Source: an optimization exercise on an open RTL-to-GDS flow (aim: small area). Production flows keep margins and buffers that such runs may drop. At most, simulation tests tie the RTL to the original design; equivalence was not proved. The series may have gaps, and a smaller design here may also do less where the tests do not look. Only the layout flow was run in runs 7 and 8; the RTL was not checked for function there.

==> design/flow/design.v <==
`timescale 1ns / 1ps
module CORDIC_Top (
        input clk,
        input rst,
        input [16:0] x_i,
        input [16:0] y_i,
        input [16:0] theta_i,
        output [16:0] x_o,
        output [16:0] y_o,
        output [16:0] theta_o
    );
    localparam ITERATIONS = 16;
    function [16:0] tanangle;
        input [3:0] i;
        begin
            case (i)
                4'b0000: tanangle = 17'd25736;  
                4'b0001: tanangle = 17'd15193;  
                4'b0010: tanangle = 17'd8027;  
                4'b0011: tanangle = 17'd4075;  
                4'b0100: tanangle = 17'd2045;  
                4'b0101: tanangle = 17'd1024;  
                4'b0110: tanangle = 17'd512;  
                4'b0111: tanangle = 17'd256;  
                4'b1000: tanangle = 17'd128;  
                4'b1001: tanangle = 17'd64;  
                4'b1010: tanangle = 17'd32;  
                4'b1011: tanangle = 17'd16;  
                4'b1100: tanangle = 17'd8;  
                4'b1101: tanangle = 17'd4;  
                4'b1110: tanangle = 17'd2;  
                default: tanangle = 17'd1;  
            endcase
        end
    endfunction
    reg signed [16:0] x [ITERATIONS:1];
    reg signed [16:0] y [ITERATIONS:1];
    reg signed [16:0] z [ITERATIONS:1];
    wire signed [16:0] x_in [ITERATIONS-1:0];
    wire signed [16:0] y_in [ITERATIONS-1:0];
    wire signed [16:0] z_in [ITERATIONS-1:0];
    assign x_in[0] = x_i;
    assign y_in[0] = y_i;
    assign z_in[0] = theta_i;
    genvar gi;
    generate
        for (gi = 1; gi < ITERATIONS; gi = gi + 1) begin: link_genloop
            assign x_in[gi] = x[gi];
            assign y_in[gi] = y[gi];
            assign z_in[gi] = z[gi];
        end
        for (gi = 0; gi < ITERATIONS; gi = gi + 1) begin: stage_genloop
            wire signed [16:0] x_sh = x_in[gi] >>> gi;
            wire signed [16:0] y_sh = y_in[gi] >>> gi;
            wire neg = z_in[gi][16];
            always @(posedge clk or posedge rst) begin
                if (rst) begin
                    x[gi+1] <= 0;
                    y[gi+1] <= 0;
                    z[gi+1] <= 0;
                end
                else begin
                    if (neg) begin
                        x[gi+1] <= x_in[gi] + y_sh;
                        y[gi+1] <= y_in[gi] - x_sh;
                        z[gi+1] <= z_in[gi] + tanangle(gi);
                    end
                    else begin
                        x[gi+1] <= x_in[gi] - y_sh;
                        y[gi+1] <= y_in[gi] + x_sh;
                        z[gi+1] <= z_in[gi] - tanangle(gi);
                    end
                end
            end
        end
    endgenerate
    assign x_o = x[ITERATIONS];
    assign y_o = y[ITERATIONS];
    assign theta_o = z[ITERATIONS];
endmodule
`timescale 1ns / 1ps
module sin_cos (
        input clk,
        input rstn,
        input signed [17:0] theta_tdata,
        input theta_tvalid,
        output [17*2-1:0] sin_cos_tdata,
        output sin_cos_tvalid
    );
    localparam ITERATION = 17;
    localparam FARCTIONAL_BITS = 15;
    localparam FARCTIONAL_SHIFT = (2 ** FARCTIONAL_BITS);
    localparam [16:0] x_i = 19898;  
    localparam [16:0] y_i = 0;
    localparam signed [17:0] PI_BY_2 = 51471;  
    localparam signed [17:0] PI = 102943;  
    reg [ITERATION-1:0] tvalid_delay;
    wire signed [16:0] sin_o;
    wire signed [16:0] cos_o;
    reg [ITERATION-1:0] quadrant;
    reg [16:0] cordic_core_thera_in;
    assign sin_cos_tvalid = tvalid_delay[ITERATION-1];
    assign sin_cos_tdata = {sin_o, quadrant[ITERATION-1] ? -cos_o : cos_o};
    always @(posedge clk or negedge rstn) begin
        if (!rstn) begin
            tvalid_delay <= 0;
            cordic_core_thera_in <= 0;
            quadrant <= 0;
        end
        else begin
            tvalid_delay <= tvalid_delay << 1 | theta_tvalid;
            if (theta_tvalid) begin
                if (theta_tdata > PI_BY_2) begin
                    cordic_core_thera_in <= -theta_tdata + PI;
                    quadrant <= quadrant << 1 | 1'b1;
                end
                else if (theta_tdata < -PI_BY_2) begin
                    cordic_core_thera_in <= -theta_tdata - PI;
                    quadrant <= quadrant << 1 | 1'b1;
                end
                else begin
                    cordic_core_thera_in <= theta_tdata;
                    quadrant <= quadrant << 1;
                end
            end else begin
                cordic_core_thera_in <= 0;
                quadrant <= quadrant << 1;
            end
        end
    end
    CORDIC_Top cordic_core (
                   .clk(clk),   
                   .rst(~rstn),   
                   .x_i(x_i),   
                   .y_i(y_i),   
                   .theta_i(cordic_core_thera_in),   
                   .x_o(cos_o),   
                   .y_o(sin_o)   
               );
endmodule
`timescale 1ns / 1ps
module SVPWM #(
        parameter integer PWM_WIDTH = 16
    ) (
        input clk,
        input rstn,
        input [PWM_WIDTH*2-1:0] alpha_beat_tdata,
        input alpha_beat_tvalid,
        output [PWM_WIDTH*3-1:0] pwm_out_tdata,
        output pwm_out_tvalid
    );
    localparam signed [PWM_WIDTH/2+1:0] SQRT3_BY_2 = 221;  
    reg signed [PWM_WIDTH:0] alpha_tmp;
    reg signed [PWM_WIDTH:0] va[2:0];
    reg signed [PWM_WIDTH:0] vb[2:0];
    reg signed [PWM_WIDTH:0] vc[2:0];
    reg signed [PWM_WIDTH:0] mux;
    reg signed [PWM_WIDTH:0] vmax;
    reg signed [PWM_WIDTH:0] vmin;
    reg signed [PWM_WIDTH:0] vcom;
    reg [PWM_WIDTH-1:0] pwm_u;
    reg [PWM_WIDTH-1:0] pwm_v;
    reg [PWM_WIDTH-1:0] pwm_w;
    reg [4:0] valid_delay;
    wire signed [PWM_WIDTH:0] alpha = {
             alpha_beat_tdata[PWM_WIDTH*2-1], alpha_beat_tdata[PWM_WIDTH*2-1:PWM_WIDTH]
         };
    wire signed [PWM_WIDTH/2-1:0] beta = {alpha_beat_tdata[PWM_WIDTH-1:PWM_WIDTH/2]};
    assign pwm_out_tdata  = {pwm_u, pwm_v, pwm_w};
    assign pwm_out_tvalid = valid_delay[4];
    function signed [PWM_WIDTH:0] MAX;
        input signed [PWM_WIDTH:0] a;
        input signed [PWM_WIDTH:0] b;
        begin
            if (a > b)
                MAX = a;
            else
                MAX = b;
        end
    endfunction
    function signed [PWM_WIDTH:0] MIN;
        input signed [PWM_WIDTH:0] a;
        input signed [PWM_WIDTH:0] b;
        begin
            if (a < b)
                MIN = a;
            else
                MIN = b;
        end
    endfunction
    always @(posedge clk) begin
        if (!rstn) begin
            alpha_tmp <= 0;
            va[0] <= 0;
            vb[0] <= 0;
            vc[0] <= 0;
            va[1] <= 0;
            vb[1] <= 0;
            vc[1] <= 0;
            va[2] <= 0;
            vb[2] <= 0;
            vc[2] <= 0;
            mux <= 0;
            vmax <= 0;
            vmin <= 0;
            vcom <= 0;
            pwm_u <= 0;
            pwm_v <= 0;
            pwm_w <= 0;
            valid_delay <= 0;
        end
        else begin
            valid_delay <= valid_delay << 1 | alpha_beat_tvalid;
            mux <= beta * SQRT3_BY_2;
            alpha_tmp <= alpha;
            va[0] <= alpha_tmp;
            vb[0] <= -alpha_tmp / $signed(3'd2) + mux;
            vc[0] <= -alpha_tmp / $signed(3'd2) - mux;
            vmax <= MAX(va[0], MAX(vb[0], vc[0]));
            vmin <= MIN(va[0], MIN(vb[0], vc[0]));
            va[1] <= va[0] * $signed(3'd2);
            vb[1] <= vb[0] * $signed(3'd2);
            vc[1] <= vc[0] * $signed(3'd2);
            vcom <= vmax + vmin;
            va[2] <= va[1] + (2'd2 ** (PWM_WIDTH - 1));
            vb[2] <= vb[1] + (2'd2 ** (PWM_WIDTH - 1));
            vc[2] <= vc[1] + (2'd2 ** (PWM_WIDTH - 1));
            pwm_u <= vcom - va[2];
            pwm_v <= vcom - vb[2];
            pwm_w <= vcom - vc[2];
        end
    end
endmodule
`timescale 1ns / 1ps
module PWM_Conv #(
        parameter integer PWM_CHANNEL_NUM = 3,
        parameter integer PWM_WIDTH = 16,
        parameter [PWM_WIDTH-1:0] PWM_RELOAD = 5000
    ) (
        input clk,
        input rstn,
        input [PWM_CHANNEL_NUM*PWM_WIDTH-1:0] axis_tdata,
        input axis_tvalid,
        output [PWM_CHANNEL_NUM*PWM_WIDTH-1:0] comp1,
        output [PWM_CHANNEL_NUM*PWM_WIDTH-1:0] comp2
    );
    localparam signed [PWM_WIDTH-1:0] RESIZE =  PWM_RELOAD / 4;  
    integer i;
    function [PWM_WIDTH-1:0] perunit_to_unsigned;
        input [PWM_WIDTH-1:0] D;
        begin
            perunit_to_unsigned = D * RESIZE / (2 ** (PWM_WIDTH - 1));
        end
    endfunction
    reg  [PWM_WIDTH-1:0] comp1_array[PWM_CHANNEL_NUM-1:0];
    reg  [PWM_WIDTH-1:0] comp2_array[PWM_CHANNEL_NUM-1:0];
    wire [PWM_WIDTH-1:0] pwm_array  [PWM_CHANNEL_NUM-1:0];
    genvar gi;
    generate
        for (gi = 0; gi < PWM_CHANNEL_NUM; gi = gi + 1) begin: comp_genloop
            assign pwm_array[gi] = perunit_to_unsigned(axis_tdata[(gi+1)*PWM_WIDTH-1:gi*PWM_WIDTH]);
            assign comp1[(gi+1)*PWM_WIDTH-1:gi*PWM_WIDTH] = comp1_array[gi];
            assign comp2[(gi+1)*PWM_WIDTH-1:gi*PWM_WIDTH] = comp2_array[gi];
        end
    endgenerate
    always @(posedge clk) begin
        if (!rstn) begin
            for (i = 0; i < PWM_CHANNEL_NUM; i = i + 1) begin
                comp1_array[i] <= 0;
                comp2_array[i] <= 0;
            end
        end
        else begin
            if (axis_tvalid) begin
                for (i = 0; i < PWM_CHANNEL_NUM; i = i + 1) begin
                    comp1_array[i] <= (PWM_RELOAD / $signed(3'd2)) - pwm_array[i];  
                    comp2_array[i] <= (PWM_RELOAD / $signed(3'd2)) + pwm_array[i];  
                end
            end
        end
    end
endmodule
`timescale 1ns / 1ps
module foc_svpwm (
        input clk,
        input rst,
        input [17:0] theta,
        input theta_valid,
        output [47:0] comp1,
        output [47:0] comp2,
        output comp_valid
    );
    wire rstn = ~rst;
    wire [33:0] sin_cos_tdata;
    wire sin_cos_tvalid;
    wire [47:0] pwm_out_tdata;
    wire pwm_out_tvalid;
    reg comp_valid_reg;
    sin_cos sin_cos_i (
                .clk(clk),
                .rstn(rstn),
                .theta_tdata(theta),
                .theta_tvalid(theta_valid),
                .sin_cos_tdata(sin_cos_tdata),
                .sin_cos_tvalid(sin_cos_tvalid)
            );
    wire [15:0] alpha = sin_cos_tdata[33:33-15];
    wire [15:0] beat = sin_cos_tdata[16:1];
    wire alpha_beat_tvalid = sin_cos_tvalid;
    SVPWM svpwm(
              .clk(clk),
              .rstn(rstn),
              .alpha_beat_tdata({alpha, beat}),
              .alpha_beat_tvalid(alpha_beat_tvalid),
              .pwm_out_tdata(pwm_out_tdata),
              .pwm_out_tvalid(pwm_out_tvalid)
          );
    PWM_Conv #(
                 .PWM_CHANNEL_NUM(3),
                 .PWM_WIDTH(16),
                 .PWM_RELOAD(4999)  
             ) pwm_conv_0 (
                 .clk(clk),
                 .rstn(rstn),
                 .axis_tdata(pwm_out_tdata),
                 .axis_tvalid(pwm_out_tvalid),
                 .comp1(comp1),
                 .comp2(comp2)
             );
    always @(posedge clk) begin
        if (!rstn)
            comp_valid_reg <= 0;
        else
            comp_valid_reg <= pwm_out_tvalid;
    end
    assign comp_valid = comp_valid_reg;
endmodule
==> design/flow/run.sh <==
#!/bin/bash
# synth_recipe.tcl (not shown) runs the flow's synth.tcl, then flattens the netlist and writes it again
# the make line also repeats each setting of config.mk as NAME=value (left out here)
make -C /OpenROAD-flow-scripts/flow DESIGN_CONFIG=/design/flow/config.mk WORK_HOME=/design/flow/orfs CLKGATE_MAP_FILE= SYNTH_SCRIPT=/design/flow/synth_recipe.tcl finish
==> design/flow/config.mk <==
export PLATFORM = sky130hd
export DESIGN_NAME = foc_svpwm
export DESIGN_NICKNAME = foc_svpwm
export VERILOG_FILES = /design/flow/design.v
export SDC_FILE = /design/flow/constraint.sdc
export NUM_CORES = 4
export LEC_CHECK = 0
export CAP_MARGIN = 20
export CORE_MARGIN = 2
export CORE_UTILIZATION = 40
export SLEW_MARGIN = 20
==> design/flow/constraint.sdc <==
create_clock -name core_clock -period 10.0 [get_ports {clk}]
set_input_delay 2.0000 -clock core_clock [delete_from_list [all_inputs] [get_ports {clk}]]
set_output_delay 2.0000 -clock core_clock [all_outputs]
set_load 0.01 [all_outputs]
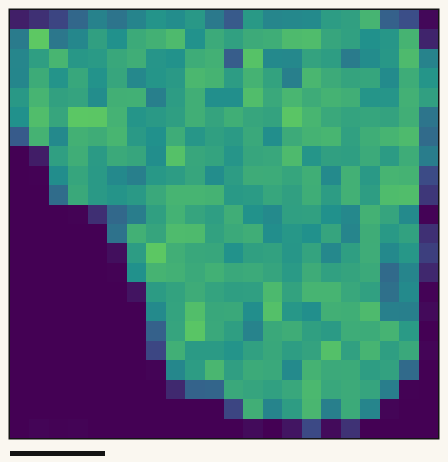
(run_1/util_map.png)
Scale bar: 100 µm. 22 x 22 tiles, from dark purple (low) to yellow (high), 0 to 100% covered.
fullest tile	75%
nearly empty tiles	22%
mean over tiles	42%
emptiest ninth of the die	south-west
Initial Utilization: 40.2%
core area: 197000 µm²

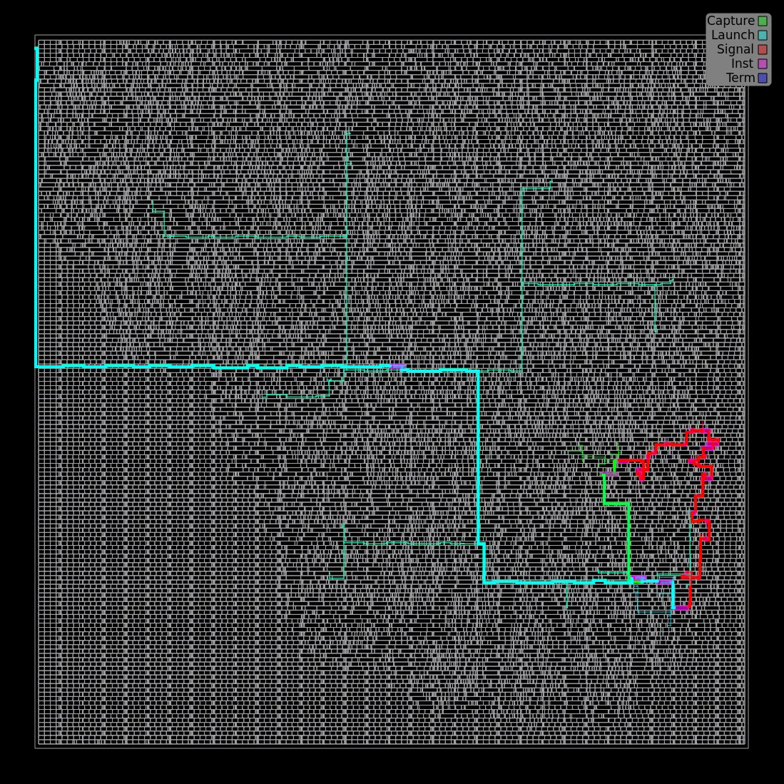
(run_1/critical_path.png)
Util after Layout: 44.5%
minimum clock period: 6.49 ns
Non-Filler Instances: 11300

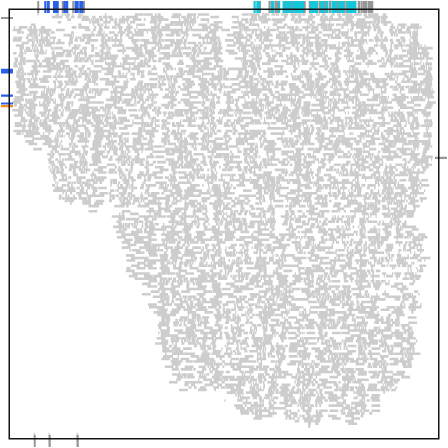
(run_1/pinout.png)
Pins as bars across the die edge, other pins in grey.
colour	port	pins	direction	edge
blue	`theta`	18	input	13 north, 5 west
orange	`theta_valid`	1	input	west
cyan	`comp1`	48	output	north
IO Port Bufs: 108
die height: 449 µm

==> flow_summary.ini, run 1 <==
[critical_path]
worstSetupPathDepth = 23
critPathCapture = svpwm.mux[15]
cp-startpoint = sin_cos_i.cordic_core.x[16][5]
worst-path-buf-inv = 4
path_cells = nor4_1 -> nand3_1 -> or3_1 -> o31ai_1 -> xnor2_1 -> inv_1 -> fa_1 -> inv_1 -> ha_1 -> inv_1 -> fa_1 -> fa_1 -> inv_1 -> ha_1 -> a21oi_1 -> o21bai_1 -> a21oi_1 -> o21bai_1 -> a21oi_1 -> o21bai_1 -> a2111oi_0 -> o21ai_0 -> nor3b_1
critPathMostFrequentCell = inv_1
r2r-start = sin_cos_i.cordic_core.x[16][5]
crit_type = register to register
worstPathArrival_ns = 7.10
cpPeakStageDelay_ns = 0.57

[clock_network]
ctsResizeCount = 0
clock-sinks = 1135
clock_latency_ns = 0.78
cts.clk_slew.worst_paths_ns = 0.06
cts-buffers-inserted = 135
post_cts_buffers = 0
cts_max_level = 4

[place]
place_area_um2 = 83200
dp_hpwl_um = 142000
dp_slack_ns = 3.51

[sta]
tightestPinTransition_ns = 1.12
rsz0062_at_grt = no
finClkSkew_ns = 0.0466
fmax_ghz = 0.154
fin_ws_ns = 3.51

[die]
die_width_um = 449
pin_count = 118

[finish]
n_sequential_cell = 1135
top_regs = sin_cos_i.cordic_core.y (256), sin_cos_i.cordic_core.x (255), sin_cos_i.cordic_core.z (229)
regArea_um2 = 26700
largest_class = multi-input gates
multi_input_area_share_pct = 55.2
largest_register_ff_count = 256
final_cell_mix = ha_1, inv_1, dfrtp_1, nor2_1, xnor2_1
non_clock_inverter_count = 926
largest-register = sin_cos_i.cordic_core.y
clock_area_share_pct = 5.17
final-nonclk-buf-share_pct = 1.51
n_all_buffers = 134
antennaDiodeCount = 1

[logic_synthesis]
ys_seq_area_share_pct = 33.6
synthAdderAreaFrac_pct = 21.6
synth_common_cells = ha_1, inv_1, dfrtp_1
synth_ff_type = dfrtp_1
yosys-top-cells-area = dfrtp_1, ha_1, dfxtp_1
async_reset_ff_share_pct = 69.7
synth_area_um2 = 79300
synth_top_area_share_pct = 24.9
synth_xor_area_share_pct = 10.3

[detailed_routing]
finalWirelength_um = 180000
top_layer = met5
drc = 0
drtIter0Drc = 2903
met2_length_um = 85300
via_count = 58600
drt_first_pass_iters = 6
wl_per_cell_um = 16.0
m1WireLength_um = 81100

[status]
status = no timing/DRC/antenna violations

[worst_hold_path]
min_path_cells = 0
hp-start = sin_cos_i.quadrant[7]
hold_class = register to register
holdPathEnd = sin_cos_i.quadrant[8]

[global_routing]
grt_max_degree = 183
met2_usage_pct = 30.0
grt_use_met3_pct = 2.51
grt_pass1_vias = 58900
grt_pass1_wl_um = 298000

[flow_run]
maxCapViolCount = 0
==> run 2: a larger rewrite; changed files in full <==
==> design/flow/design.v <==
`timescale 1ns / 1ps
module foc_svpwm (
        input clk,
        input rst,
        input [17:0] theta,
        input theta_valid,
        output [47:0] comp1,
        output [47:0] comp2,
        output comp_valid
    );
    wire signed [17:0] th = theta;
    wire qa = th > 18'sd51471;
    wire qb = th < -18'sd51471;
    wire [16:0] z0 = qa ? (17'd102943 - theta[16:0]) : qb ? (-theta[16:0] - 17'd102943) : theta[16:0];
    wire n0 = z0[16];
    wire [15:0] z1 = n0 ? z0[15:0] + 16'd25736 : z0[15:0] - 16'd25736;
    wire n1 = z1[15];
    wire [14:0] z2 = n1 ? z1[14:0] + 15'd15193 : z1[14:0] - 15'd15193;
    reg qA; reg [1:0] pA; reg [14:0] z2A;
    always @(posedge clk) begin qA <= qa | qb; pA <= {n0, n1}; z2A <= z2; end
    wire n2 = z2A[14];
    wire [13:0] z3 = n2 ? z2A[13:0] + 14'd8027 : z2A[13:0] - 14'd8027;
    wire n3 = z3[13];
    wire [12:0] z4 = n3 ? z3[12:0] + 13'd4075 : z3[12:0] - 13'd4075;
    wire n4 = z4[12];
    wire [11:0] z5 = n4 ? z4[11:0] + 12'd2045 : z4[11:0] - 12'd2045;
    reg [16:0] x5t, y5t;
    always @(*) begin
        case ({pA, n2, n3, n4})
            5'd1: begin x5t = 17'd487; y5t = 17'd32743; end
            5'd2: begin x5t = 17'd4528; y5t = 17'd32431; end
            5'd3: begin x5t = 17'd8530; y5t = 17'd31615; end
            5'd4: begin x5t = 17'd12144; y5t = 17'd30410; end
            5'd5: begin x5t = 17'd15836; y5t = 17'd28662; end
            5'd6: begin x5t = 17'd19256; y5t = 17'd26485; end
            5'd7: begin x5t = 17'd22404; y5t = 17'd23883; end
            5'd8: begin x5t = 17'd23883; y5t = 17'd22404; end
            5'd9: begin x5t = 17'd26485; y5t = 17'd19256; end
            5'd10: begin x5t = 17'd28662; y5t = 17'd15836; end
            5'd11: begin x5t = 17'd30410; y5t = 17'd12144; end
            5'd12: begin x5t = 17'd31615; y5t = 17'd8530; end
            5'd13: begin x5t = 17'd32431; y5t = 17'd4528; end
            5'd14: begin x5t = 17'd32743; y5t = 17'd487; end
            5'd17: begin x5t = 17'd32743; y5t = 17'd130585; end
            5'd18: begin x5t = 17'd32433; y5t = 17'd126544; end
            5'd19: begin x5t = 17'd31615; y5t = 17'd122542; end
            5'd20: begin x5t = 17'd30411; y5t = 17'd118927; end
            5'd21: begin x5t = 17'd28661; y5t = 17'd115235; end
            5'd22: begin x5t = 17'd26484; y5t = 17'd111816; end
            5'd23: begin x5t = 17'd23880; y5t = 17'd108670; end
            5'd24: begin x5t = 17'd22405; y5t = 17'd107189; end
            5'd25: begin x5t = 17'd19257; y5t = 17'd104587; end
            5'd26: begin x5t = 17'd15837; y5t = 17'd102410; end
            5'd27: begin x5t = 17'd12145; y5t = 17'd100662; end
            5'd28: begin x5t = 17'd8531; y5t = 17'd99456; end
            5'd29: begin x5t = 17'd4527; y5t = 17'd98640; end
            5'd30: begin x5t = 17'd486; y5t = 17'd98330; end
            default: begin x5t = 17'bx; y5t = 17'bx; end
        endcase
    end
    reg qS0; reg [10:0] bS0; reg [16:0] x5, y5;
    always @(posedge clk) begin qS0 <= qA; bS0 <= {~z5[11], z5[10:1]}; x5 <= x5t; y5 <= y5t; end
    wire u5 = bS0[10];
    wire d5 = ~bS0[10];
    wire [16:0] tx5 = $signed(x5) >>> 5;
    wire [16:0] ty5 = $signed(y5) >>> 5;
    wire [16:0] x6w, y6w;
    rca #(17) ax5 (x5, ~(ty5 ^ {17{d5}}), u5, x6w);
    rca #(17) ay5 (y5, ~(tx5 ^ {17{u5}}), d5, y6w);
    reg qS1; reg [16:0] x6r, y6r; reg [10:0] bS1;
    always @(posedge clk) begin qS1 <= qS0; x6r <= x6w; y6r <= y6w; bS1 <= bS0; end
    wire u6 = bS1[9];
    wire d6 = ~bS1[9];
    wire [16:0] tx6 = $signed(x6r) >>> 6;
    wire [16:0] ty6 = $signed(y6r) >>> 6;
    wire [16:0] x7w, y7w;
    rca #(17) ax6 (x6r, ~(ty6 ^ {17{d6}}), u6, x7w);
    rca #(17) ay6 (y6r, ~(tx6 ^ {17{u6}}), d6, y7w);
    reg qS2; reg [16:0] x7r, y7r; reg [10:0] bS2;
    always @(posedge clk) begin qS2 <= qS1; x7r <= x7w; y7r <= y7w; bS2 <= bS1; end
    wire u7 = bS2[8];
    wire d7 = ~bS2[8];
    wire [16:0] tx7 = $signed(x7r) >>> 7;
    wire [16:0] ty7 = $signed(y7r) >>> 7;
    wire [16:0] x8w, y8w;
    rca #(17) ax7 (x7r, ~(ty7 ^ {17{d7}}), u7, x8w);
    rca #(17) ay7 (y7r, ~(tx7 ^ {17{u7}}), d7, y8w);
    reg qS3; reg [16:0] x8r, y8r; reg [10:0] bS3;
    always @(posedge clk) begin qS3 <= qS2; x8r <= x8w; y8r <= y8w; bS3 <= bS2; end
    wire u8 = bS3[7];
    wire d8 = ~bS3[7];
    wire [16:0] tx8 = $signed(x8r) >>> 8;
    wire [16:0] ty8 = $signed(y8r) >>> 8;
    wire [16:0] x9w, y9w;
    rca #(17) ax8 (x8r, ~(ty8 ^ {17{d8}}), u8, x9w);
    rca #(17) ay8 (y8r, ~(tx8 ^ {17{u8}}), d8, y9w);
    reg qS4; reg [16:0] x9r, y9r; reg [10:0] bS4;
    always @(posedge clk) begin qS4 <= qS3; x9r <= x9w; y9r <= y9w; bS4 <= bS3; end
    wire u9 = bS4[6];
    wire d9 = ~bS4[6];
    wire [16:0] tx9 = $signed(x9r) >>> 9;
    wire [16:0] ty9 = $signed(y9r) >>> 9;
    wire [16:0] x10w, y10w;
    rca #(17) ax9 (x9r, ~(ty9 ^ {17{d9}}), u9, x10w);
    rca #(17) ay9 (y9r, ~(tx9 ^ {17{u9}}), d9, y10w);
    reg qS5; reg [16:0] x10r, y10r; reg [10:0] bS5;
    always @(posedge clk) begin qS5 <= qS4; x10r <= x10w; y10r <= y10w; bS5 <= bS4; end
    wire u10 = bS5[5];
    wire d10 = ~bS5[5];
    wire [16:0] tx10 = $signed(x10r) >>> 10;
    wire [16:0] ty10 = $signed(y10r) >>> 10;
    wire [16:0] x11w, y11w;
    rca #(17) ax10 (x10r, ~(ty10 ^ {17{d10}}), u10, x11w);
    rca #(17) ay10 (y10r, ~(tx10 ^ {17{u10}}), d10, y11w);
    reg qS6; reg [16:0] x11r, y11r; reg [10:0] bS6;
    always @(posedge clk) begin qS6 <= qS5; x11r <= x11w; y11r <= y11w; bS6 <= bS5; end
    wire u11 = bS6[4];
    wire d11 = ~bS6[4];
    wire [16:0] tx11 = $signed(x11r) >>> 11;
    wire [16:0] ty11 = $signed(y11r) >>> 11;
    wire [16:0] x12w, y12w;
    rca #(17) ax11 (x11r, ~(ty11 ^ {17{d11}}), u11, x12w);
    rca #(17) ay11 (y11r, ~(tx11 ^ {17{u11}}), d11, y12w);
    reg qS7; reg [16:0] x12r, y12r; reg [10:0] bS7;
    always @(posedge clk) begin qS7 <= qS6; x12r <= x12w; y12r <= y12w; bS7 <= bS6; end
    wire u12 = bS7[3];
    wire d12 = ~bS7[3];
    wire [16:0] tx12 = $signed(x12r) >>> 12;
    wire [16:0] ty12 = $signed(y12r) >>> 12;
    wire [16:0] x13w, y13w;
    rca #(17) ax12 (x12r, ~(ty12 ^ {17{d12}}), u12, x13w);
    rca #(17) ay12 (y12r, ~(tx12 ^ {17{u12}}), d12, y13w);
    reg qS8; reg [16:0] x13r, y13r; reg [10:0] bS8;
    always @(posedge clk) begin qS8 <= qS7; x13r <= x13w; y13r <= y13w; bS8 <= bS7; end
    wire u13 = bS8[2];
    wire d13 = ~bS8[2];
    wire [16:0] tx13 = $signed(x13r) >>> 13;
    wire [16:0] ty13 = $signed(y13r) >>> 13;
    wire [16:0] x14w, y14w;
    rca #(17) ax13 (x13r, ~(ty13 ^ {17{d13}}), u13, x14w);
    rca #(17) ay13 (y13r, ~(tx13 ^ {17{u13}}), d13, y14w);
    reg qS9; reg [16:0] x14r, y14r; reg [10:0] bS9;
    always @(posedge clk) begin qS9 <= qS8; x14r <= x14w; y14r <= y14w; bS9 <= bS8; end
    wire u14 = bS9[1];
    wire d14 = ~bS9[1];
    wire [16:0] tx14 = $signed(x14r) >>> 14;
    wire [16:0] ty14 = $signed(y14r) >>> 14;
    wire [16:0] x15w, y15w;
    rca #(17) ax14 (x14r, ~(ty14 ^ {17{d14}}), u14, x15w);
    rca #(17) ay14 (y14r, ~(tx14 ^ {17{u14}}), d14, y15w);
    reg qS10; reg [16:0] x15r, y15r; reg [10:0] bS10;
    always @(posedge clk) begin qS10 <= qS9; x15r <= x15w; y15r <= y15w; bS10 <= bS9; end
    wire u15 = bS10[0];
    wire d15 = ~bS10[0];
    wire [16:0] tx15 = $signed(x15r) >>> 15;
    wire [16:0] ty15 = $signed(y15r) >>> 15;
    wire [16:0] x16w, y16w;
    rca #(17) ax15 (x15r, ~(ty15 ^ {17{d15}}), u15, x16w);
    rca #(17) ay15 (y15r, ~(tx15 ^ {17{u15}}), d15, y16w);
    wire x16z = ~|x16w[8:0];
    wire [7:0] cneg;
    rca #(8) acn (~x16w[16:9], 8'd0, x16z, cneg);
    reg [15:0] alS; reg [7:0] beS;
    always @(posedge clk) begin alS <= y16w[16:1]; beS <= qS10 ? cneg : x16w[16:9]; end
    wire [16:0] a = {alS[15], alS};
    wire [17:0] a3;
    rca #(18) aa3 ({a[16], a}, {a, 1'b0}, a[16], a3);
    wire [16:0] g = a3[17:1];
    wire [16:0] b = {{9{beS[7]}}, beS};
    wire [16:0] mt1, mt2, m, m3;
    rca #(17) am1 ({b[8:0], 8'd0}, ~{b[11:0], 5'd0}, 1'b1, mt1);
    rca #(17) am2 (mt1, ~{b[14:0], 2'd0}, 1'b1, mt2);
    rca #(17) am3 (mt2, b, 1'b0, m);
    rca #(17) am4 (m, {m[15:0], 1'b0}, 1'b0, m3);
    reg [16:0] gS, mS, m3S;
    always @(posedge clk) begin gS <= g; mS <= m; m3S <= m3; end
    wire [16:0] s1, s2, gm3, gp3;
    rca #(17) as1 (gS, mS, 1'b0, s1);          
    rca #(17) as2 (gS, ~mS, 1'b1, s2);         
    rca #(17) ag1 (m3S, ~gS, 1'b1, gm3);       
    rca #(17) ag2 (gS, m3S, 1'b0, gp3);        
    wire amid = s2[16] ^ s1[16];
    wire bmid = ~amid & ~(s2[16] ^ mS[16]);
    wire cmid = ~amid & ~bmid;
    reg [16:0] nuS, nvS, swS;
    reg nviS;
    always @(posedge clk) begin
        nuS <= amid ? {gS[15:0], 1'b0} : bmid ? s1 : s2;
        nvS <= amid ? {mS[15:0], 1'b0} : bmid ? gm3 : ~s2;
        nviS <= cmid;
        swS <= amid ? {mS[15:0], 1'b0} : bmid ? s1 : gp3;
    end
    wire [11:0] cu, cv, cw;
    cmul mu (nuS, 1'b0, cu);
    cmul mv (nvS, nviS, cv);
    cmul mw (~swS, 1'b1, cw);
    reg [11:0] cuS, cvS, cwS;
    always @(posedge clk) begin cuS <= cu; cvS <= cv; cwS <= cw; end
    wire [12:0] du, dv, dw;
    rca #(13) adu (13'd4998, ~{1'b0, cuS}, 1'b1, du);
    rca #(13) adv (13'd4998, ~{1'b0, cvS}, 1'b1, dv);
    rca #(13) adw (13'd4998, ~{1'b0, cwS}, 1'b1, dw);
    assign comp1 = {4'd0, cuS, 4'd0, cvS, 4'd0, cwS};
    assign comp2 = {3'd0, du, 3'd0, dv, 3'd0, dw};
    reg [15:0] vS;
    always @(posedge clk or posedge rst)
        if (rst) vS <= 16'd0;
        else vS <= {vS[14:0], theta_valid};
    assign comp_valid = vS[15];
endmodule
module rca #(parameter W = 8) (
        input [W-1:0] a,
        input [W-1:0] b,
        input ci,
        output [W-1:0] s
    );
    wire [W:0] c;
    assign c[0] = ci;
    genvar j;
    generate
        for (j = 0; j < W; j = j + 1) begin : bit_
            assign s[j] = a[j] ^ b[j] ^ c[j];
            assign c[j+1] = (a[j] & b[j]) | (c[j] & (a[j] ^ b[j]));
        end
    endgenerate
endmodule
module cmul (
        input [16:0] w,
        input inc,
        output [11:0] c
    );
    wire [16:0] wo = w ^ 17'h10000;
    wire [26:0] p0 = {wo, 10'd0};
    wire [26:0] p1 = {2'd0, wo, 8'd0};
    wire [26:0] p2 = {5'd0, ~wo, 5'd0};
    wire [26:0] p3 = {10'd0, wo};
    wire [26:0] k = inc ? 27'd89163008 : 27'd89161759;
    wire [26:0] sa = p0 ^ p1 ^ p2;
    wire [26:0] ca = {(p0[25:0] & p1[25:0]) | (p0[25:0] & p2[25:0]) | (p1[25:0] & p2[25:0]), 1'b0};
    wire [26:0] sb = sa ^ ca ^ p3;
    wire [26:0] cb = {(sa[25:0] & ca[25:0]) | (sa[25:0] & p3[25:0]) | (ca[25:0] & p3[25:0]), 1'b0};
    wire [26:0] sc = sb ^ cb ^ k;
    wire [26:0] cc = {(sb[25:0] & cb[25:0]) | (sb[25:0] & k[25:0]) | (cb[25:0] & k[25:0]), 1'b0};
    wire [26:0] t;
    rca #(27) af (sc, cc, 1'b0, t);
    assign c = t[26:15];
endmodule
==> design/flow/config.mk <==
export PLATFORM = sky130hd
export DESIGN_NAME = foc_svpwm
export DESIGN_NICKNAME = foc_svpwm
export VERILOG_FILES = /design/flow/design.v
export SDC_FILE = /design/flow/constraint.sdc
export NUM_CORES = 4
export LEC_CHECK = 0
export CAP_MARGIN = 20
export CORE_MARGIN = 2
export CORE_UTILIZATION = 70
export CTS_BUF_LIST = sky130_fd_sc_hd__clkbuf_4
export SLEW_MARGIN = 20
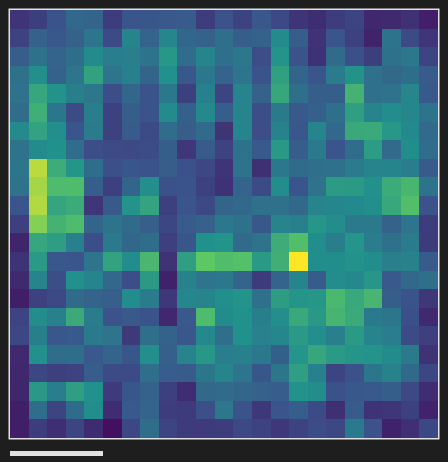
(run_2/route_heat.png)
Scale bar: 50 µm. 23 x 23 tiles, from dark purple (low) to yellow (high), scaled to the fullest tile. Values are wire area over tile area, all layers added.
fullest tile	0.60
emptiest ninth of the die	south-west
tiles over half the peak	16%
mean over tiles	0.21
final wirelength: 72200 µm
Via Count: 21400
total track usage: 28.8%
Wirelength per Cell: 18.1 µm

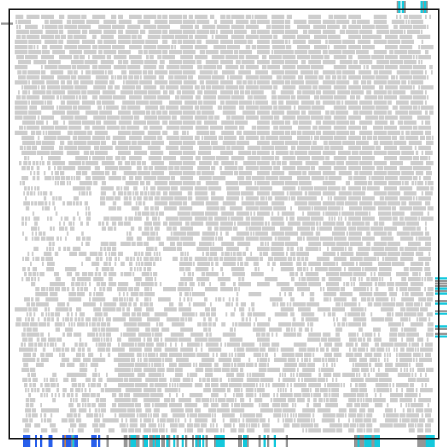
(run_2/pinout.png)
Pins as bars across the die edge, other pins in grey.
colour	port	pins	direction	edge
cyan	`comp1`	48	output	37 south, 7 east, 4 north
orange	`theta_valid`	1	input	south
blue	`theta`	18	input	south
all pins by edge	94 south, 15 east, 8 north, 1 west
IO Port Bufs: 96
die width: 231 µm
die height: 231 µm

==> run 2 against run 1 <==
Area after synthesis is 55% lower. Sequential share of layout area is 2.2 points higher. Largest cell class unchanged.
==> flow_summary.ini, run 2 <==
[status]
status = no timing/DRC/antenna violations

[logic_synthesis]
synth_mux_area_share_pct = 0.594
synthAdderAreaFrac_pct = 39.8
async_reset_ff_share_pct = 2.49
synth_top_area_share_pct = 34.9
synth_common_cells = dfxtp_1, fa_1, inv_1
synth_warnings = 1
ys_seq_area_share_pct = 36.0
yosys-top-cells-area = dfxtp_1, fa_1, ha_1
synth_ff_type = dfxtp_1
synth_compound_area_share_pct = 7.47
synth_xor_area_share_pct = 6.48
syn_inst = 2971
synth_area_um2 = 36000
synth_enable_flop_cells = 0

[die]
pin_count = 118
std_cell_rows = 83
core_area_um2 = 51100
initial_core_util_pct = 70.5

[clock_network]
cts-buffers-inserted = 159
cts_max_level = 4
clock_latency_ns = 1.03
clock-sinks = 643
cts.clk_slew.worst_paths_ns = 0.07
cts_hold_buf = 0
post_cts_buffers = 0
cts-root-buf = clkbuf_4
ctsResizeCount = 0

[global_routing]
grt_max_degree = 56
met2_usage_pct = 52.2
antenna_found_initial = 2
grt_use_met3_pct = 5.50
grt_pass1_wl_um = 119000
grt_pass1_vias = 24100
met1_usage_pct = 33.4

[detailed_routing]
drt_first_pass_iters = 5
top_layer = met4
drc = 0
drtIter0Drc = 1128
m1WireLength_um = 28100
met2_length_um = 38700
wl_met3_um = 2900

[sta]
fmax_ghz = 0.110
rsz0062_at_grt = no
finClkSkew_ns = 0.0791
tightestPinTransition_ns = 0.942
min_period_over_period_pct = 90.7
slew_violations = 0

[critical_path]
critPathTopFamily = adder cells
crit_type = register to register
cpPeakStageDelay_ns = 0.77
path_cells = ha_1 -> inv_1 -> fa_1 -> inv_1 -> fa_1 -> fa_1 -> fa_1 -> fa_1 -> fa_1 -> fa_1 -> fa_1 -> fa_1 -> fa_1 -> fa_1 -> fa_1 -> fa_1 -> fa_1 -> fa_1 -> nand2_1 -> o21a_1 -> clkinv_1 -> nand2_1 -> o21ai_0 -> nor2_1
r2r-start = m3S[0]
worstSetupPathDepth = 24
worst-path-buf-inv = 3
critPathCapture = nuS[15]
worstSetupStartpointType = register
crit_slowest_cell = o21a_1
critPathMostFrequentCell = fa_1
worstPathArrival_ns = 9.98
cp-startpoint = m3S[0]
critPathMaxFanout = 26
required_ns = 10.91

[finish]
antennaDiodeCount = 4
n_all_buffers = 124
final_cell_mix = dfxtp_1, fa_1, inv_1, ha_1, clkbuf_4
non_clock_inverter_count = 402
regArea_um2 = 13000
n_sequential_cell = 643
final-nonclk-buf-share_pct = 2.95
clock_area_share_pct = 5.06
drive_gt1_share_pct = 9.66
nClkBuffers = 212
stdcell_area_um2 = 39700
final_cell_count_no_fill = 3977
largest_class = multi-input gates

[place]
dp_hpwl_um = 55800
place_area_um2 = 37600
routabilityCongestion = 0.908
dp_slack_ns = 1.01

[worst_hold_path]
min_path_cells = 0
hp-start = bS4[2]
hold_class = register to register
holdPathEnd = bS5[2]

[flow_run]
maxCapViolCount = 0
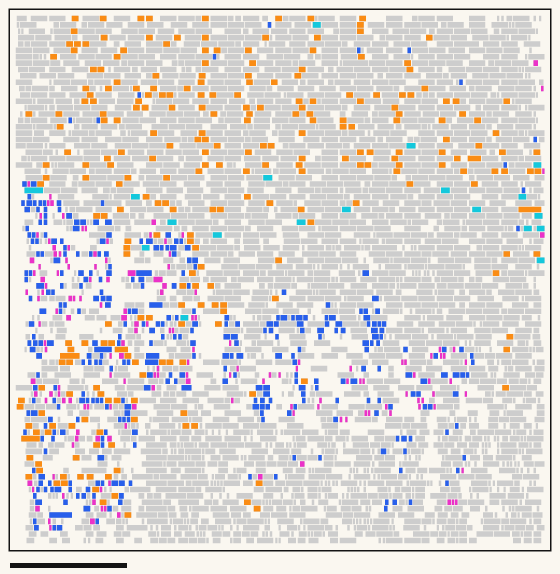
(run_2/gates.png)
Scale bar: 50 µm.
colour	family	cells
magenta	nor cells	156
blue	aoi and oai cells	340
orange	xor and xnor cells	262
cyan	mux cells	19
commonest non-fill, non-tap cell in the layout: dfxtp_1
fraction of area in multi-input gates: 53.4%

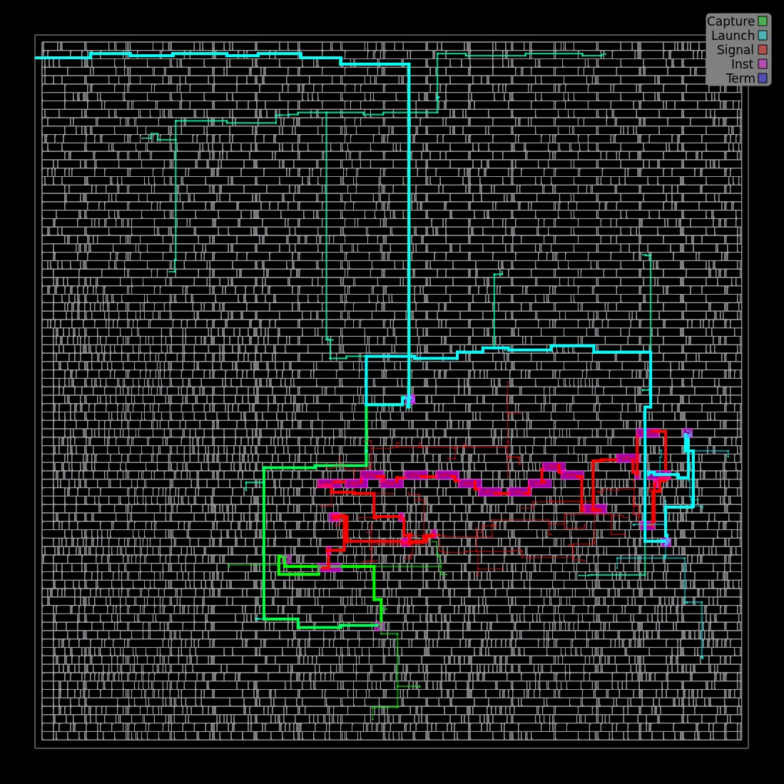
(run_2/critical_path.png)
minimum clock period: 9.07 ns
final worst setup slack: 0.932 ns
Util after Layout: 77.7%
Setup TNS Final: 0 ns

==> run 3, diff against run 2 <==
--- a/design/flow/config.mk
+++ b/design/flow/config.mk
@@ -8,5 +8,4 @@
 export CAP_MARGIN = 20
 export CORE_MARGIN = 2
-export CORE_UTILIZATION = 70
-export CTS_BUF_LIST = sky130_fd_sc_hd__clkbuf_4
+export CORE_UTILIZATION = 40
 export SLEW_MARGIN = 20
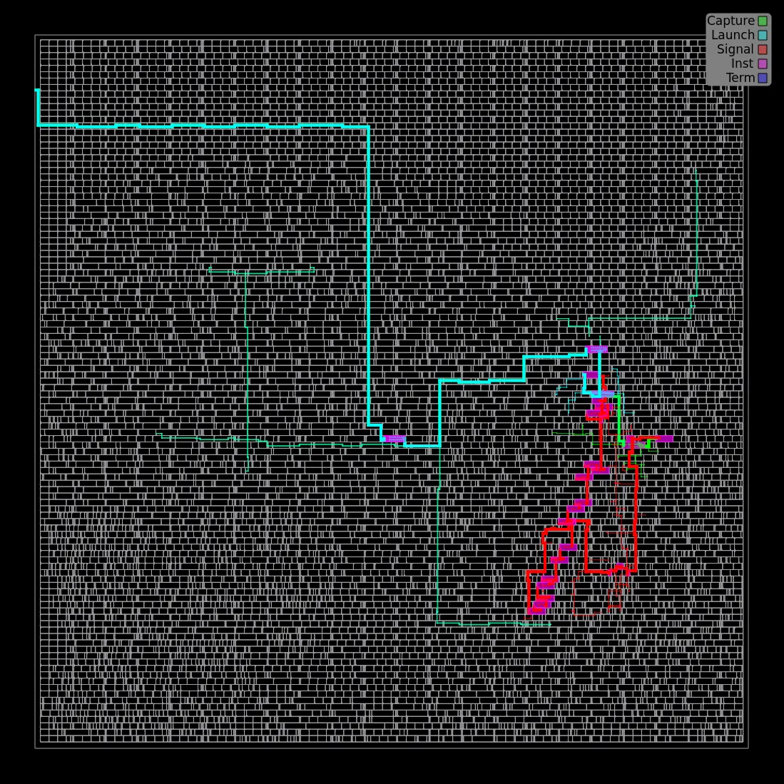
(run_3/critical_path.png)
final worst setup slack: 1.15 ns
minimum clock period: 8.85 ns
Util after Layout: 45.6%

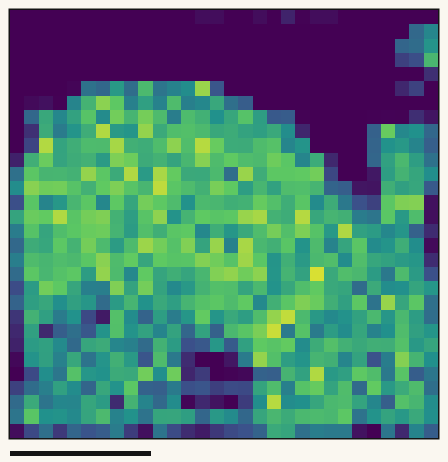
(run_3/util_map.png)
Scale bar: 100 µm. 30 x 30 tiles, from dark purple (low) to yellow (high), 0 to 100% covered.
tiles over 75% full	10%
fullest tile	94%
emptiest ninth of the die	north-east
mean over tiles	43%
core area: 89600 µm²
Initial Utilization: 40.2%

==> run 3 against run 2 <==
Area after synthesis unchanged. Maximum frequency grew 2.4%. Via count decreased by 6.0%. Register-to-register slack improved by 0.22 ns. Critical endpoint is now nvS[2]. Largest cell class unchanged.
==> flow_summary.ini, run 3 <==
[critical_path]
critPathTopFamily = adder cells
r2r-end = nvS[2]
worstPathArrival_ns = 9.35
required_ns = 10.50
worstSetupPathDepth = 22
cpPeakStageDelay_ns = 0.74
cp-startpoint = m3S[0]
r2r-start = m3S[0]
worstSetupStartpointType = register
path_cells = ha_1 -> inv_1 -> fa_1 -> inv_1 -> fa_1 -> fa_1 -> fa_1 -> fa_1 -> fa_1 -> fa_1 -> fa_1 -> fa_1 -> fa_1 -> fa_1 -> fa_1 -> fa_1 -> fa_1 -> fa_1 -> nand2_1 -> o21a_1 -> clkinv_1 -> a221oi_1
worst-path-buf-inv = 3
critPathMaxFanout = 26
crit_type = register to register
critPathCapture = nvS[2]
critPathMostFrequentCell = fa_1
crit_slowest_cell = fa_1

[logic_synthesis]
synth_common_cells = dfxtp_1, fa_1, inv_1
synth_ff_type = dfxtp_1
synth-simple-area-share_pct = 4.21
synthAdderAreaFrac_pct = 39.8
synth_compound_area_share_pct = 7.47
yosys-top-cells-area = dfxtp_1, fa_1, ha_1
synth_area_leader_cell = dfxtp_1
synth_mux_area_share_pct = 0.594
synth_top_area_share_pct = 34.9
synth_enable_flop_cells = 0
synth_area_um2 = 36000
yosysUniqueCellTypes = 95
synth_warnings = 1
synth_xor_area_share_pct = 6.48
async_reset_ff_share_pct = 2.49
syn_inst = 2971
ys_seq_area_share_pct = 36.0

[worst_hold_path]
hold_class = register to register
holdPathEnd = bS2[6]
hp-start = bS1[6]
min_path_cells = 0

[detailed_routing]
drc = 0
drt_first_pass_iters = 6
top_layer = met4
met2_length_um = 33300
wl_met3_um = 2170
drtIter0Drc = 880
m1WireLength_um = 25400

[clock_network]
cts-buffers-inserted = 73
cts.clk_slew.worst_paths_ns = 0.06
cts_hold_buf = 0
clock-sinks = 643
post_cts_buffers = 0
clock_latency_ns = 0.61
cts-root-buf = clkbuf_16
ctsResizeCount = 0
cts_max_level = 3

[global_routing]
antenna_found_initial = 0
grt_pass1_vias = 21400
grt_pass1_wl_um = 106000
grt_use_met3_pct = 2.20
met1_usage_pct = 16.7
met2_usage_pct = 26.5
grt_max_degree = 56

[sta]
rsz0062_at_grt = no
finClkSkew_ns = 0.0162
tns_ns = 0
setup_viol = 0
tightestPinTransition_ns = 0.987
relSlewSlack_pct = 33.8
min_period_over_period_pct = 88.5
fmax_ghz = 0.113
slew_violations = 0

[flow_run]
maxCapViolCount = 0

[die]
tapCellCount = 1176
pin_count = 118
std_cell_rows = 110

[finish]
regArea_um2 = 13000
final_cell_mix = dfxtp_1, fa_1, inv_1, ha_1, xnor2_1
non_clock_inverter_count = 402
stdcell_area_um2 = 40800
multi_input_area_share_pct = 51.8
n_sequential_cell = 643
final-nonclk-buf-share_pct = 2.89
final_cell_count_no_fill = 4330
largest_class = multi-input gates
layout_commonest_cell = dfxtp_1
drive_gt1_share_pct = 6.44
nClkBuffers = 98
n_all_buffers = 125
antennaDiodeCount = 0
clock_area_share_pct = 6.28

[place]
dp_hpwl_um = 50400
port-buffer-count = 96
place_area_um2 = 38300
dp_slack_ns = 1.20
routabilityCongestion = 0.876

[status]
status = no timing/DRC/antenna violations
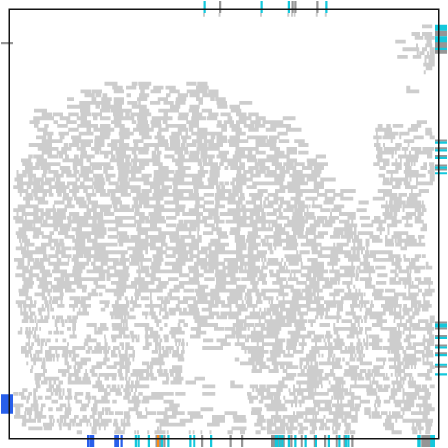
(run_3/pinout.png)
Pins as bars across the die edge, other pins in grey.
colour	port	pins	direction	edge
orange	`theta_valid`	1	input	south
cyan	`comp1`	48	output	25 south, 19 east, 4 north
blue	`theta`	18	input	10 west, 8 south
die height: 304 µm
die width: 304 µm

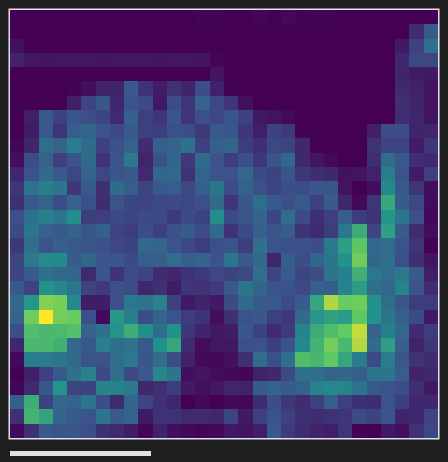
(run_3/route_heat.png)
Scale bar: 100 µm. 30 x 30 tiles, from dark purple (low) to yellow (high), scaled to the fullest tile. Values are wire area over tile area, all layers added.
emptiest ninth of the die	north-east
mean over tiles	0.11
fullest tile	0.51
tiles over half the peak	6.2%
Wirelength per Cell: 14.4 µm
total track usage: 14.2%
Via Count: 20100
final wirelength: 62300 µm

==> run 4, diff against run 3 <==
--- a/design/flow/config.mk
+++ b/design/flow/config.mk
@@ -8,4 +8,5 @@
 export CAP_MARGIN = 20
 export CORE_MARGIN = 2
-export CORE_UTILIZATION = 40
+export CORE_UTILIZATION = 60
+export CTS_BUF_LIST = sky130_fd_sc_hd__clkbuf_2 sky130_fd_sc_hd__clkbuf_4 sky130_fd_sc_hd__clkbuf_8
 export SLEW_MARGIN = 20
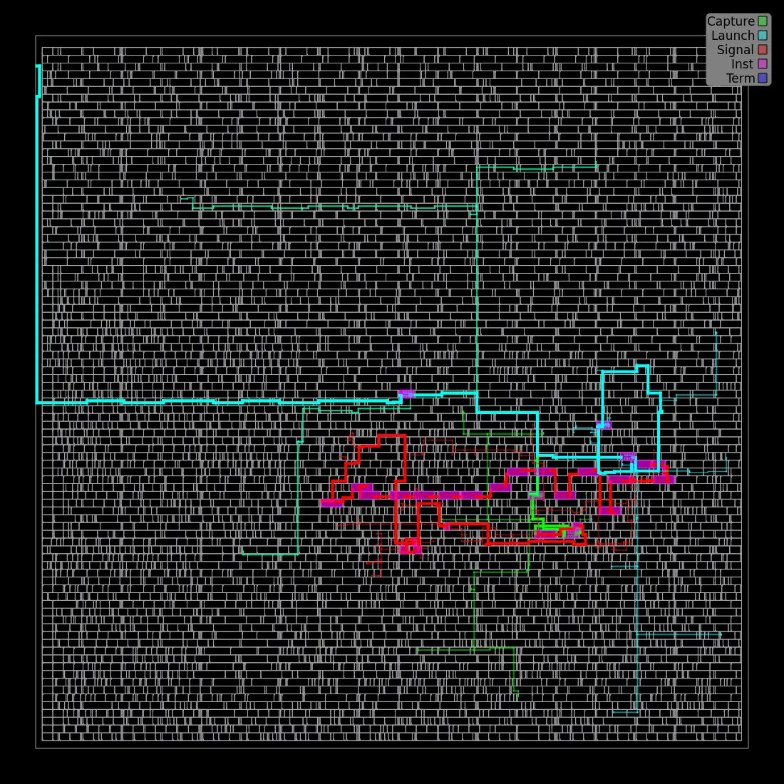
(run_4/critical_path.png)
Util after Layout: 67.9%
minimum clock period: 8.53 ns

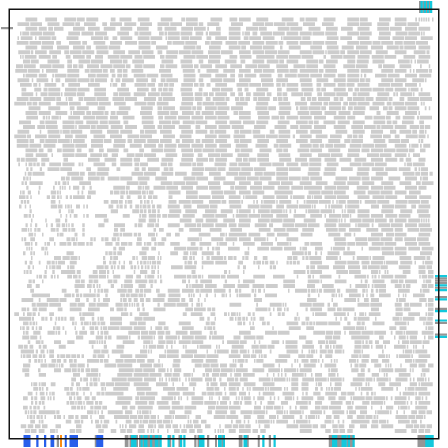
(run_4/pinout.png)
Pins as bars across the die edge, other pins in grey.
colour	port	pins	direction	edge
orange	`theta_valid`	1	input	south
blue	`theta`	18	input	south
cyan	`comp1`	48	output	37 south, 7 east, 4 north
all pins by edge	94 south, 15 east, 8 north, 1 west
die width: 249 µm
die height: 249 µm

==> run 4 against run 3 <==
Via count is 1.4% higher. Setup slack better by 0.32 ns. Count of clock-buffer cells in the layout is 50 higher. First-iteration DRC count is 8.2% lower. Critical path depth is 1 higher. Cell area is 1.7% lower. Die area is 33% lower. Highest routed layer unchanged.
==> flow_summary.ini, run 4 <==
[critical_path]
worstPathArrival_ns = 9.10
critPathMostFrequentCell = fa_1
critPathCapture = nvS[5]
cpPeakStageDelay_ns = 0.75
r2r-start = m3S[0]
cp-startpoint = m3S[0]
required_ns = 10.57
critPathMaxFanout = 26
worst-path-buf-inv = 4
crit_slowest_cell = fa_1
worstSetupPathDepth = 23
r2r-end = nvS[5]
crit_type = register to register
worstSetupStartpointType = register
path_cells = ha_1 -> inv_1 -> fa_1 -> inv_1 -> fa_1 -> fa_1 -> fa_1 -> fa_1 -> fa_1 -> fa_1 -> fa_1 -> fa_1 -> fa_1 -> fa_1 -> fa_1 -> fa_1 -> fa_1 -> fa_1 -> nand2_1 -> o21a_1 -> buf_4 -> clkinv_1 -> a221oi_1

[place]
place_area_um2 = 37800
dp_slack_ns = 1.26
routabilityCongestion = 0.898
port-buffer-count = 96
dp_hpwl_um = 53400

[sta]
slew_violations = 0
min_period_over_period_pct = 85.3
setup_viol = 0
rsz0062_at_grt = no
tightestPinTransition_ns = 0.967
relSlewSlack_pct = 35.1
finClkSkew_ns = 0.0622
fmax_ghz = 0.117

[finish]
regArea_um2 = 13000
stdcell_area_um2 = 40100
nClkBuffers = 148
n_sequential_cell = 643
antennaDiodeCount = 6
final-nonclk-buf-share_pct = 2.92
n_all_buffers = 124
clock_area_share_pct = 5.85
drive_gt1_share_pct = 8.17
layout_commonest_cell = dfxtp_1
non_clock_inverter_count = 402
largest_class = multi-input gates

[clock_network]
cts-buffers-inserted = 102
cts.clk_slew.worst_paths_ns = 0.06
cts_hold_buf = 0
post_cts_buffers = 0
clock-sinks = 643
cts_max_level = 3
cts-root-buf = clkbuf_8

[die]
tapCellCount = 773
pin_count = 118

[worst_hold_path]
holdPathEnd = bS4[0]
hp-start = bS3[0]
hold_class = register to register

[global_routing]
met2_usage_pct = 39.3
grt_pass1_wl_um = 111000
grt_use_met3_pct = 3.40
groute.usage.overall_pct = 22.2
grt_max_degree = 56
grt_pass1_vias = 22600
met1_usage_pct = 28.2

[logic_synthesis]
synth_area_leader_cell = dfxtp_1
ys_seq_area_share_pct = 36.0
synth_mux_area_share_pct = 0.594
synth_top_area_share_pct = 34.9
async_reset_ff_share_pct = 2.49
synth_xor_area_share_pct = 6.48
synth_common_cells = dfxtp_1, fa_1, inv_1
synth-simple-area-share_pct = 4.21
synth_area_um2 = 36000
synthAdderAreaFrac_pct = 39.8
synth_enable_flop_cells = 0
synth_compound_area_share_pct = 7.47
syn_inst = 2971
yosysUniqueCellTypes = 95
yosys-top-cells-area = dfxtp_1, fa_1, ha_1

[detailed_routing]
drc = 0
top_layer = met4
wl_met3_um = 1930
met2_length_um = 33300
antenna_left = 0
drtIter0Drc = 808
wl_per_cell_um = 16.3
m1WireLength_um = 28200
finalWirelength_um = 65000
via_count = 20400

[flow_run]
maxCapViolCount = 0

[status]
status = no timing/DRC/antenna violations
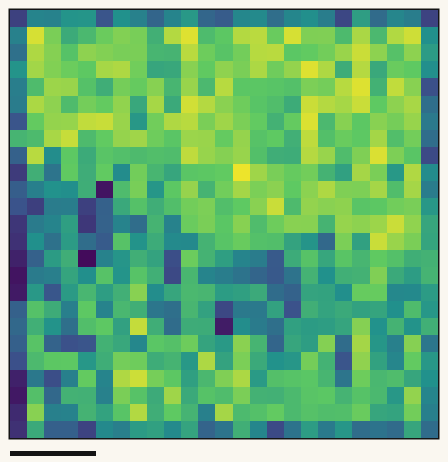
(run_4/util_map.png)
Scale bar: 50 µm. 25 x 25 tiles, from dark purple (low) to yellow (high), 0 to 100% covered.
fullest tile	98%
mean over tiles	63%
tiles over 75% full	34%
core area: 59100 µm²
Initial Utilization: 60.9%

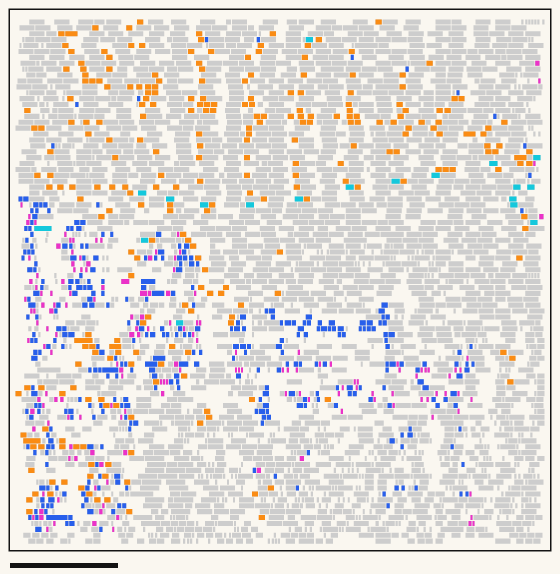
(run_4/gates.png)
Scale bar: 50 µm.
colour	family	cells
cyan	mux cells	19
magenta	nor cells	156
blue	aoi and oai cells	340
orange	xor and xnor cells	262
fraction of area in multi-input gates: 52.8%
Non-Filler Instances: 3984

## Run 5: large edit since run 4, in outline
design/flow/design.v: 247 -> 916 lines; modules unchanged: 2
  foc_svpwm: edited, 209 -> 868 lines
  fa: new, 10 lines
==> module fa as of run 5 <==
module fa (
        input a,
        input b,
        input c,
        output s,
        output co
    );
    assign s = a ^ b ^ c;
    assign co = (a & b) | (c & (a ^ b));
endmodule
--- a/design/flow/config.mk
+++ b/design/flow/config.mk
@@ -8,5 +8,6 @@
 export CAP_MARGIN = 20
 export CORE_MARGIN = 2
-export CORE_UTILIZATION = 60
-export CTS_BUF_LIST = sky130_fd_sc_hd__clkbuf_2 sky130_fd_sc_hd__clkbuf_4 sky130_fd_sc_hd__clkbuf_8
+export CORE_UTILIZATION = 75
+export CTS_BUF_LIST = sky130_fd_sc_hd__clkbuf_8
+export CTS_CLUSTER_SIZE = 20
 export SLEW_MARGIN = 20
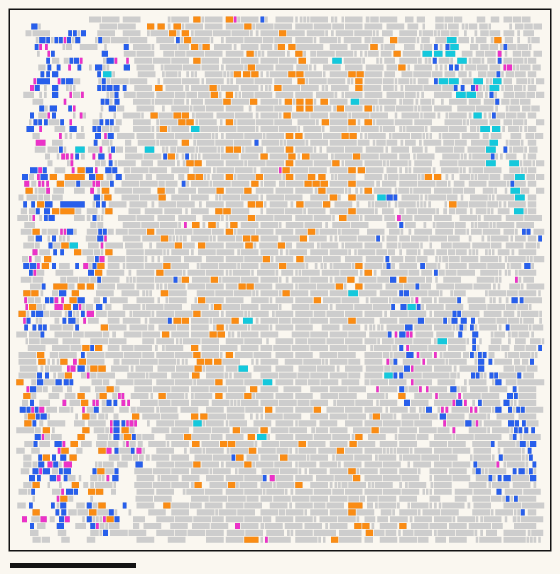
(run_5/gates.png)
Scale bar: 50 µm.
colour	family	cells
magenta	nor cells	137
cyan	mux cells	41
blue	aoi and oai cells	327
orange	xor and xnor cells	275
Non-Filler Instances: 3801
commonest non-fill, non-tap cell in the layout: inv_1
fraction of area in multi-input gates: 55.4%

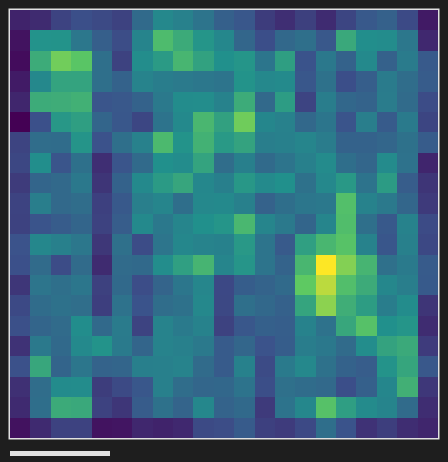
(run_5/route_heat.png)
Scale bar: 50 µm. 21 x 21 tiles, from dark purple (low) to yellow (high), scaled to the fullest tile. Values are wire area over tile area, all layers added.
tiles over half the peak	17%
fullest tile	0.69
mean over tiles	0.26
nearly empty tiles	0.20%
final wirelength: 74200 µm
total track usage: 34.3%
Wirelength per Cell: 19.5 µm
Via Count: 21300

==> run 5 against run 4 <==
Still clean. Synthesized cell count up 1.6%. Clock skew down 0.028 ns. Final cell count down 4.6%. Register-to-register slack worse by 0.42 ns. Via count up 4.5%. Sequential share of layout area down 3.9 points. Flip-flop and latch count down 129. Routed wire length up 14%. Die area down 26%.
==> flow_summary.ini, run 5 <==
[die]
initial_core_util_pct = 75.6
pin_count = 118
std_cell_rows = 77
tapCellCount = 592
core_area_um2 = 44000

[clock_network]
cts_max_level = 3
cts-buffers-inserted = 83
clock-sinks = 514
cts_hold_buf = 0
post_cts_buffers = 0
ctsResizeCount = 0

[logic_synthesis]
synth_xor_area_share_pct = 7.33
synth_area_um2 = 33300
synth-simple-area-share_pct = 4.58
synth_enable_flop_cells = 0
syn_inst = 3020
yosysUniqueCellTypes = 81
yosys-top-cells-area = fa_1, dfxtp_1, ha_1
synth_ff_type = dfxtp_1
synth_area_leader_cell = fa_1
synth_warnings = 1
synthAdderAreaFrac_pct = 39.8
synth_mux_area_share_pct = 1.34
synth_common_cells = inv_1, fa_1, dfxtp_1
synth_compound_area_share_pct = 7.48
async_reset_ff_share_pct = 2.53
synth_top_area_share_pct = 31.0

[global_routing]
met2_usage_pct = 62.1
met1_usage_pct = 40.1
grt_use_met3_pct = 5.59
antenna_found_initial = 1
grt_max_degree = 51

[finish]
final_cell_mix = inv_1, fa_1, dfxtp_1, ha_1, nand2_1
n_sequential_cell = 514
final-nonclk-buf-share_pct = 3.10
largest_class = multi-input gates
antennaDiodeCount = 1
non_clock_inverter_count = 613
drive_gt1_share_pct = 6.08
clock_area_share_pct = 4.81
regArea_um2 = 10400

[detailed_routing]
top_layer = met4
drc = 0
wl_met3_um = 3940
drt_first_pass_iters = 5
met2_length_um = 39300
drtIter0Drc = 1263

[place]
place_area_um2 = 34800
routabilityCongestion = 0.887
dp_hpwl_um = 55500
dp_slack_ns = 1.17
port-buffer-count = 96

[critical_path]
critPathMaxFanout = 9
r2r-end = m3S[16]
worst-path-buf-inv = 0
r2r-start = r8_q
required_ns = 10.60
crit_type = register to register
crit_slowest_cell = dfxtp_1
critPathTopFamily = adder cells
critPathMostFrequentCell = fa_1
critPathCapture = m3S[16]
worstSetupPathDepth = 21

[worst_hold_path]
hp-start = r4_u15
holdPathEnd = r5_u15
min_path_cells = 0

[sta]
min_period_over_period_pct = 89.5
finClkSkew_ns = 0.0344
setup_viol = 0
slew_violations = 0
fmax_ghz = 0.112
relSlewSlack_pct = 27.1
tns_ns = 0
rsz0062_at_grt = no
tightestPinTransition_ns = 1.09

[status]
status = no timing/DRC/antenna violations
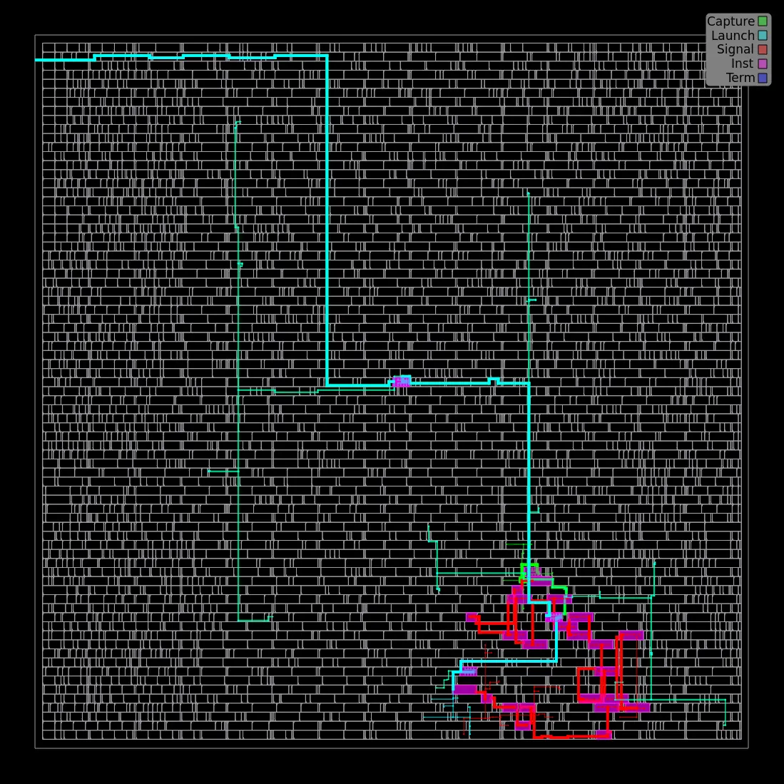
(run_5/critical_path.png)
final worst setup slack: 1.05 ns
minimum clock period: 8.95 ns
Util after Layout: 82.9%

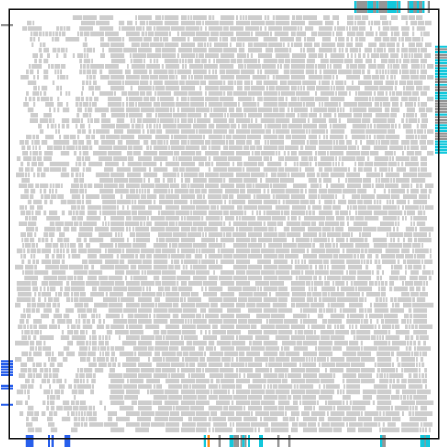
(run_5/pinout.png)
Pins as bars across the die edge, other pins in grey.
colour	port	pins	direction	edge
cyan	`comp1`	48	output	21 east, 15 north, 12 south
blue	`theta`	18	input	9 south, 9 west
orange	`theta_valid`	1	input	south
all pins by edge	40 east, 35 north, 33 south, 10 west
die height: 215 µm
die width: 215 µm

==> run 6, diff against run 5 <==
--- a/design/flow/config.mk
+++ b/design/flow/config.mk
@@ -9,5 +9,6 @@
 export CORE_MARGIN = 2
 export CORE_UTILIZATION = 75
-export CTS_BUF_LIST = sky130_fd_sc_hd__clkbuf_8
-export CTS_CLUSTER_SIZE = 20
+export CTS_BUF_LIST = sky130_fd_sc_hd__clkbuf_4 sky130_fd_sc_hd__clkbuf_8
+export CTS_CLUSTER_DIAMETER = 50
+export CTS_CLUSTER_SIZE = 16
 export SLEW_MARGIN = 20
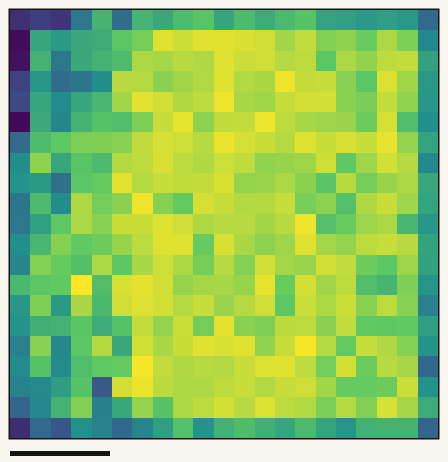
(run_6/util_map.png)
Scale bar: 50 µm. 21 x 21 tiles, from dark purple (low) to yellow (high), 0 to 100% covered.
mean over tiles	76%
tiles over 75% full	65%
fullest tile	100%
Initial Utilization: 75.6%
Util after Layout: 81.6%

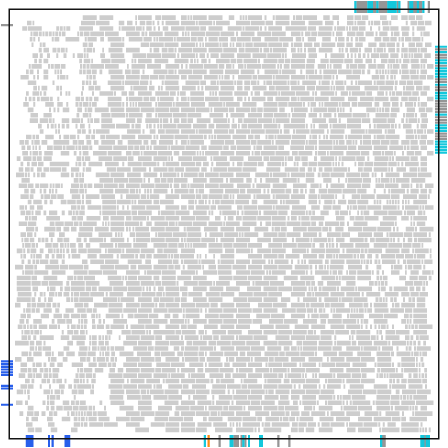
(run_6/pinout.png)
Pins as bars across the die edge, other pins in grey.
colour	port	pins	direction	edge
orange	`theta_valid`	1	input	south
cyan	`comp1`	48	output	21 east, 15 north, 12 south
blue	`theta`	18	input	9 south, 9 west
all pins by edge	40 east, 35 north, 33 south, 10 west

==> run 6 against run 5 <==
Worst hold slack better by 0.0010 ns. Global-route usage down 2.2 points. Highest routed layer is now met5. Largest cell class unchanged. Count of clock-buffer cells in the layout decreased by 35. Sequential share of layout area up 0.47 points.
==> flow_summary.ini, run 6 <==
[logic_synthesis]
synth_common_cells = inv_1, fa_1, dfxtp_1
synth_area_um2 = 33300
synth_ff_type = dfxtp_1
synth_mux_area_share_pct = 1.34
async_reset_ff_share_pct = 2.53
synth_area_leader_cell = fa_1

[critical_path]
critPathMostFrequentCell = fa_1
required_ns = 10.54
r2r-end = r2_y9_8
cpPeakStageDelay_ns = 0.69

[global_routing]
grt_max_degree = 51
groute.usage.overall_pct = 32.0
grt_pass1_wl_um = 117000
antenna_found_initial = 2
met1_usage_pct = 39.0

[detailed_routing]
drt_first_pass_iters = 5
via_count = 20800
met2_length_um = 36900
top_layer = met5
drtIter0Drc = 1078

[sta]
tightestPinTransition_ns = 1.02
relSlewSlack_pct = 31.8
min_period_over_period_pct = 88.5
fmax_ghz = 0.113
setup_viol = 0

[place]
dp_slack_ns = 1.17
port-buffer-count = 96
routabilityCongestion = 0.887

[worst_hold_path]
hp-start = r4_u15
hold_class = register to register

[die]
std_cell_rows = 77
die_width_um = 215
die_h_um = 215

[finish]
drive_gt1_share_pct = 5.01
nClkBuffers = 60
clock_area_share_pct = 3.23
n_sequential_cell = 514
n_all_buffers = 119
antennaDiodeCount = 1

[clock_network]
cts_hold_buf = 0
cts_max_level = 2
ctsResizeCount = 0
cts-root-buf = clkbuf_8
cts-buffers-inserted = 51

[status]
status = no timing/DRC/antenna violations
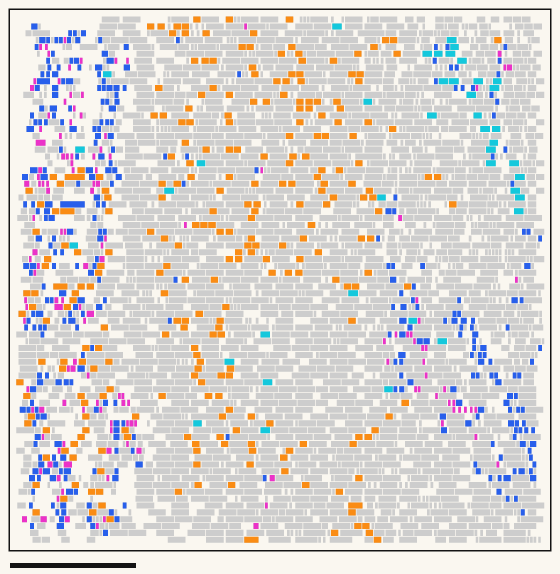
(run_6/gates.png)
Scale bar: 50 µm.
colour	family	cells
orange	xor and xnor cells	275
blue	aoi and oai cells	327
magenta	nor cells	137
cyan	mux cells	41
Non-Filler Instances: 3744
fraction of area in multi-input gates: 56.3%

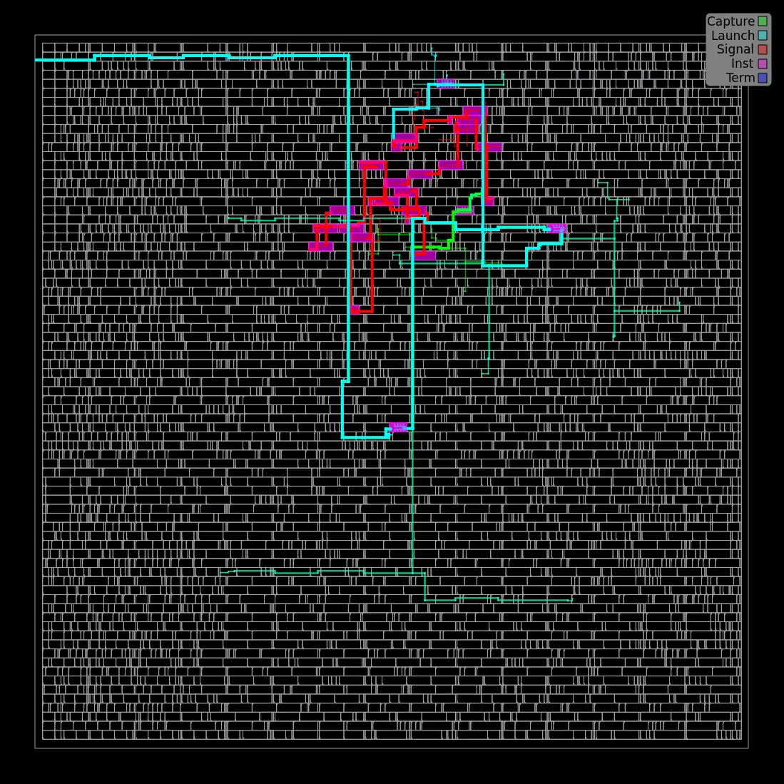
(run_6/critical_path.png)
minimum clock period: 8.85 ns
final worst setup slack: 1.15 ns

==> run 7: too many edits to list; what changed since run 6 <==
design/flow/design.v: 916 -> 941 lines; modules unchanged: 2
  foc_svpwm: edited, 868 -> 875 lines
  cmuln: new, 18 lines
  cmuli: new, 21 lines
  removed: cmul
==> module cmuln as of run 7 <==
module cmuln (
        input [15:0] w,
        input unused,
        output [11:0] c
    );
    wire [15:0] wo = w ^ 16'h8000;
    wire [26:0] p0 = {1'b1, wo, 5'd0, 5'b11111};
    wire [26:0] p1 = {3'd0, wo, 8'd0};
    wire [26:0] p2 = {6'd0, ~wo, 5'd0};
    wire [26:0] p3 = {1'b0, 5'b11111, 4'd0, 1'b1, wo};
    wire [26:0] sa = p0 ^ p1 ^ p2;
    wire [26:0] ca = {(p0[25:0] & p1[25:0]) | (p0[25:0] & p2[25:0]) | (p1[25:0] & p2[25:0]), 1'b0};
    wire [26:0] sb = sa ^ ca ^ p3;
    wire [26:0] cb = {(sa[25:0] & ca[25:0]) | (sa[25:0] & p3[25:0]) | (ca[25:0] & p3[25:0]), 1'b0};
    wire [26:0] t;
    rca #(27) af (sb, cb, 1'b0, t);
    assign c = t[26:15];
endmodule
==> module cmuli as of run 7 <==
module cmuli (
        input [15:0] w,
        input inc,
        output [11:0] c
    );
    wire [15:0] wo = w ^ 16'h8000;
    wire [26:0] p0 = {1'b0, wo, 10'd0};
    wire [26:0] p1 = {3'd0, wo, 8'd0};
    wire [26:0] p2 = {6'd0, ~wo, 5'd0};
    wire [26:0] p3 = {11'd0, wo};
    wire [26:0] k = inc ? 27'd132187392 : 27'd132186143;
    wire [26:0] sa = p0 ^ p1 ^ p2;
    wire [26:0] ca = {(p0[25:0] & p1[25:0]) | (p0[25:0] & p2[25:0]) | (p1[25:0] & p2[25:0]), 1'b0};
    wire [26:0] sb = sa ^ ca ^ p3;
    wire [26:0] cb = {(sa[25:0] & ca[25:0]) | (sa[25:0] & p3[25:0]) | (ca[25:0] & p3[25:0]), 1'b0};
    wire [26:0] sc = sb ^ cb ^ k;
    wire [26:0] cc = {(sb[25:0] & cb[25:0]) | (sb[25:0] & k[25:0]) | (cb[25:0] & k[25:0]), 1'b0};
    wire [26:0] t;
    rca #(27) af (sc, cc, 1'b0, t);
    assign c = t[26:15];
endmodule
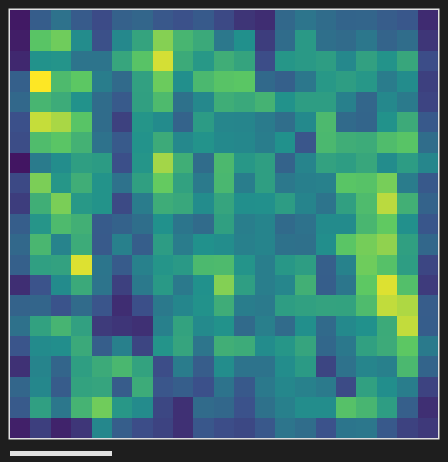
(run_7/route_heat.png)
Scale bar: 50 µm. 21 x 21 tiles, from dark purple (low) to yellow (high), scaled to the fullest tile. Values are wire area over tile area, all layers added.
tiles over half the peak	41%
fullest tile	0.51
mean over tiles	0.24
final wirelength: 65400 µm
total track usage: 31.7%
Wirelength per Cell: 18.3 µm
Via Count: 19700

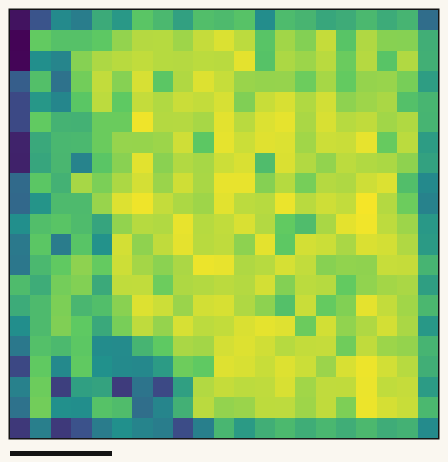
(run_7/util_map.png)
Scale bar: 50 µm. 21 x 21 tiles, from dark purple (low) to yellow (high), 0 to 100% covered.
mean over tiles	76%
nearly empty tiles	0.50%
fullest tile	99%
tiles over 75% full	64%
core area: 41800 µm²
Util after Layout: 81.2%

==> run 7 against run 6 <==
Flip-flop and latch count down 63. Highest routed layer is now met4. Global-route usage down 0.35 points. Critical endpoint is now r2_x8_6. Still clean. Final cell count down 4.6%. Synthesized cell count down 3.2%. Setup slack worse by 0.35 ns.
==> flow_summary.ini, run 7 <==
[logic_synthesis]
synth_area_um2 = 31500
synth_common_cells = inv_1, fa_1, dfxtp_1
synth_compound_area_share_pct = 7.50
synthAdderAreaFrac_pct = 40.8
synth_warnings = 1
synth_mux_area_share_pct = 1.50
yosysUniqueCellTypes = 82
synth_top_area_share_pct = 32.0
synth_xor_area_share_pct = 7.55
synth_area_leader_cell = fa_1
ys_seq_area_share_pct = 28.8
syn_inst = 2922
synth-simple-area-share_pct = 4.82
async_reset_ff_share_pct = 2.66
synth_enable_flop_cells = 0
synth_ff_type = dfxtp_1
yosys-top-cells-area = fa_1, dfxtp_1, ha_1

[critical_path]
cpPeakStageDelay_ns = 0.59
crit_type = register to register
path_cells = inv_1 -> ha_1 -> inv_1 -> fa_1 -> inv_1 -> fa_1 -> fa_1 -> fa_1 -> fa_1 -> fa_1 -> fa_1 -> fa_1 -> fa_1 -> fa_1 -> xor2_1 -> fa_1 -> xnor2_1 -> fa_1 -> fa_1 -> fa_1 -> fa_1 -> fa_1 -> inv_1 -> fa_1
worstSetupPathDepth = 24
critPathMaxFanout = 12
worstSetupStartpointType = register
critPathCapture = r2_x8_6
cp-startpoint = r1_u5
r2r-start = r1_u5
r2r_slack_ns = 0.79
worst-path-buf-inv = 4
r2r-end = r2_x8_6
crit_slowest_cell = fa_1
required_ns = 10.51
worstPathArrival_ns = 9.72
critPathTopFamily = adder cells

[sta]
tns_ns = 0
relSlewSlack_pct = 37.3
rsz0062_at_grt = no
min_period_over_period_pct = 92.1
setup_viol = 0
fmax_ghz = 0.109
tightestPinTransition_ns = 0.940
slew_violations = 0

[die]
std_cell_rows = 75
tapCellCount = 539
pin_count = 118
initial_core_util_pct = 75.5

[detailed_routing]
drt_first_pass_iters = 7
drtIter0Drc = 1315
m1WireLength_um = 24300
drc = 0
antenna_left = 0
top_layer = met4
met2_length_um = 36400
wl_met3_um = 2210
vias_per_cell = 5.51

[clock_network]
clock-sinks = 451
cts_hold_buf = 0
ctsResizeCount = 0
cts-buffers-inserted = 42
cts_max_level = 2
post_cts_buffers = 0
cts.clk_slew.worst_paths_ns = 0.09
cts-root-buf = clkbuf_8

[status]
status = no timing/DRC/antenna violations

[finish]
antennaDiodeCount = 0
n_sequential_cell = 451
largest_class = multi-input gates
final_cell_mix = inv_1, fa_1, dfxtp_1, ha_1, xnor2_1
drive_gt1_share_pct = 4.75
layout_commonest_cell = inv_1
clock_area_share_pct = 2.80
regArea_um2 = 9090
n_all_buffers = 116
final-nonclk-buf-share_pct = 3.28
stdcell_area_um2 = 33900
multi_input_area_share_pct = 58.2
non_clock_inverter_count = 630

[worst_hold_path]
hp-start = r4_q
hold_class = register to register
min_path_cells = 0
holdPathEnd = r5_q

[global_routing]
antenna_found_initial = 0
grt_pass1_wl_um = 109000
met1_usage_pct = 36.8
grt_use_met3_pct = 3.89
grt_pass1_vias = 22000
met2_usage_pct = 59.9

[flow_run]
maxCapViolCount = 0

[place]
routabilityCongestion = 0.884
dp_slack_ns = 0.767
place_area_um2 = 32900
dp_hpwl_um = 51800
port-buffer-count = 96
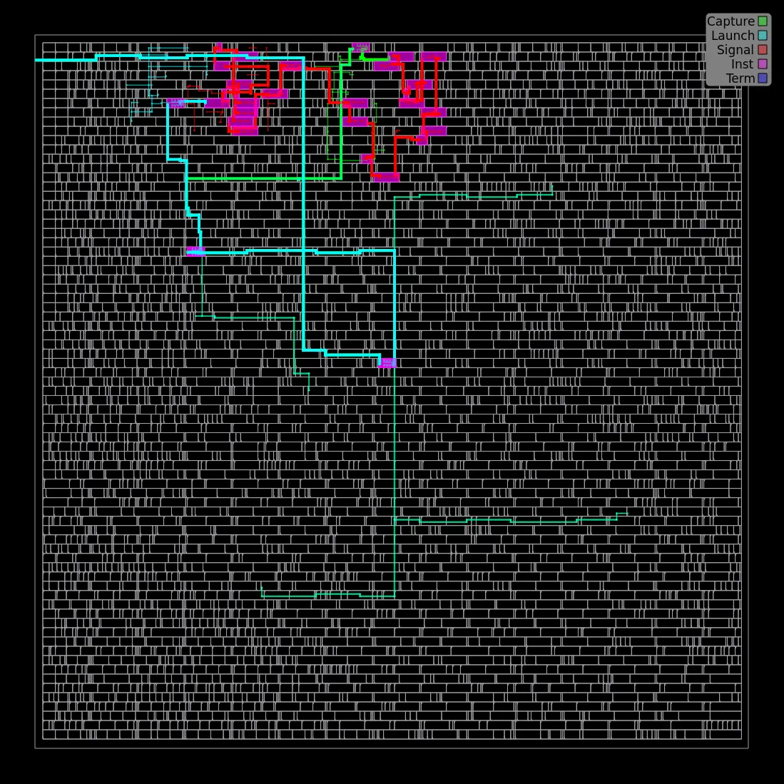
(run_7/critical_path.png)
minimum clock period: 9.21 ns
final worst setup slack: 0.794 ns
Non-Filler Instances: 3571

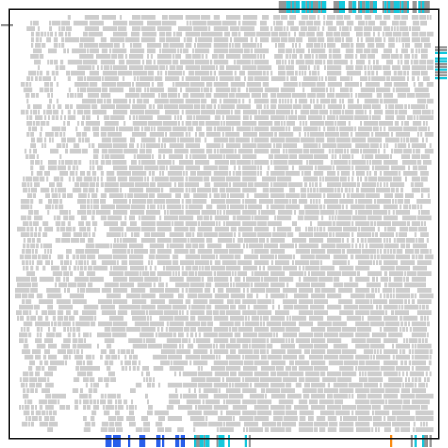
(run_7/pinout.png)
Pins as bars across the die edge, other pins in grey.
colour	port	pins	direction	edge
blue	`theta`	18	input	south
orange	`theta_valid`	1	input	south
cyan	`comp1`	48	output	31 north, 12 south, 5 east
die width: 209 µm
die height: 209 µm

==> run 8, diff against run 7 <==
--- a/design/flow/design.v
+++ b/design/flow/design.v
@@ -14,18 +14,49 @@
     wire [16:0] z0 = qa ? (17'd102943 - theta[16:0]) : qb ? (-theta[16:0] - 17'd102943) : theta[16:0];
     wire n0 = z0[16];
-    wire [15:0] z1 = n0 ? z0[15:0] + 16'd25736 : z0[15:0] - 16'd25736;
-    wire n1 = z1[15];
-    wire [14:0] z2 = n1 ? z1[14:0] + 15'd15193 : z1[14:0] - 15'd15193;
-    reg qA; reg [1:0] pA; reg [14:0] z2A;
-    always @(posedge clk) begin qA <= qa | qb; pA <= {n0, n1}; z2A <= z2; end
-    wire n2 = z2A[14];
-    wire [13:0] z3 = n2 ? z2A[13:0] + 14'd8027 : z2A[13:0] - 14'd8027;
-    wire n3 = z3[13];
-    wire [12:0] z4 = n3 ? z3[12:0] + 13'd4075 : z3[12:0] - 13'd4075;
-    wire n4 = z4[12];
-    wire [11:0] z5 = n4 ? z4[11:0] + 12'd2045 : z4[11:0] - 12'd2045;
+    wire signed [16:0] z0s = z0;
+    wire n1 = n0 ? (z0s < -17'sd25736) : (z0s < 17'sd25736);
+    reg signed [16:0] t2;
+    always @(*) begin
+        case ({n0, n1})
+            2'b00: t2 = 17'sd40929;
+            2'b01: t2 = 17'sd10543;
+            2'b10: t2 = -17'sd10543;
+            default: t2 = -17'sd40929;
+        endcase
+    end
+    wire n2 = z0s < t2;
+    wire [14:0] z2 = z0[14:0] - t2[14:0];
+    reg qA; reg [2:0] pA; reg [14:0] z2A;
+    always @(posedge clk) begin qA <= qa | qb; pA <= {n0, n1, n2}; z2A <= z2; end
+    wire signed [14:0] z2s = z2A;
+    wire n3 = pA[0] ? (z2s < -15'sd8027) : (z2s < 15'sd8027);
+    reg signed [14:0] t4;
+    always @(*) begin
+        case ({pA[0], n3})
+            2'b00: t4 = 15'sd12102;
+            2'b01: t4 = 15'sd3952;
+            2'b10: t4 = -15'sd3952;
+            default: t4 = -15'sd12102;
+        endcase
+    end
+    wire n4 = z2s < t4;
+    reg [11:0] t5;
+    always @(*) begin
+        case ({pA[0], n3, n4})
+            3'b000: t5 = 12'd1859;
+            3'b001: t5 = 12'd1865;
+            3'b010: t5 = 12'd1901;
+            3'b011: t5 = 12'd1907;
+            3'b100: t5 = 12'd2189;
+            3'b101: t5 = 12'd2195;
+            3'b110: t5 = 12'd2231;
+            3'b111: t5 = 12'd2237;
+            default: t5 = 12'd0;
+        endcase
+    end
+    wire [11:0] z5 = z2A[11:0] - t5;
     reg [16:0] x5t, y5t;
     always @(*) begin
-        case ({pA, n2, n3, n4})
+        case ({pA, n3, n4})
             5'd1: begin x5t = 17'd487; y5t = 17'd32743; end
             5'd2: begin x5t = 17'd4528; y5t = 17'd32431; end
--- a/design/flow/config.mk
+++ b/design/flow/config.mk
@@ -6,4 +6,5 @@
 export NUM_CORES = 4
 export LEC_CHECK = 0
+export ABC_AREA = 1
 export CAP_MARGIN = 20
 export CORE_MARGIN = 2
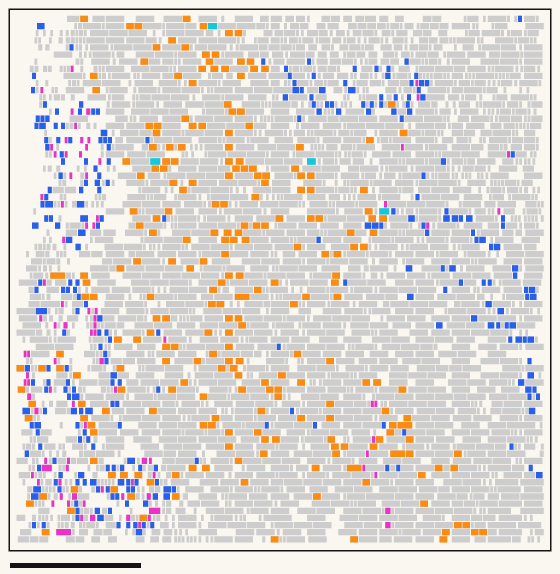
(run_8/gates.png)
Scale bar: 50 µm.
colour	family	cells
magenta	nor cells	88
cyan	mux cells	4
orange	xor and xnor cells	241
blue	aoi and oai cells	268
fraction of area in multi-input gates: 55.6%
Non-Filler Instances: 3622

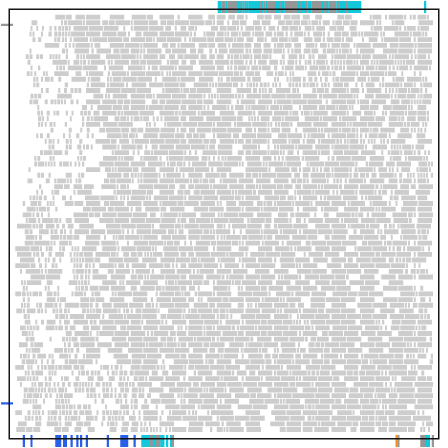
(run_8/pinout.png)
Pins as bars across the die edge, other pins in grey.
colour	port	pins	direction	edge
blue	`theta`	18	input	17 south, 1 west
orange	`theta_valid`	1	input	south
cyan	`comp1`	48	output	37 north, 11 south
die width: 206 µm
die height: 206 µm

==> run 8 against run 7 <==
Maximum frequency shrank 1.5%. Register-to-register slack worse by 0.14 ns. Synthesized cell count is 1.7% higher. Cell area shrank 2.7%. Core utilization grew 0.13 points. Routed wire length is 1.8% lower. Flip-flop and latch count rose by 1. Sequential share of layout area rose by 0.81 points. Clock skew decreased by 0.027 ns. Critical path depth grew 2. Highest routed layer unchanged.
==> flow_summary.ini, run 8 <==
[critical_path]
worstSetupStartpointType = register
r2r-end = r3_x10_5
worst-path-buf-inv = 5
crit_type = register to register
critPathMostFrequentCell = fa_1
r2r_slack_ns = 0.66
required_ns = 10.54
worstSetupPathDepth = 26
cp-startpoint = r2_u7
critPathCapture = r3_x10_5
worstPathArrival_ns = 9.88
critPathTopFamily = adder cells
critPathMaxFanout = 7

[place]
routabilityCongestion = 0.923
place_area_um2 = 32000
dp_slack_ns = 0.753
port-buffer-count = 96
dp_hpwl_um = 50200

[flow_run]
maxCapViolCount = 0

[worst_hold_path]
min_path_cells = 0
hp-start = r7_q
hold_class = register to register
holdPathEnd = r8_q

[clock_network]
cts_hold_buf = 0
cts-root-buf = clkbuf_8
clock_latency_ns = 0.65
ctsResizeCount = 0
cts.clk_slew.worst_paths_ns = 0.10
cts-buffers-inserted = 43
clock-sinks = 452
cts_max_level = 2

[logic_synthesis]
synth_top_area_share_pct = 33.0
yosysUniqueCellTypes = 58
synth_warnings = 1
synth_xor_area_share_pct = 6.92
synth_compound_area_share_pct = 5.09
synth_area_um2 = 30600
synthAdderAreaFrac_pct = 40.8
synth_ff_type = dfxtp_1
yosys-top-cells-area = fa_1, dfxtp_1, inv_1
synth_common_cells = inv_1, fa_1, dfxtp_1
synth_mux_area_share_pct = 0.139
async_reset_ff_share_pct = 2.65
ys_seq_area_share_pct = 29.8
synth_area_leader_cell = fa_1

[finish]
final-nonclk-buf-share_pct = 3.21
drive_gt1_share_pct = 4.43
layout_commonest_cell = inv_1
n_sequential_cell = 452
nClkBuffers = 52
antennaDiodeCount = 0
clock_area_share_pct = 3.06
non_clock_inverter_count = 745
largest_class = multi-input gates
nets = 3778
n_all_buffers = 109

[detailed_routing]
top_layer = met4
antenna_left = 0
met2_length_um = 35100
m1WireLength_um = 23200
drc = 0
wl_met3_um = 2570
drtIter0Drc = 1079
vias_per_cell = 5.30
drt_first_pass_iters = 7

[sta]
relSlewSlack_pct = 31.6
finClkSkew_ns = 0.0214
tns_ns = 0
rsz0062_at_grt = no
tightestPinTransition_ns = 1.02
fmax_ghz = 0.107
slew_violations = 0
min_period_over_period_pct = 93.4

[die]
tapCellCount = 532
pin_count = 118
core_area_um2 = 40600
initial_core_util_pct = 75.5

[global_routing]
met2_usage_pct = 59.7
grt_pass1_wl_um = 105000
grt_use_met3_pct = 4.92
grt_pass1_vias = 21600
met1_usage_pct = 35.9

[status]
status = no timing/DRC/antenna violations
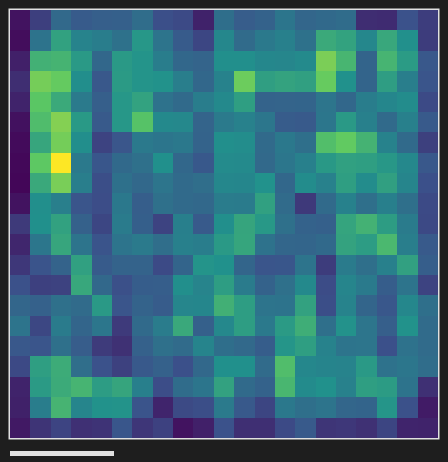
(run_8/route_heat.png)
Scale bar: 50 µm. 21 x 21 tiles, from dark purple (low) to yellow (high), scaled to the fullest tile. Values are wire area over tile area, all layers added.
tiles over half the peak	23%
fullest tile	0.63
nearly empty tiles	0.20%
Wirelength per Cell: 17.7 µm
Via Count: 19200
final wirelength: 64200 µm

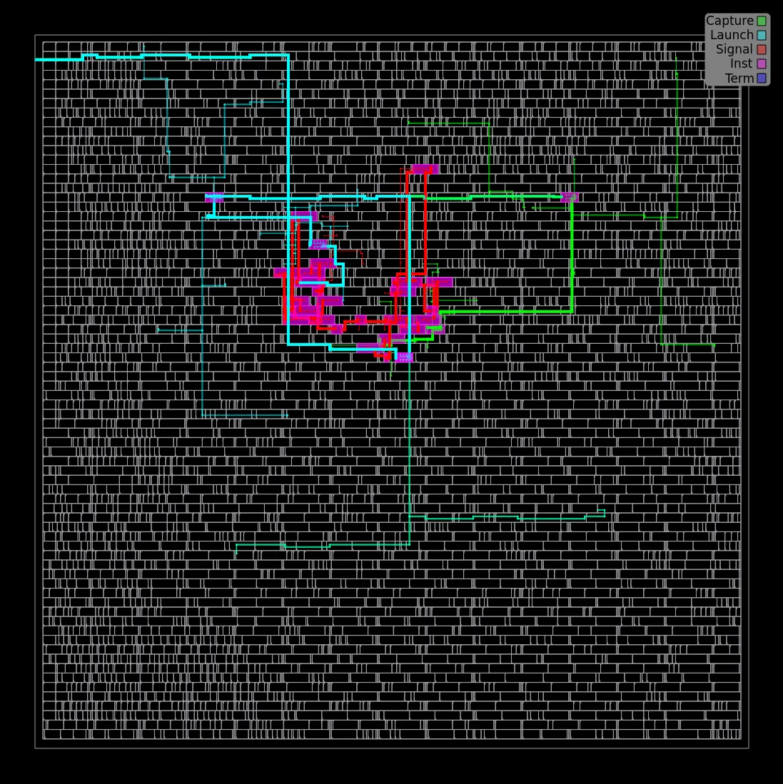
(run_8/critical_path.png)
Util after Layout: 81.4%
final worst setup slack: 0.656 ns
minimum clock period: 9.34 ns

==> run 9, diff against run 8 <==
--- a/design/flow/design.v
+++ b/design/flow/design.v
@@ -854,22 +854,122 @@
     wire qF = r8_q;
     wire [7:0] beS;
-    rca #(8) abe (bxS ^ {8{qF}}, 8'd0, qF & zzS, beS);
+    wire [7:0] abe_a = bxS ^ {8{qF}};
+    wire [7:0] abe_b = 8'd0;
+    wire [8:0] abe_c;
+    assign abe_c[0] = qF & zzS;
+    genvar abe_j;
+    generate
+        for (abe_j = 0; abe_j < 8; abe_j = abe_j + 1) begin : abe_bit
+            assign beS[abe_j] = abe_a[abe_j] ^ abe_b[abe_j] ^ abe_c[abe_j];
+            assign abe_c[abe_j+1] = (abe_a[abe_j] & abe_b[abe_j]) | (abe_c[abe_j] & (abe_a[abe_j] ^ abe_b[abe_j]));
+        end
+    endgenerate
     wire [15:0] b = {{8{beS[7]}}, beS};
     wire [15:0] mt1, mt2, m;
-    rca #(16) am1 ({b[7:0], 8'd0}, ~{b[10:0], 5'd0}, 1'b1, mt1);
-    rca #(16) am2 (mt1, ~{b[13:0], 2'd0}, 1'b1, mt2);
-    rca #(16) am3 (mt2, b, 1'b0, m);
+    wire [15:0] am1_a = {b[7:0], 8'd0};
+    wire [15:0] am1_b = ~{b[10:0], 5'd0};
+    wire [16:0] am1_c;
+    assign am1_c[0] = 1'b1;
+    genvar am1_j;
+    generate
+        for (am1_j = 0; am1_j < 16; am1_j = am1_j + 1) begin : am1_bit
+            assign mt1[am1_j] = am1_a[am1_j] ^ am1_b[am1_j] ^ am1_c[am1_j];
+            assign am1_c[am1_j+1] = (am1_a[am1_j] & am1_b[am1_j]) | (am1_c[am1_j] & (am1_a[am1_j] ^ am1_b[am1_j]));
+        end
+    endgenerate
+    wire [15:0] am2_a = mt1;
+    wire [15:0] am2_b = ~{b[13:0], 2'd0};
+    wire [16:0] am2_c;
+    assign am2_c[0] = 1'b1;
+    genvar am2_j;
+    generate
+        for (am2_j = 0; am2_j < 16; am2_j = am2_j + 1) begin : am2_bit
+            assign mt2[am2_j] = am2_a[am2_j] ^ am2_b[am2_j] ^ am2_c[am2_j];
+            assign am2_c[am2_j+1] = (am2_a[am2_j] & am2_b[am2_j]) | (am2_c[am2_j] & (am2_a[am2_j] ^ am2_b[am2_j]));
+        end
+    endgenerate
+    wire [15:0] am3_a = mt2;
+    wire [15:0] am3_b = b;
+    wire [16:0] am3_c;
+    assign am3_c[0] = 1'b0;
+    genvar am3_j;
+    generate
+        for (am3_j = 0; am3_j < 16; am3_j = am3_j + 1) begin : am3_bit
+            assign m[am3_j] = am3_a[am3_j] ^ am3_b[am3_j] ^ am3_c[am3_j];
+            assign am3_c[am3_j+1] = (am3_a[am3_j] & am3_b[am3_j]) | (am3_c[am3_j] & (am3_a[am3_j] ^ am3_b[am3_j]));
+        end
+    endgenerate
     wire [15:0] a = alS;
     wire [16:0] a3;
-    rca #(17) aa3 ({a[15], a}, {a, 1'b0}, a[15], a3);
+    wire [16:0] aa3_a = {a[15], a};
+    wire [16:0] aa3_b = {a, 1'b0};
+    wire [17:0] aa3_c;
+    assign aa3_c[0] = a[15];
+    genvar aa3_j;
+    generate
+        for (aa3_j = 0; aa3_j < 17; aa3_j = aa3_j + 1) begin : aa3_bit
+            assign a3[aa3_j] = aa3_a[aa3_j] ^ aa3_b[aa3_j] ^ aa3_c[aa3_j];
+            assign aa3_c[aa3_j+1] = (aa3_a[aa3_j] & aa3_b[aa3_j]) | (aa3_c[aa3_j] & (aa3_a[aa3_j] ^ aa3_b[aa3_j]));
+        end
+    endgenerate
     wire [15:0] g = a3[16:1];
     reg [15:0] gS, mS;
     always @(posedge clk) begin gS <= g; mS <= m; end
     wire [15:0] m3S, s1, s2, gm3, gp3;
-    rca #(16) am4 (mS, {mS[14:0], 1'b0}, 1'b0, m3S);
-    rca #(16) as1 (gS, mS, 1'b0, s1);          
-    rca #(16) as2 (gS, ~mS, 1'b1, s2);         
-    rca #(16) ag1 (m3S, ~gS, 1'b1, gm3);       
-    rca #(16) ag2 (gS, m3S, 1'b0, gp3);        
+    wire [15:0] am4_a = mS;
+    wire [15:0] am4_b = {mS[14:0], 1'b0};
+    wire [16:0] am4_c;
+    assign am4_c[0] = 1'b0;
+    genvar am4_j;
+    generate
+        for (am4_j = 0; am4_j < 16; am4_j = am4_j + 1) begin : am4_bit
+            assign m3S[am4_j] = am4_a[am4_j] ^ am4_b[am4_j] ^ am4_c[am4_j];
+            assign am4_c[am4_j+1] = (am4_a[am4_j] & am4_b[am4_j]) | (am4_c[am4_j] & (am4_a[am4_j] ^ am4_b[am4_j]));
+        end
+    endgenerate
+    wire [15:0] as1_a = gS;
+    wire [15:0] as1_b = mS;
+    wire [16:0] as1_c;
+    assign as1_c[0] = 1'b0;
+    genvar as1_j;
+    generate
+        for (as1_j = 0; as1_j < 16; as1_j = as1_j + 1) begin : as1_bit
+            assign s1[as1_j] = as1_a[as1_j] ^ as1_b[as1_j] ^ as1_c[as1_j];
+            assign as1_c[as1_j+1] = (as1_a[as1_j] & as1_b[as1_j]) | (as1_c[as1_j] & (as1_a[as1_j] ^ as1_b[as1_j]));
+        end
+    endgenerate
+    wire [15:0] as2_a = gS;
+    wire [15:0] as2_b = ~mS;
+    wire [16:0] as2_c;
+    assign as2_c[0] = 1'b1;
+    genvar as2_j;
+    generate
+        for (as2_j = 0; as2_j < 16; as2_j = as2_j + 1) begin : as2_bit
+            assign s2[as2_j] = as2_a[as2_j] ^ as2_b[as2_j] ^ as2_c[as2_j];
+            assign as2_c[as2_j+1] = (as2_a[as2_j] & as2_b[as2_j]) | (as2_c[as2_j] & (as2_a[as2_j] ^ as2_b[as2_j]));
+        end
+    endgenerate
+    wire [15:0] ag1_a = m3S;
+    wire [15:0] ag1_b = ~gS;
+    wire [16:0] ag1_c;
+    assign ag1_c[0] = 1'b1;
+    genvar ag1_j;
+    generate
+        for (ag1_j = 0; ag1_j < 16; ag1_j = ag1_j + 1) begin : ag1_bit
+            assign gm3[ag1_j] = ag1_a[ag1_j] ^ ag1_b[ag1_j] ^ ag1_c[ag1_j];
+            assign ag1_c[ag1_j+1] = (ag1_a[ag1_j] & ag1_b[ag1_j]) | (ag1_c[ag1_j] & (ag1_a[ag1_j] ^ ag1_b[ag1_j]));
+        end
+    endgenerate
+    wire [15:0] ag2_a = gS;
+    wire [15:0] ag2_b = m3S;
+    wire [16:0] ag2_c;
+    assign ag2_c[0] = 1'b0;
+    genvar ag2_j;
+    generate
+        for (ag2_j = 0; ag2_j < 16; ag2_j = ag2_j + 1) begin : ag2_bit
+            assign gp3[ag2_j] = ag2_a[ag2_j] ^ ag2_b[ag2_j] ^ ag2_c[ag2_j];
+            assign ag2_c[ag2_j+1] = (ag2_a[ag2_j] & ag2_b[ag2_j]) | (ag2_c[ag2_j] & (ag2_a[ag2_j] ^ ag2_b[ag2_j]));
+        end
+    endgenerate
     wire amid = s2[15] ^ s1[15];
     wire bmid = ~amid & ~(s2[15] ^ mS[15]);
@@ -883,6 +983,61 @@
     wire cmidS = ~amidS & ~bmidS;
     wire [11:0] yn, ym;
-    cmuln ms (sS, 1'b0, yn);
-    cmuli mm (nwS, cmidS, ym);
+    wire [15:0] ms_w = sS;
+    wire ms_inc = 1'b0;
+    wire ms_unused = 1'b0;
+    wire [11:0] ms_c;
+    wire [15:0] ms_wo = ms_w ^ 16'h8000;
+    wire [26:0] ms_p0 = {1'b1, ms_wo, 5'd0, 5'b11111};
+    wire [26:0] ms_p1 = {3'd0, ms_wo, 8'd0};
+    wire [26:0] ms_p2 = {6'd0, ~ms_wo, 5'd0};
+    wire [26:0] ms_p3 = {1'b0, 5'b11111, 4'd0, 1'b1, ms_wo};
+    wire [26:0] ms_sa = ms_p0 ^ ms_p1 ^ ms_p2;
+    wire [26:0] ms_ca = {(ms_p0[25:0] & ms_p1[25:0]) | (ms_p0[25:0] & ms_p2[25:0]) | (ms_p1[25:0] & ms_p2[25:0]), 1'b0};
+    wire [26:0] ms_sb = ms_sa ^ ms_ca ^ ms_p3;
+    wire [26:0] ms_cb = {(ms_sa[25:0] & ms_ca[25:0]) | (ms_sa[25:0] & ms_p3[25:0]) | (ms_ca[25:0] & ms_p3[25:0]), 1'b0};
+    wire [26:0] ms_t;
+    wire [26:0] ms_af_a = ms_sb;
+    wire [26:0] ms_af_b = ms_cb;
+    wire [27:0] ms_af_c;
+    assign ms_af_c[0] = 1'b0;
+    genvar ms_af_j;
+    generate
+        for (ms_af_j = 0; ms_af_j < 27; ms_af_j = ms_af_j + 1) begin : ms_af_bit
+            assign ms_t[ms_af_j] = ms_af_a[ms_af_j] ^ ms_af_b[ms_af_j] ^ ms_af_c[ms_af_j];
+            assign ms_af_c[ms_af_j+1] = (ms_af_a[ms_af_j] & ms_af_b[ms_af_j]) | (ms_af_c[ms_af_j] & (ms_af_a[ms_af_j] ^ ms_af_b[ms_af_j]));
+        end
+    endgenerate
+    assign ms_c = ms_t[26:15];
+    assign yn = ms_c;
+    wire [15:0] mm_w = nwS;
+    wire mm_inc = cmidS;
+    wire mm_unused = 1'b0;
+    wire [11:0] mm_c;
+    wire [15:0] mm_wo = mm_w ^ 16'h8000;
+    wire [26:0] mm_p0 = {1'b0, mm_wo, 10'd0};
+    wire [26:0] mm_p1 = {3'd0, mm_wo, 8'd0};
+    wire [26:0] mm_p2 = {6'd0, ~mm_wo, 5'd0};
+    wire [26:0] mm_p3 = {11'd0, mm_wo};
+    wire [26:0] mm_k = mm_inc ? 27'd132187392 : 27'd132186143;
+    wire [26:0] mm_sa = mm_p0 ^ mm_p1 ^ mm_p2;
+    wire [26:0] mm_ca = {(mm_p0[25:0] & mm_p1[25:0]) | (mm_p0[25:0] & mm_p2[25:0]) | (mm_p1[25:0] & mm_p2[25:0]), 1'b0};
+    wire [26:0] mm_sb = mm_sa ^ mm_ca ^ mm_p3;
+    wire [26:0] mm_cb = {(mm_sa[25:0] & mm_ca[25:0]) | (mm_sa[25:0] & mm_p3[25:0]) | (mm_ca[25:0] & mm_p3[25:0]), 1'b0};
+    wire [26:0] mm_sc = mm_sb ^ mm_cb ^ mm_k;
+    wire [26:0] mm_cc = {(mm_sb[25:0] & mm_cb[25:0]) | (mm_sb[25:0] & mm_k[25:0]) | (mm_cb[25:0] & mm_k[25:0]), 1'b0};
+    wire [26:0] mm_t;
+    wire [26:0] mm_af_a = mm_sc;
+    wire [26:0] mm_af_b = mm_cc;
+    wire [27:0] mm_af_c;
+    assign mm_af_c[0] = 1'b0;
+    genvar mm_af_j;
+    generate
+        for (mm_af_j = 0; mm_af_j < 27; mm_af_j = mm_af_j + 1) begin : mm_af_bit
+            assign mm_t[mm_af_j] = mm_af_a[mm_af_j] ^ mm_af_b[mm_af_j] ^ mm_af_c[mm_af_j];
+            assign mm_af_c[mm_af_j+1] = (mm_af_a[mm_af_j] & mm_af_b[mm_af_j]) | (mm_af_c[mm_af_j] & (mm_af_a[mm_af_j] ^ mm_af_b[mm_af_j]));
+        end
+    endgenerate
+    assign mm_c = mm_t[26:15];
+    assign ym = mm_c;
     reg [11:0] ynS, ymS;
     reg amidT, bmidT;
@@ -890,12 +1045,52 @@
     wire cmidT = ~amidT & ~bmidT;
     wire [11:0] yp;
-    rca #(12) ayp (12'd2501, ~ynS, 1'b1, yp);
+    wire [11:0] ayp_a = 12'd2501;
+    wire [11:0] ayp_b = ~ynS;
+    wire [12:0] ayp_c;
+    assign ayp_c[0] = 1'b1;
+    genvar ayp_j;
+    generate
+        for (ayp_j = 0; ayp_j < 12; ayp_j = ayp_j + 1) begin : ayp_bit
+            assign yp[ayp_j] = ayp_a[ayp_j] ^ ayp_b[ayp_j] ^ ayp_c[ayp_j];
+            assign ayp_c[ayp_j+1] = (ayp_a[ayp_j] & ayp_b[ayp_j]) | (ayp_c[ayp_j] & (ayp_a[ayp_j] ^ ayp_b[ayp_j]));
+        end
+    endgenerate
     wire [11:0] cu = amidT ? ymS : ynS;
     wire [11:0] cv = amidT ? ynS : bmidT ? ymS : yp;
     wire [11:0] cw = cmidT ? ymS : yp;
     wire [12:0] du, dv, dw;
-    rca #(13) adu (13'd4998, ~{1'b0, cu}, 1'b1, du);
-    rca #(13) adv (13'd4998, ~{1'b0, cv}, 1'b1, dv);
-    rca #(13) adw (13'd4998, ~{1'b0, cw}, 1'b1, dw);
+    wire [12:0] adu_a = 13'd4998;
+    wire [12:0] adu_b = ~{1'b0, cu};
+    wire [13:0] adu_c;
+    assign adu_c[0] = 1'b1;
+    genvar adu_j;
+    generate
+        for (adu_j = 0; adu_j < 13; adu_j = adu_j + 1) begin : adu_bit
+            assign du[adu_j] = adu_a[adu_j] ^ adu_b[adu_j] ^ adu_c[adu_j];
+            assign adu_c[adu_j+1] = (adu_a[adu_j] & adu_b[adu_j]) | (adu_c[adu_j] & (adu_a[adu_j] ^ adu_b[adu_j]));
+        end
+    endgenerate
+    wire [12:0] adv_a = 13'd4998;
+    wire [12:0] adv_b = ~{1'b0, cv};
+    wire [13:0] adv_c;
+    assign adv_c[0] = 1'b1;
+    genvar adv_j;
+    generate
+        for (adv_j = 0; adv_j < 13; adv_j = adv_j + 1) begin : adv_bit
+            assign dv[adv_j] = adv_a[adv_j] ^ adv_b[adv_j] ^ adv_c[adv_j];
+            assign adv_c[adv_j+1] = (adv_a[adv_j] & adv_b[adv_j]) | (adv_c[adv_j] & (adv_a[adv_j] ^ adv_b[adv_j]));
+        end
+    endgenerate
+    wire [12:0] adw_a = 13'd4998;
+    wire [12:0] adw_b = ~{1'b0, cw};
+    wire [13:0] adw_c;
+    assign adw_c[0] = 1'b1;
+    genvar adw_j;
+    generate
+        for (adw_j = 0; adw_j < 13; adw_j = adw_j + 1) begin : adw_bit
+            assign dw[adw_j] = adw_a[adw_j] ^ adw_b[adw_j] ^ adw_c[adw_j];
+            assign adw_c[adw_j+1] = (adw_a[adw_j] & adw_b[adw_j]) | (adw_c[adw_j] & (adw_a[adw_j] ^ adw_b[adw_j]));
+        end
+    endgenerate
     assign comp1 = {4'd0, cu, 4'd0, cv, 4'd0, cw};
     assign comp2 = {3'd0, du, 3'd0, dv, 3'd0, dw};
@@ -916,57 +1111,2 @@
     assign co = (a & b) | (c & (a ^ b));
 endmodule
-module rca #(parameter W = 8) (
-        input [W-1:0] a,
-        input [W-1:0] b,
-        input ci,
-        output [W-1:0] s
-    );
-    wire [W:0] c;
-    assign c[0] = ci;
-    genvar j;
-    generate
-        for (j = 0; j < W; j = j + 1) begin : bit_
-            assign s[j] = a[j] ^ b[j] ^ c[j];
-            assign c[j+1] = (a[j] & b[j]) | (c[j] & (a[j] ^ b[j]));
-        end
-    endgenerate
-endmodule
-module cmuln (
-        input [15:0] w,
-        input unused,
-        output [11:0] c
-    );
-    wire [15:0] wo = w ^ 16'h8000;
-    wire [26:0] p0 = {1'b1, wo, 5'd0, 5'b11111};
-    wire [26:0] p1 = {3'd0, wo, 8'd0};
-    wire [26:0] p2 = {6'd0, ~wo, 5'd0};
-    wire [26:0] p3 = {1'b0, 5'b11111, 4'd0, 1'b1, wo};
-    wire [26:0] sa = p0 ^ p1 ^ p2;
-    wire [26:0] ca = {(p0[25:0] & p1[25:0]) | (p0[25:0] & p2[25:0]) | (p1[25:0] & p2[25:0]), 1'b0};
-    wire [26:0] sb = sa ^ ca ^ p3;
-    wire [26:0] cb = {(sa[25:0] & ca[25:0]) | (sa[25:0] & p3[25:0]) | (ca[25:0] & p3[25:0]), 1'b0};
-    wire [26:0] t;
-    rca #(27) af (sb, cb, 1'b0, t);
-    assign c = t[26:15];
-endmodule
-module cmuli (
-        input [15:0] w,
-        input inc,
-        output [11:0] c
-    );
-    wire [15:0] wo = w ^ 16'h8000;
-    wire [26:0] p0 = {1'b0, wo, 10'd0};
-    wire [26:0] p1 = {3'd0, wo, 8'd0};
-    wire [26:0] p2 = {6'd0, ~wo, 5'd0};
-    wire [26:0] p3 = {11'd0, wo};
-    wire [26:0] k = inc ? 27'd132187392 : 27'd132186143;
-    wire [26:0] sa = p0 ^ p1 ^ p2;
-    wire [26:0] ca = {(p0[25:0] & p1[25:0]) | (p0[25:0] & p2[25:0]) | (p1[25:0] & p2[25:0]), 1'b0};
-    wire [26:0] sb = sa ^ ca ^ p3;
-    wire [26:0] cb = {(sa[25:0] & ca[25:0]) | (sa[25:0] & p3[25:0]) | (ca[25:0] & p3[25:0]), 1'b0};
-    wire [26:0] sc = sb ^ cb ^ k;
-    wire [26:0] cc = {(sb[25:0] & cb[25:0]) | (sb[25:0] & k[25:0]) | (cb[25:0] & k[25:0]), 1'b0};
-    wire [26:0] t;
-    rca #(27) af (sc, cc, 1'b0, t);
-    assign c = t[26:15];
-endmodule
--- a/design/flow/config.mk
+++ b/design/flow/config.mk
@@ -14,2 +14,4 @@
 export CTS_CLUSTER_SIZE = 16
 export SLEW_MARGIN = 20
+export SYNTH_HIERARCHICAL = 1
+export SYNTH_MINIMUM_KEEP_SIZE = 0
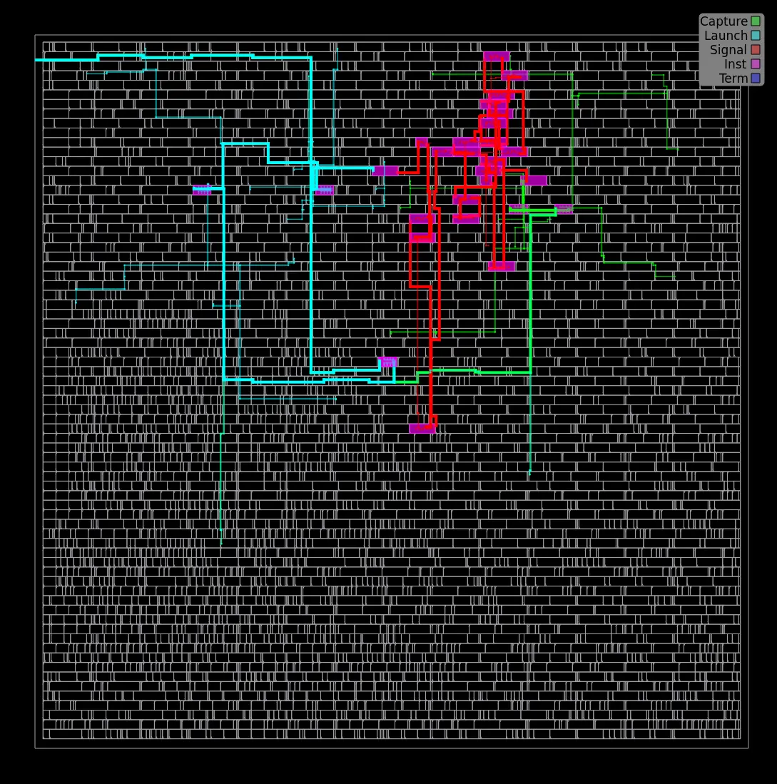
(run_9/critical_path.png)
minimum clock period: 9.50 ns
final worst setup slack: 0.497 ns

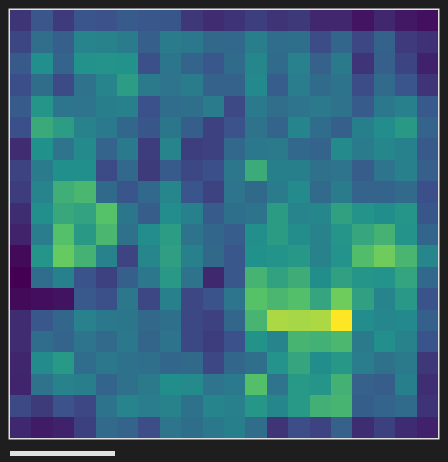
(run_9/route_heat.png)
Scale bar: 50 µm. 20 x 20 tiles, from dark purple (low) to yellow (high), scaled to the fullest tile. Values are wire area over tile area, all layers added.
nearly empty tiles	0.30%
mean over tiles	0.26
fullest tile	0.69
tiles over half the peak	19%
Wirelength per Cell: 20.3 µm
Via Count: 18200
final wirelength: 66400 µm
total track usage: 33.7%

==> run 9 against run 8 <==
Sequential share of layout area is 0.60 points higher. Worst hold slack worse by 0.048 ns. Synthesized cell count shrank 12%. Critical path type unchanged. Highest routed layer unchanged.
==> flow_summary.ini, run 9 <==
[status]
status = no timing/DRC/antenna violations

[critical_path]
cpPeakStageDelay_ns = 0.68
r2r_slack_ns = 0.50
r2r-start = r4_x10_16
cp-startpoint = r4_x10_16
required_ns = 10.52
worstPathArrival_ns = 10.02
r2r-end = r5_y13_6
critPathTopFamily = adder cells
worstSetupStartpointType = register
critPathMaxFanout = 12

[logic_synthesis]
synth_common_cells = fa_1, dfxtp_1, inv_1
synth_area_um2 = 29800
synth_top_area_share_pct = 36.9
yosys-top-cells-area = fa_1, dfxtp_1, ha_1
synth_warnings = 7
synth_area_leader_cell = fa_1
async_reset_ff_share_pct = 2.65

[finish]
utilization_pct = 81.9
non_clock_inverter_count = 427
final-nonclk-buf-share_pct = 3.60
regArea_um2 = 9110

[die]
pin_count = 118

[detailed_routing]
met2_length_um = 36300
antenna_left = 0
wl_met3_um = 2890
vias_per_cell = 5.55

[global_routing]
met2_usage_pct = 62.3

[place]
place_area_um2 = 31300
dp_slack_ns = 0.654

[sta]
setup_viol = 0
rsz0062_at_grt = no
slew_violations = 0
fmax_ghz = 0.105
relSlewSlack_pct = 32.6

[clock_network]
post_cts_buffers = 0
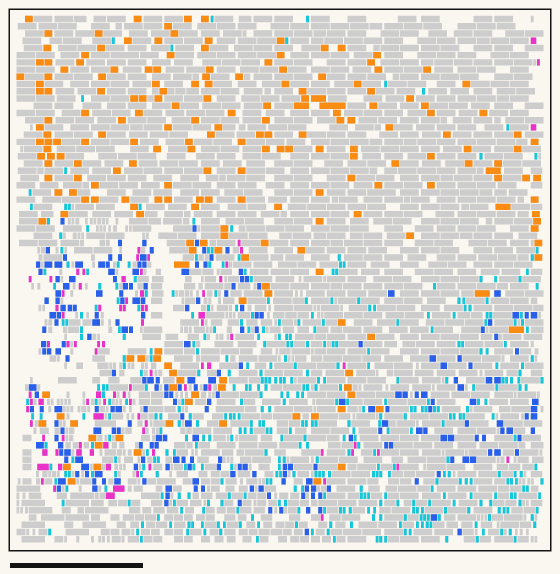
(run_9/gates.png)
Scale bar: 50 µm.
colour	family	cells
cyan	inv cells	427
magenta	nor cells	86
blue	aoi and oai cells	236
orange	xor and xnor cells	212
commonest non-fill, non-tap cell in the layout: fa_1
fraction of area in multi-input gates: 58.2%

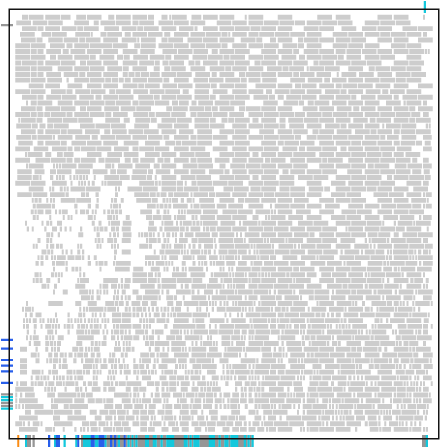
(run_9/pinout.png)
Pins as bars across the die edge, other pins in grey.
colour	port	pins	direction	edge
orange	`theta_valid`	1	input	south
blue	`theta`	18	input	12 south, 6 west
cyan	`comp1`	48	output	44 south, 3 west, 1 north
die height: 203 µm
die width: 203 µm

==> run 10, diff against run 9 <==
--- a/design/flow/config.mk
+++ b/design/flow/config.mk
@@ -6,9 +6,8 @@
 export NUM_CORES = 4
 export LEC_CHECK = 0
-export ABC_AREA = 1
 export CAP_MARGIN = 20
 export CORE_MARGIN = 2
 export CORE_UTILIZATION = 75
-export CTS_BUF_LIST = sky130_fd_sc_hd__clkbuf_4 sky130_fd_sc_hd__clkbuf_8
+export CTS_BUF_LIST = sky130_fd_sc_hd__clkbuf_8
 export CTS_CLUSTER_DIAMETER = 50
 export CTS_CLUSTER_SIZE = 16
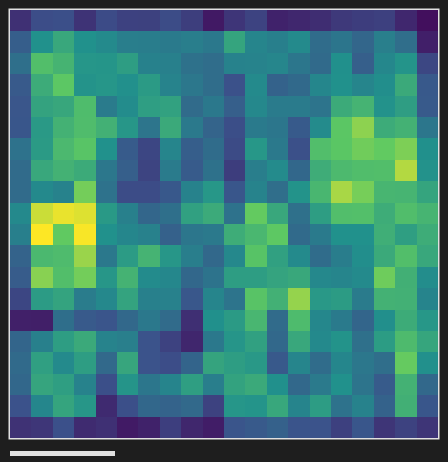
(run_10/route_heat.png)
Scale bar: 50 µm. 20 x 20 tiles, from dark purple (low) to yellow (high), scaled to the fullest tile. Values are wire area over tile area, all layers added.
fullest tile	0.54
tiles over half the peak	39%
mean over tiles	0.24
Wirelength per Cell: 20.3 µm
Via Count: 17500

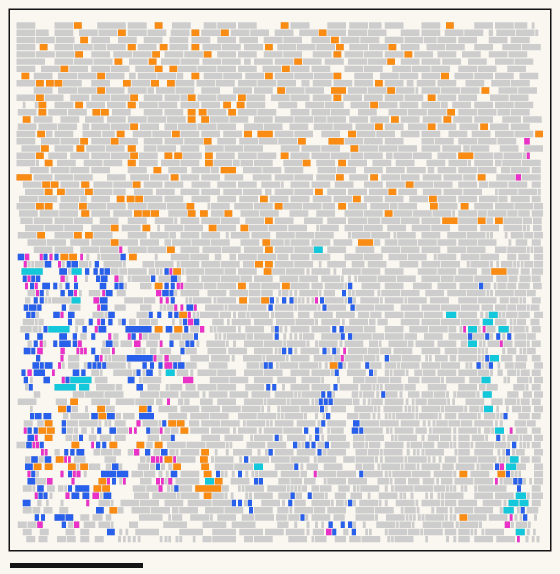
(run_10/gates.png)
Scale bar: 50 µm.
colour	family	cells
orange	xor and xnor cells	213
blue	aoi and oai cells	264
magenta	nor cells	110
cyan	mux cells	29
fraction of area in multi-input gates: 59.3%
Non-Filler Instances: 3095

==> run 10 against run 9 <==
Register-to-register slack improved by 0.09 ns. Worst hold slack improved by 0.031 ns. Non-clock buffer count rose by 4. Global-route usage fell by 0.94 points. Final cell count fell by 5.4%. Count of clock-buffer cells in the layout fell by 11. Routed wire length fell by 5.4%. Maximum frequency rose by 0.91%. Die area fell by 0.31%. Highest routed layer unchanged.
==> flow_summary.ini, run 10 <==
[logic_synthesis]
synth_top_area_share_pct = 37.1
synth_area_leader_cell = fa_1
synth_compound_area_share_pct = 6.63
synth_warnings = 7
synth-simple-area-share_pct = 4.39
synth_area_um2 = 29700
syn_inst = 2456
yosysUniqueCellTypes = 86
synth_mux_area_share_pct = 1.18
yosys-top-cells-area = fa_1, dfxtp_1, ha_1

[global_routing]
grt_pass1_wl_um = 103000
met2_usage_pct = 59.7
grt_use_met3_pct = 3.93
antenna_found_initial = 0
met1_usage_pct = 39.5
groute.usage.overall_pct = 32.8

[sta]
tightestPinTransition_ns = 0.998
setup_viol = 0
min_period_over_period_pct = 94.2

[finish]
n_all_buffers = 127
drive_gt1_share_pct = 5.59
regArea_um2 = 9110
final-nonclk-buf-share_pct = 3.72
antennaDiodeCount = 0
largest_class = multi-input gates
stdcell_area_um2 = 32100

[die]
std_cell_rows = 72

[clock_network]
cts_max_level = 2
clock-sinks = 452
cts-root-buf = clkbuf_8

[worst_hold_path]
hold_class = register to register

[critical_path]
crit_type = register to register
required_ns = 10.53
critPathMaxFanout = 6
worst-path-buf-inv = 0
r2r-end = r2_x8_6
critPathTopFamily = adder cells
worstPathArrival_ns = 9.94
r2r_slack_ns = 0.58
path_cells = xor2_1 -> fa_1 -> fa_1 -> fa_1 -> fa_1 -> fa_1 -> fa_1 -> fa_1 -> fa_1 -> fa_1 -> fa_1 -> fa_1 -> fa_1 -> fa_1 -> xnor2_1 -> fa_1 -> xor2_1 -> fa_1 -> fa_1 -> fa_1 -> fa_1

[detailed_routing]
met2_length_um = 33600
drc = 0
finalWirelength_um = 62900
m1WireLength_um = 24000
antenna_left = 0

[status]
status = no timing/DRC/antenna violations

[place]
place_area_um2 = 31200
port-buffer-count = 96
dp_hpwl_um = 50900
routabilityCongestion = 0.907
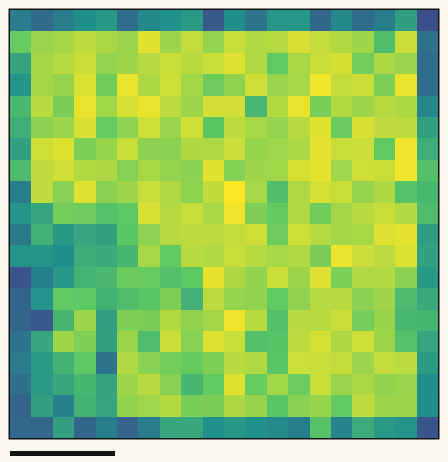
(run_10/util_map.png)
Scale bar: 50 µm. 20 x 20 tiles, from dark purple (low) to yellow (high), 0 to 100% covered.
emptiest ninth of the die	south-west
fullest tile	100%
mean over tiles	76%
tiles over 75% full	67%
core area: 38800 µm²
Initial Utilization: 76.5%
Util after Layout: 82.7%

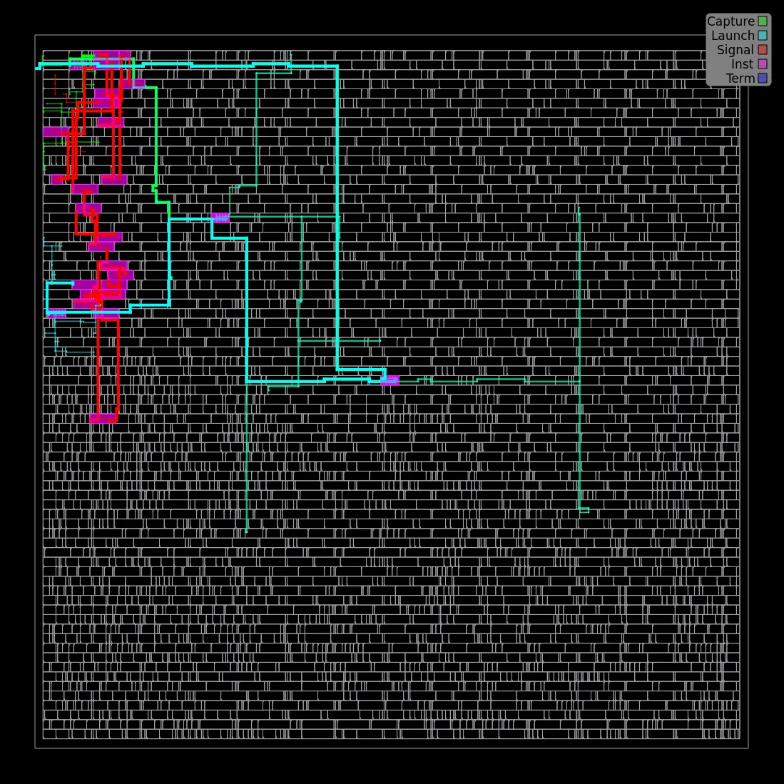
(run_10/critical_path.png)
minimum clock period: 9.42 ns
final worst setup slack: 0.583 ns

==> static timing again, ports no longer ideal <==
In the flow no input, the clock included, has a driving cell. The finished layouts below were timed again as built, in two steps.
Step 1 assumes that a clkbuf_16 drives the clock port and a buf_2 every other input.
Step 2, shift: input delay + t, output delay - t, t = (earliest + latest rising clock arrival at the registers) / 2. This alone moves slack from input paths to output paths.
Three values: ideal ports, drivers, drivers and shift; two values: the first two.
| run | shift t [ns] | setup slack, ns | latest minus earliest clock arrival (ns) |
|---|---|---|---|
| run 1 | 0.838 | 3.509 / 3.509 / 3.509 | 0.052 / 0.052 |
| run 2 | 1.046 | 0.932 / 0.932 / 0.932 | 0.086 / 0.086 |
| run 3 | 0.667 | 1.147 / 1.147 / 1.147 | 0.019 / 0.019 |
| run 4 | 0.731 | 1.472 / 1.472 / 1.185 | 0.062 / 0.062 |
| run 5 | 0.717 | 1.054 / 1.054 / 1.054 | 0.040 / 0.040 |
| run 6 | 0.712 | 1.145 / 1.145 / 1.145 | 0.038 / 0.037 |
| run 7 | 0.684 | 0.794 / 0.794 / 0.628 | 0.049 / 0.049 |
| run 8 | 0.690 | 0.656 / 0.656 / 0.656 | 0.026 / 0.026 |
| run 9 | 0.677 | 0.497 / 0.497 / 0.497 | 0.079 / 0.079 |
| run 10 | 0.678 | 0.583 / 0.583 / 0.583 | 0.067 / 0.066 |
After both steps every run listed still meets setup and hold. The setup slack of run 4, which loses most, moves by 0.000 ns with the drivers and by -0.287 ns with both steps.
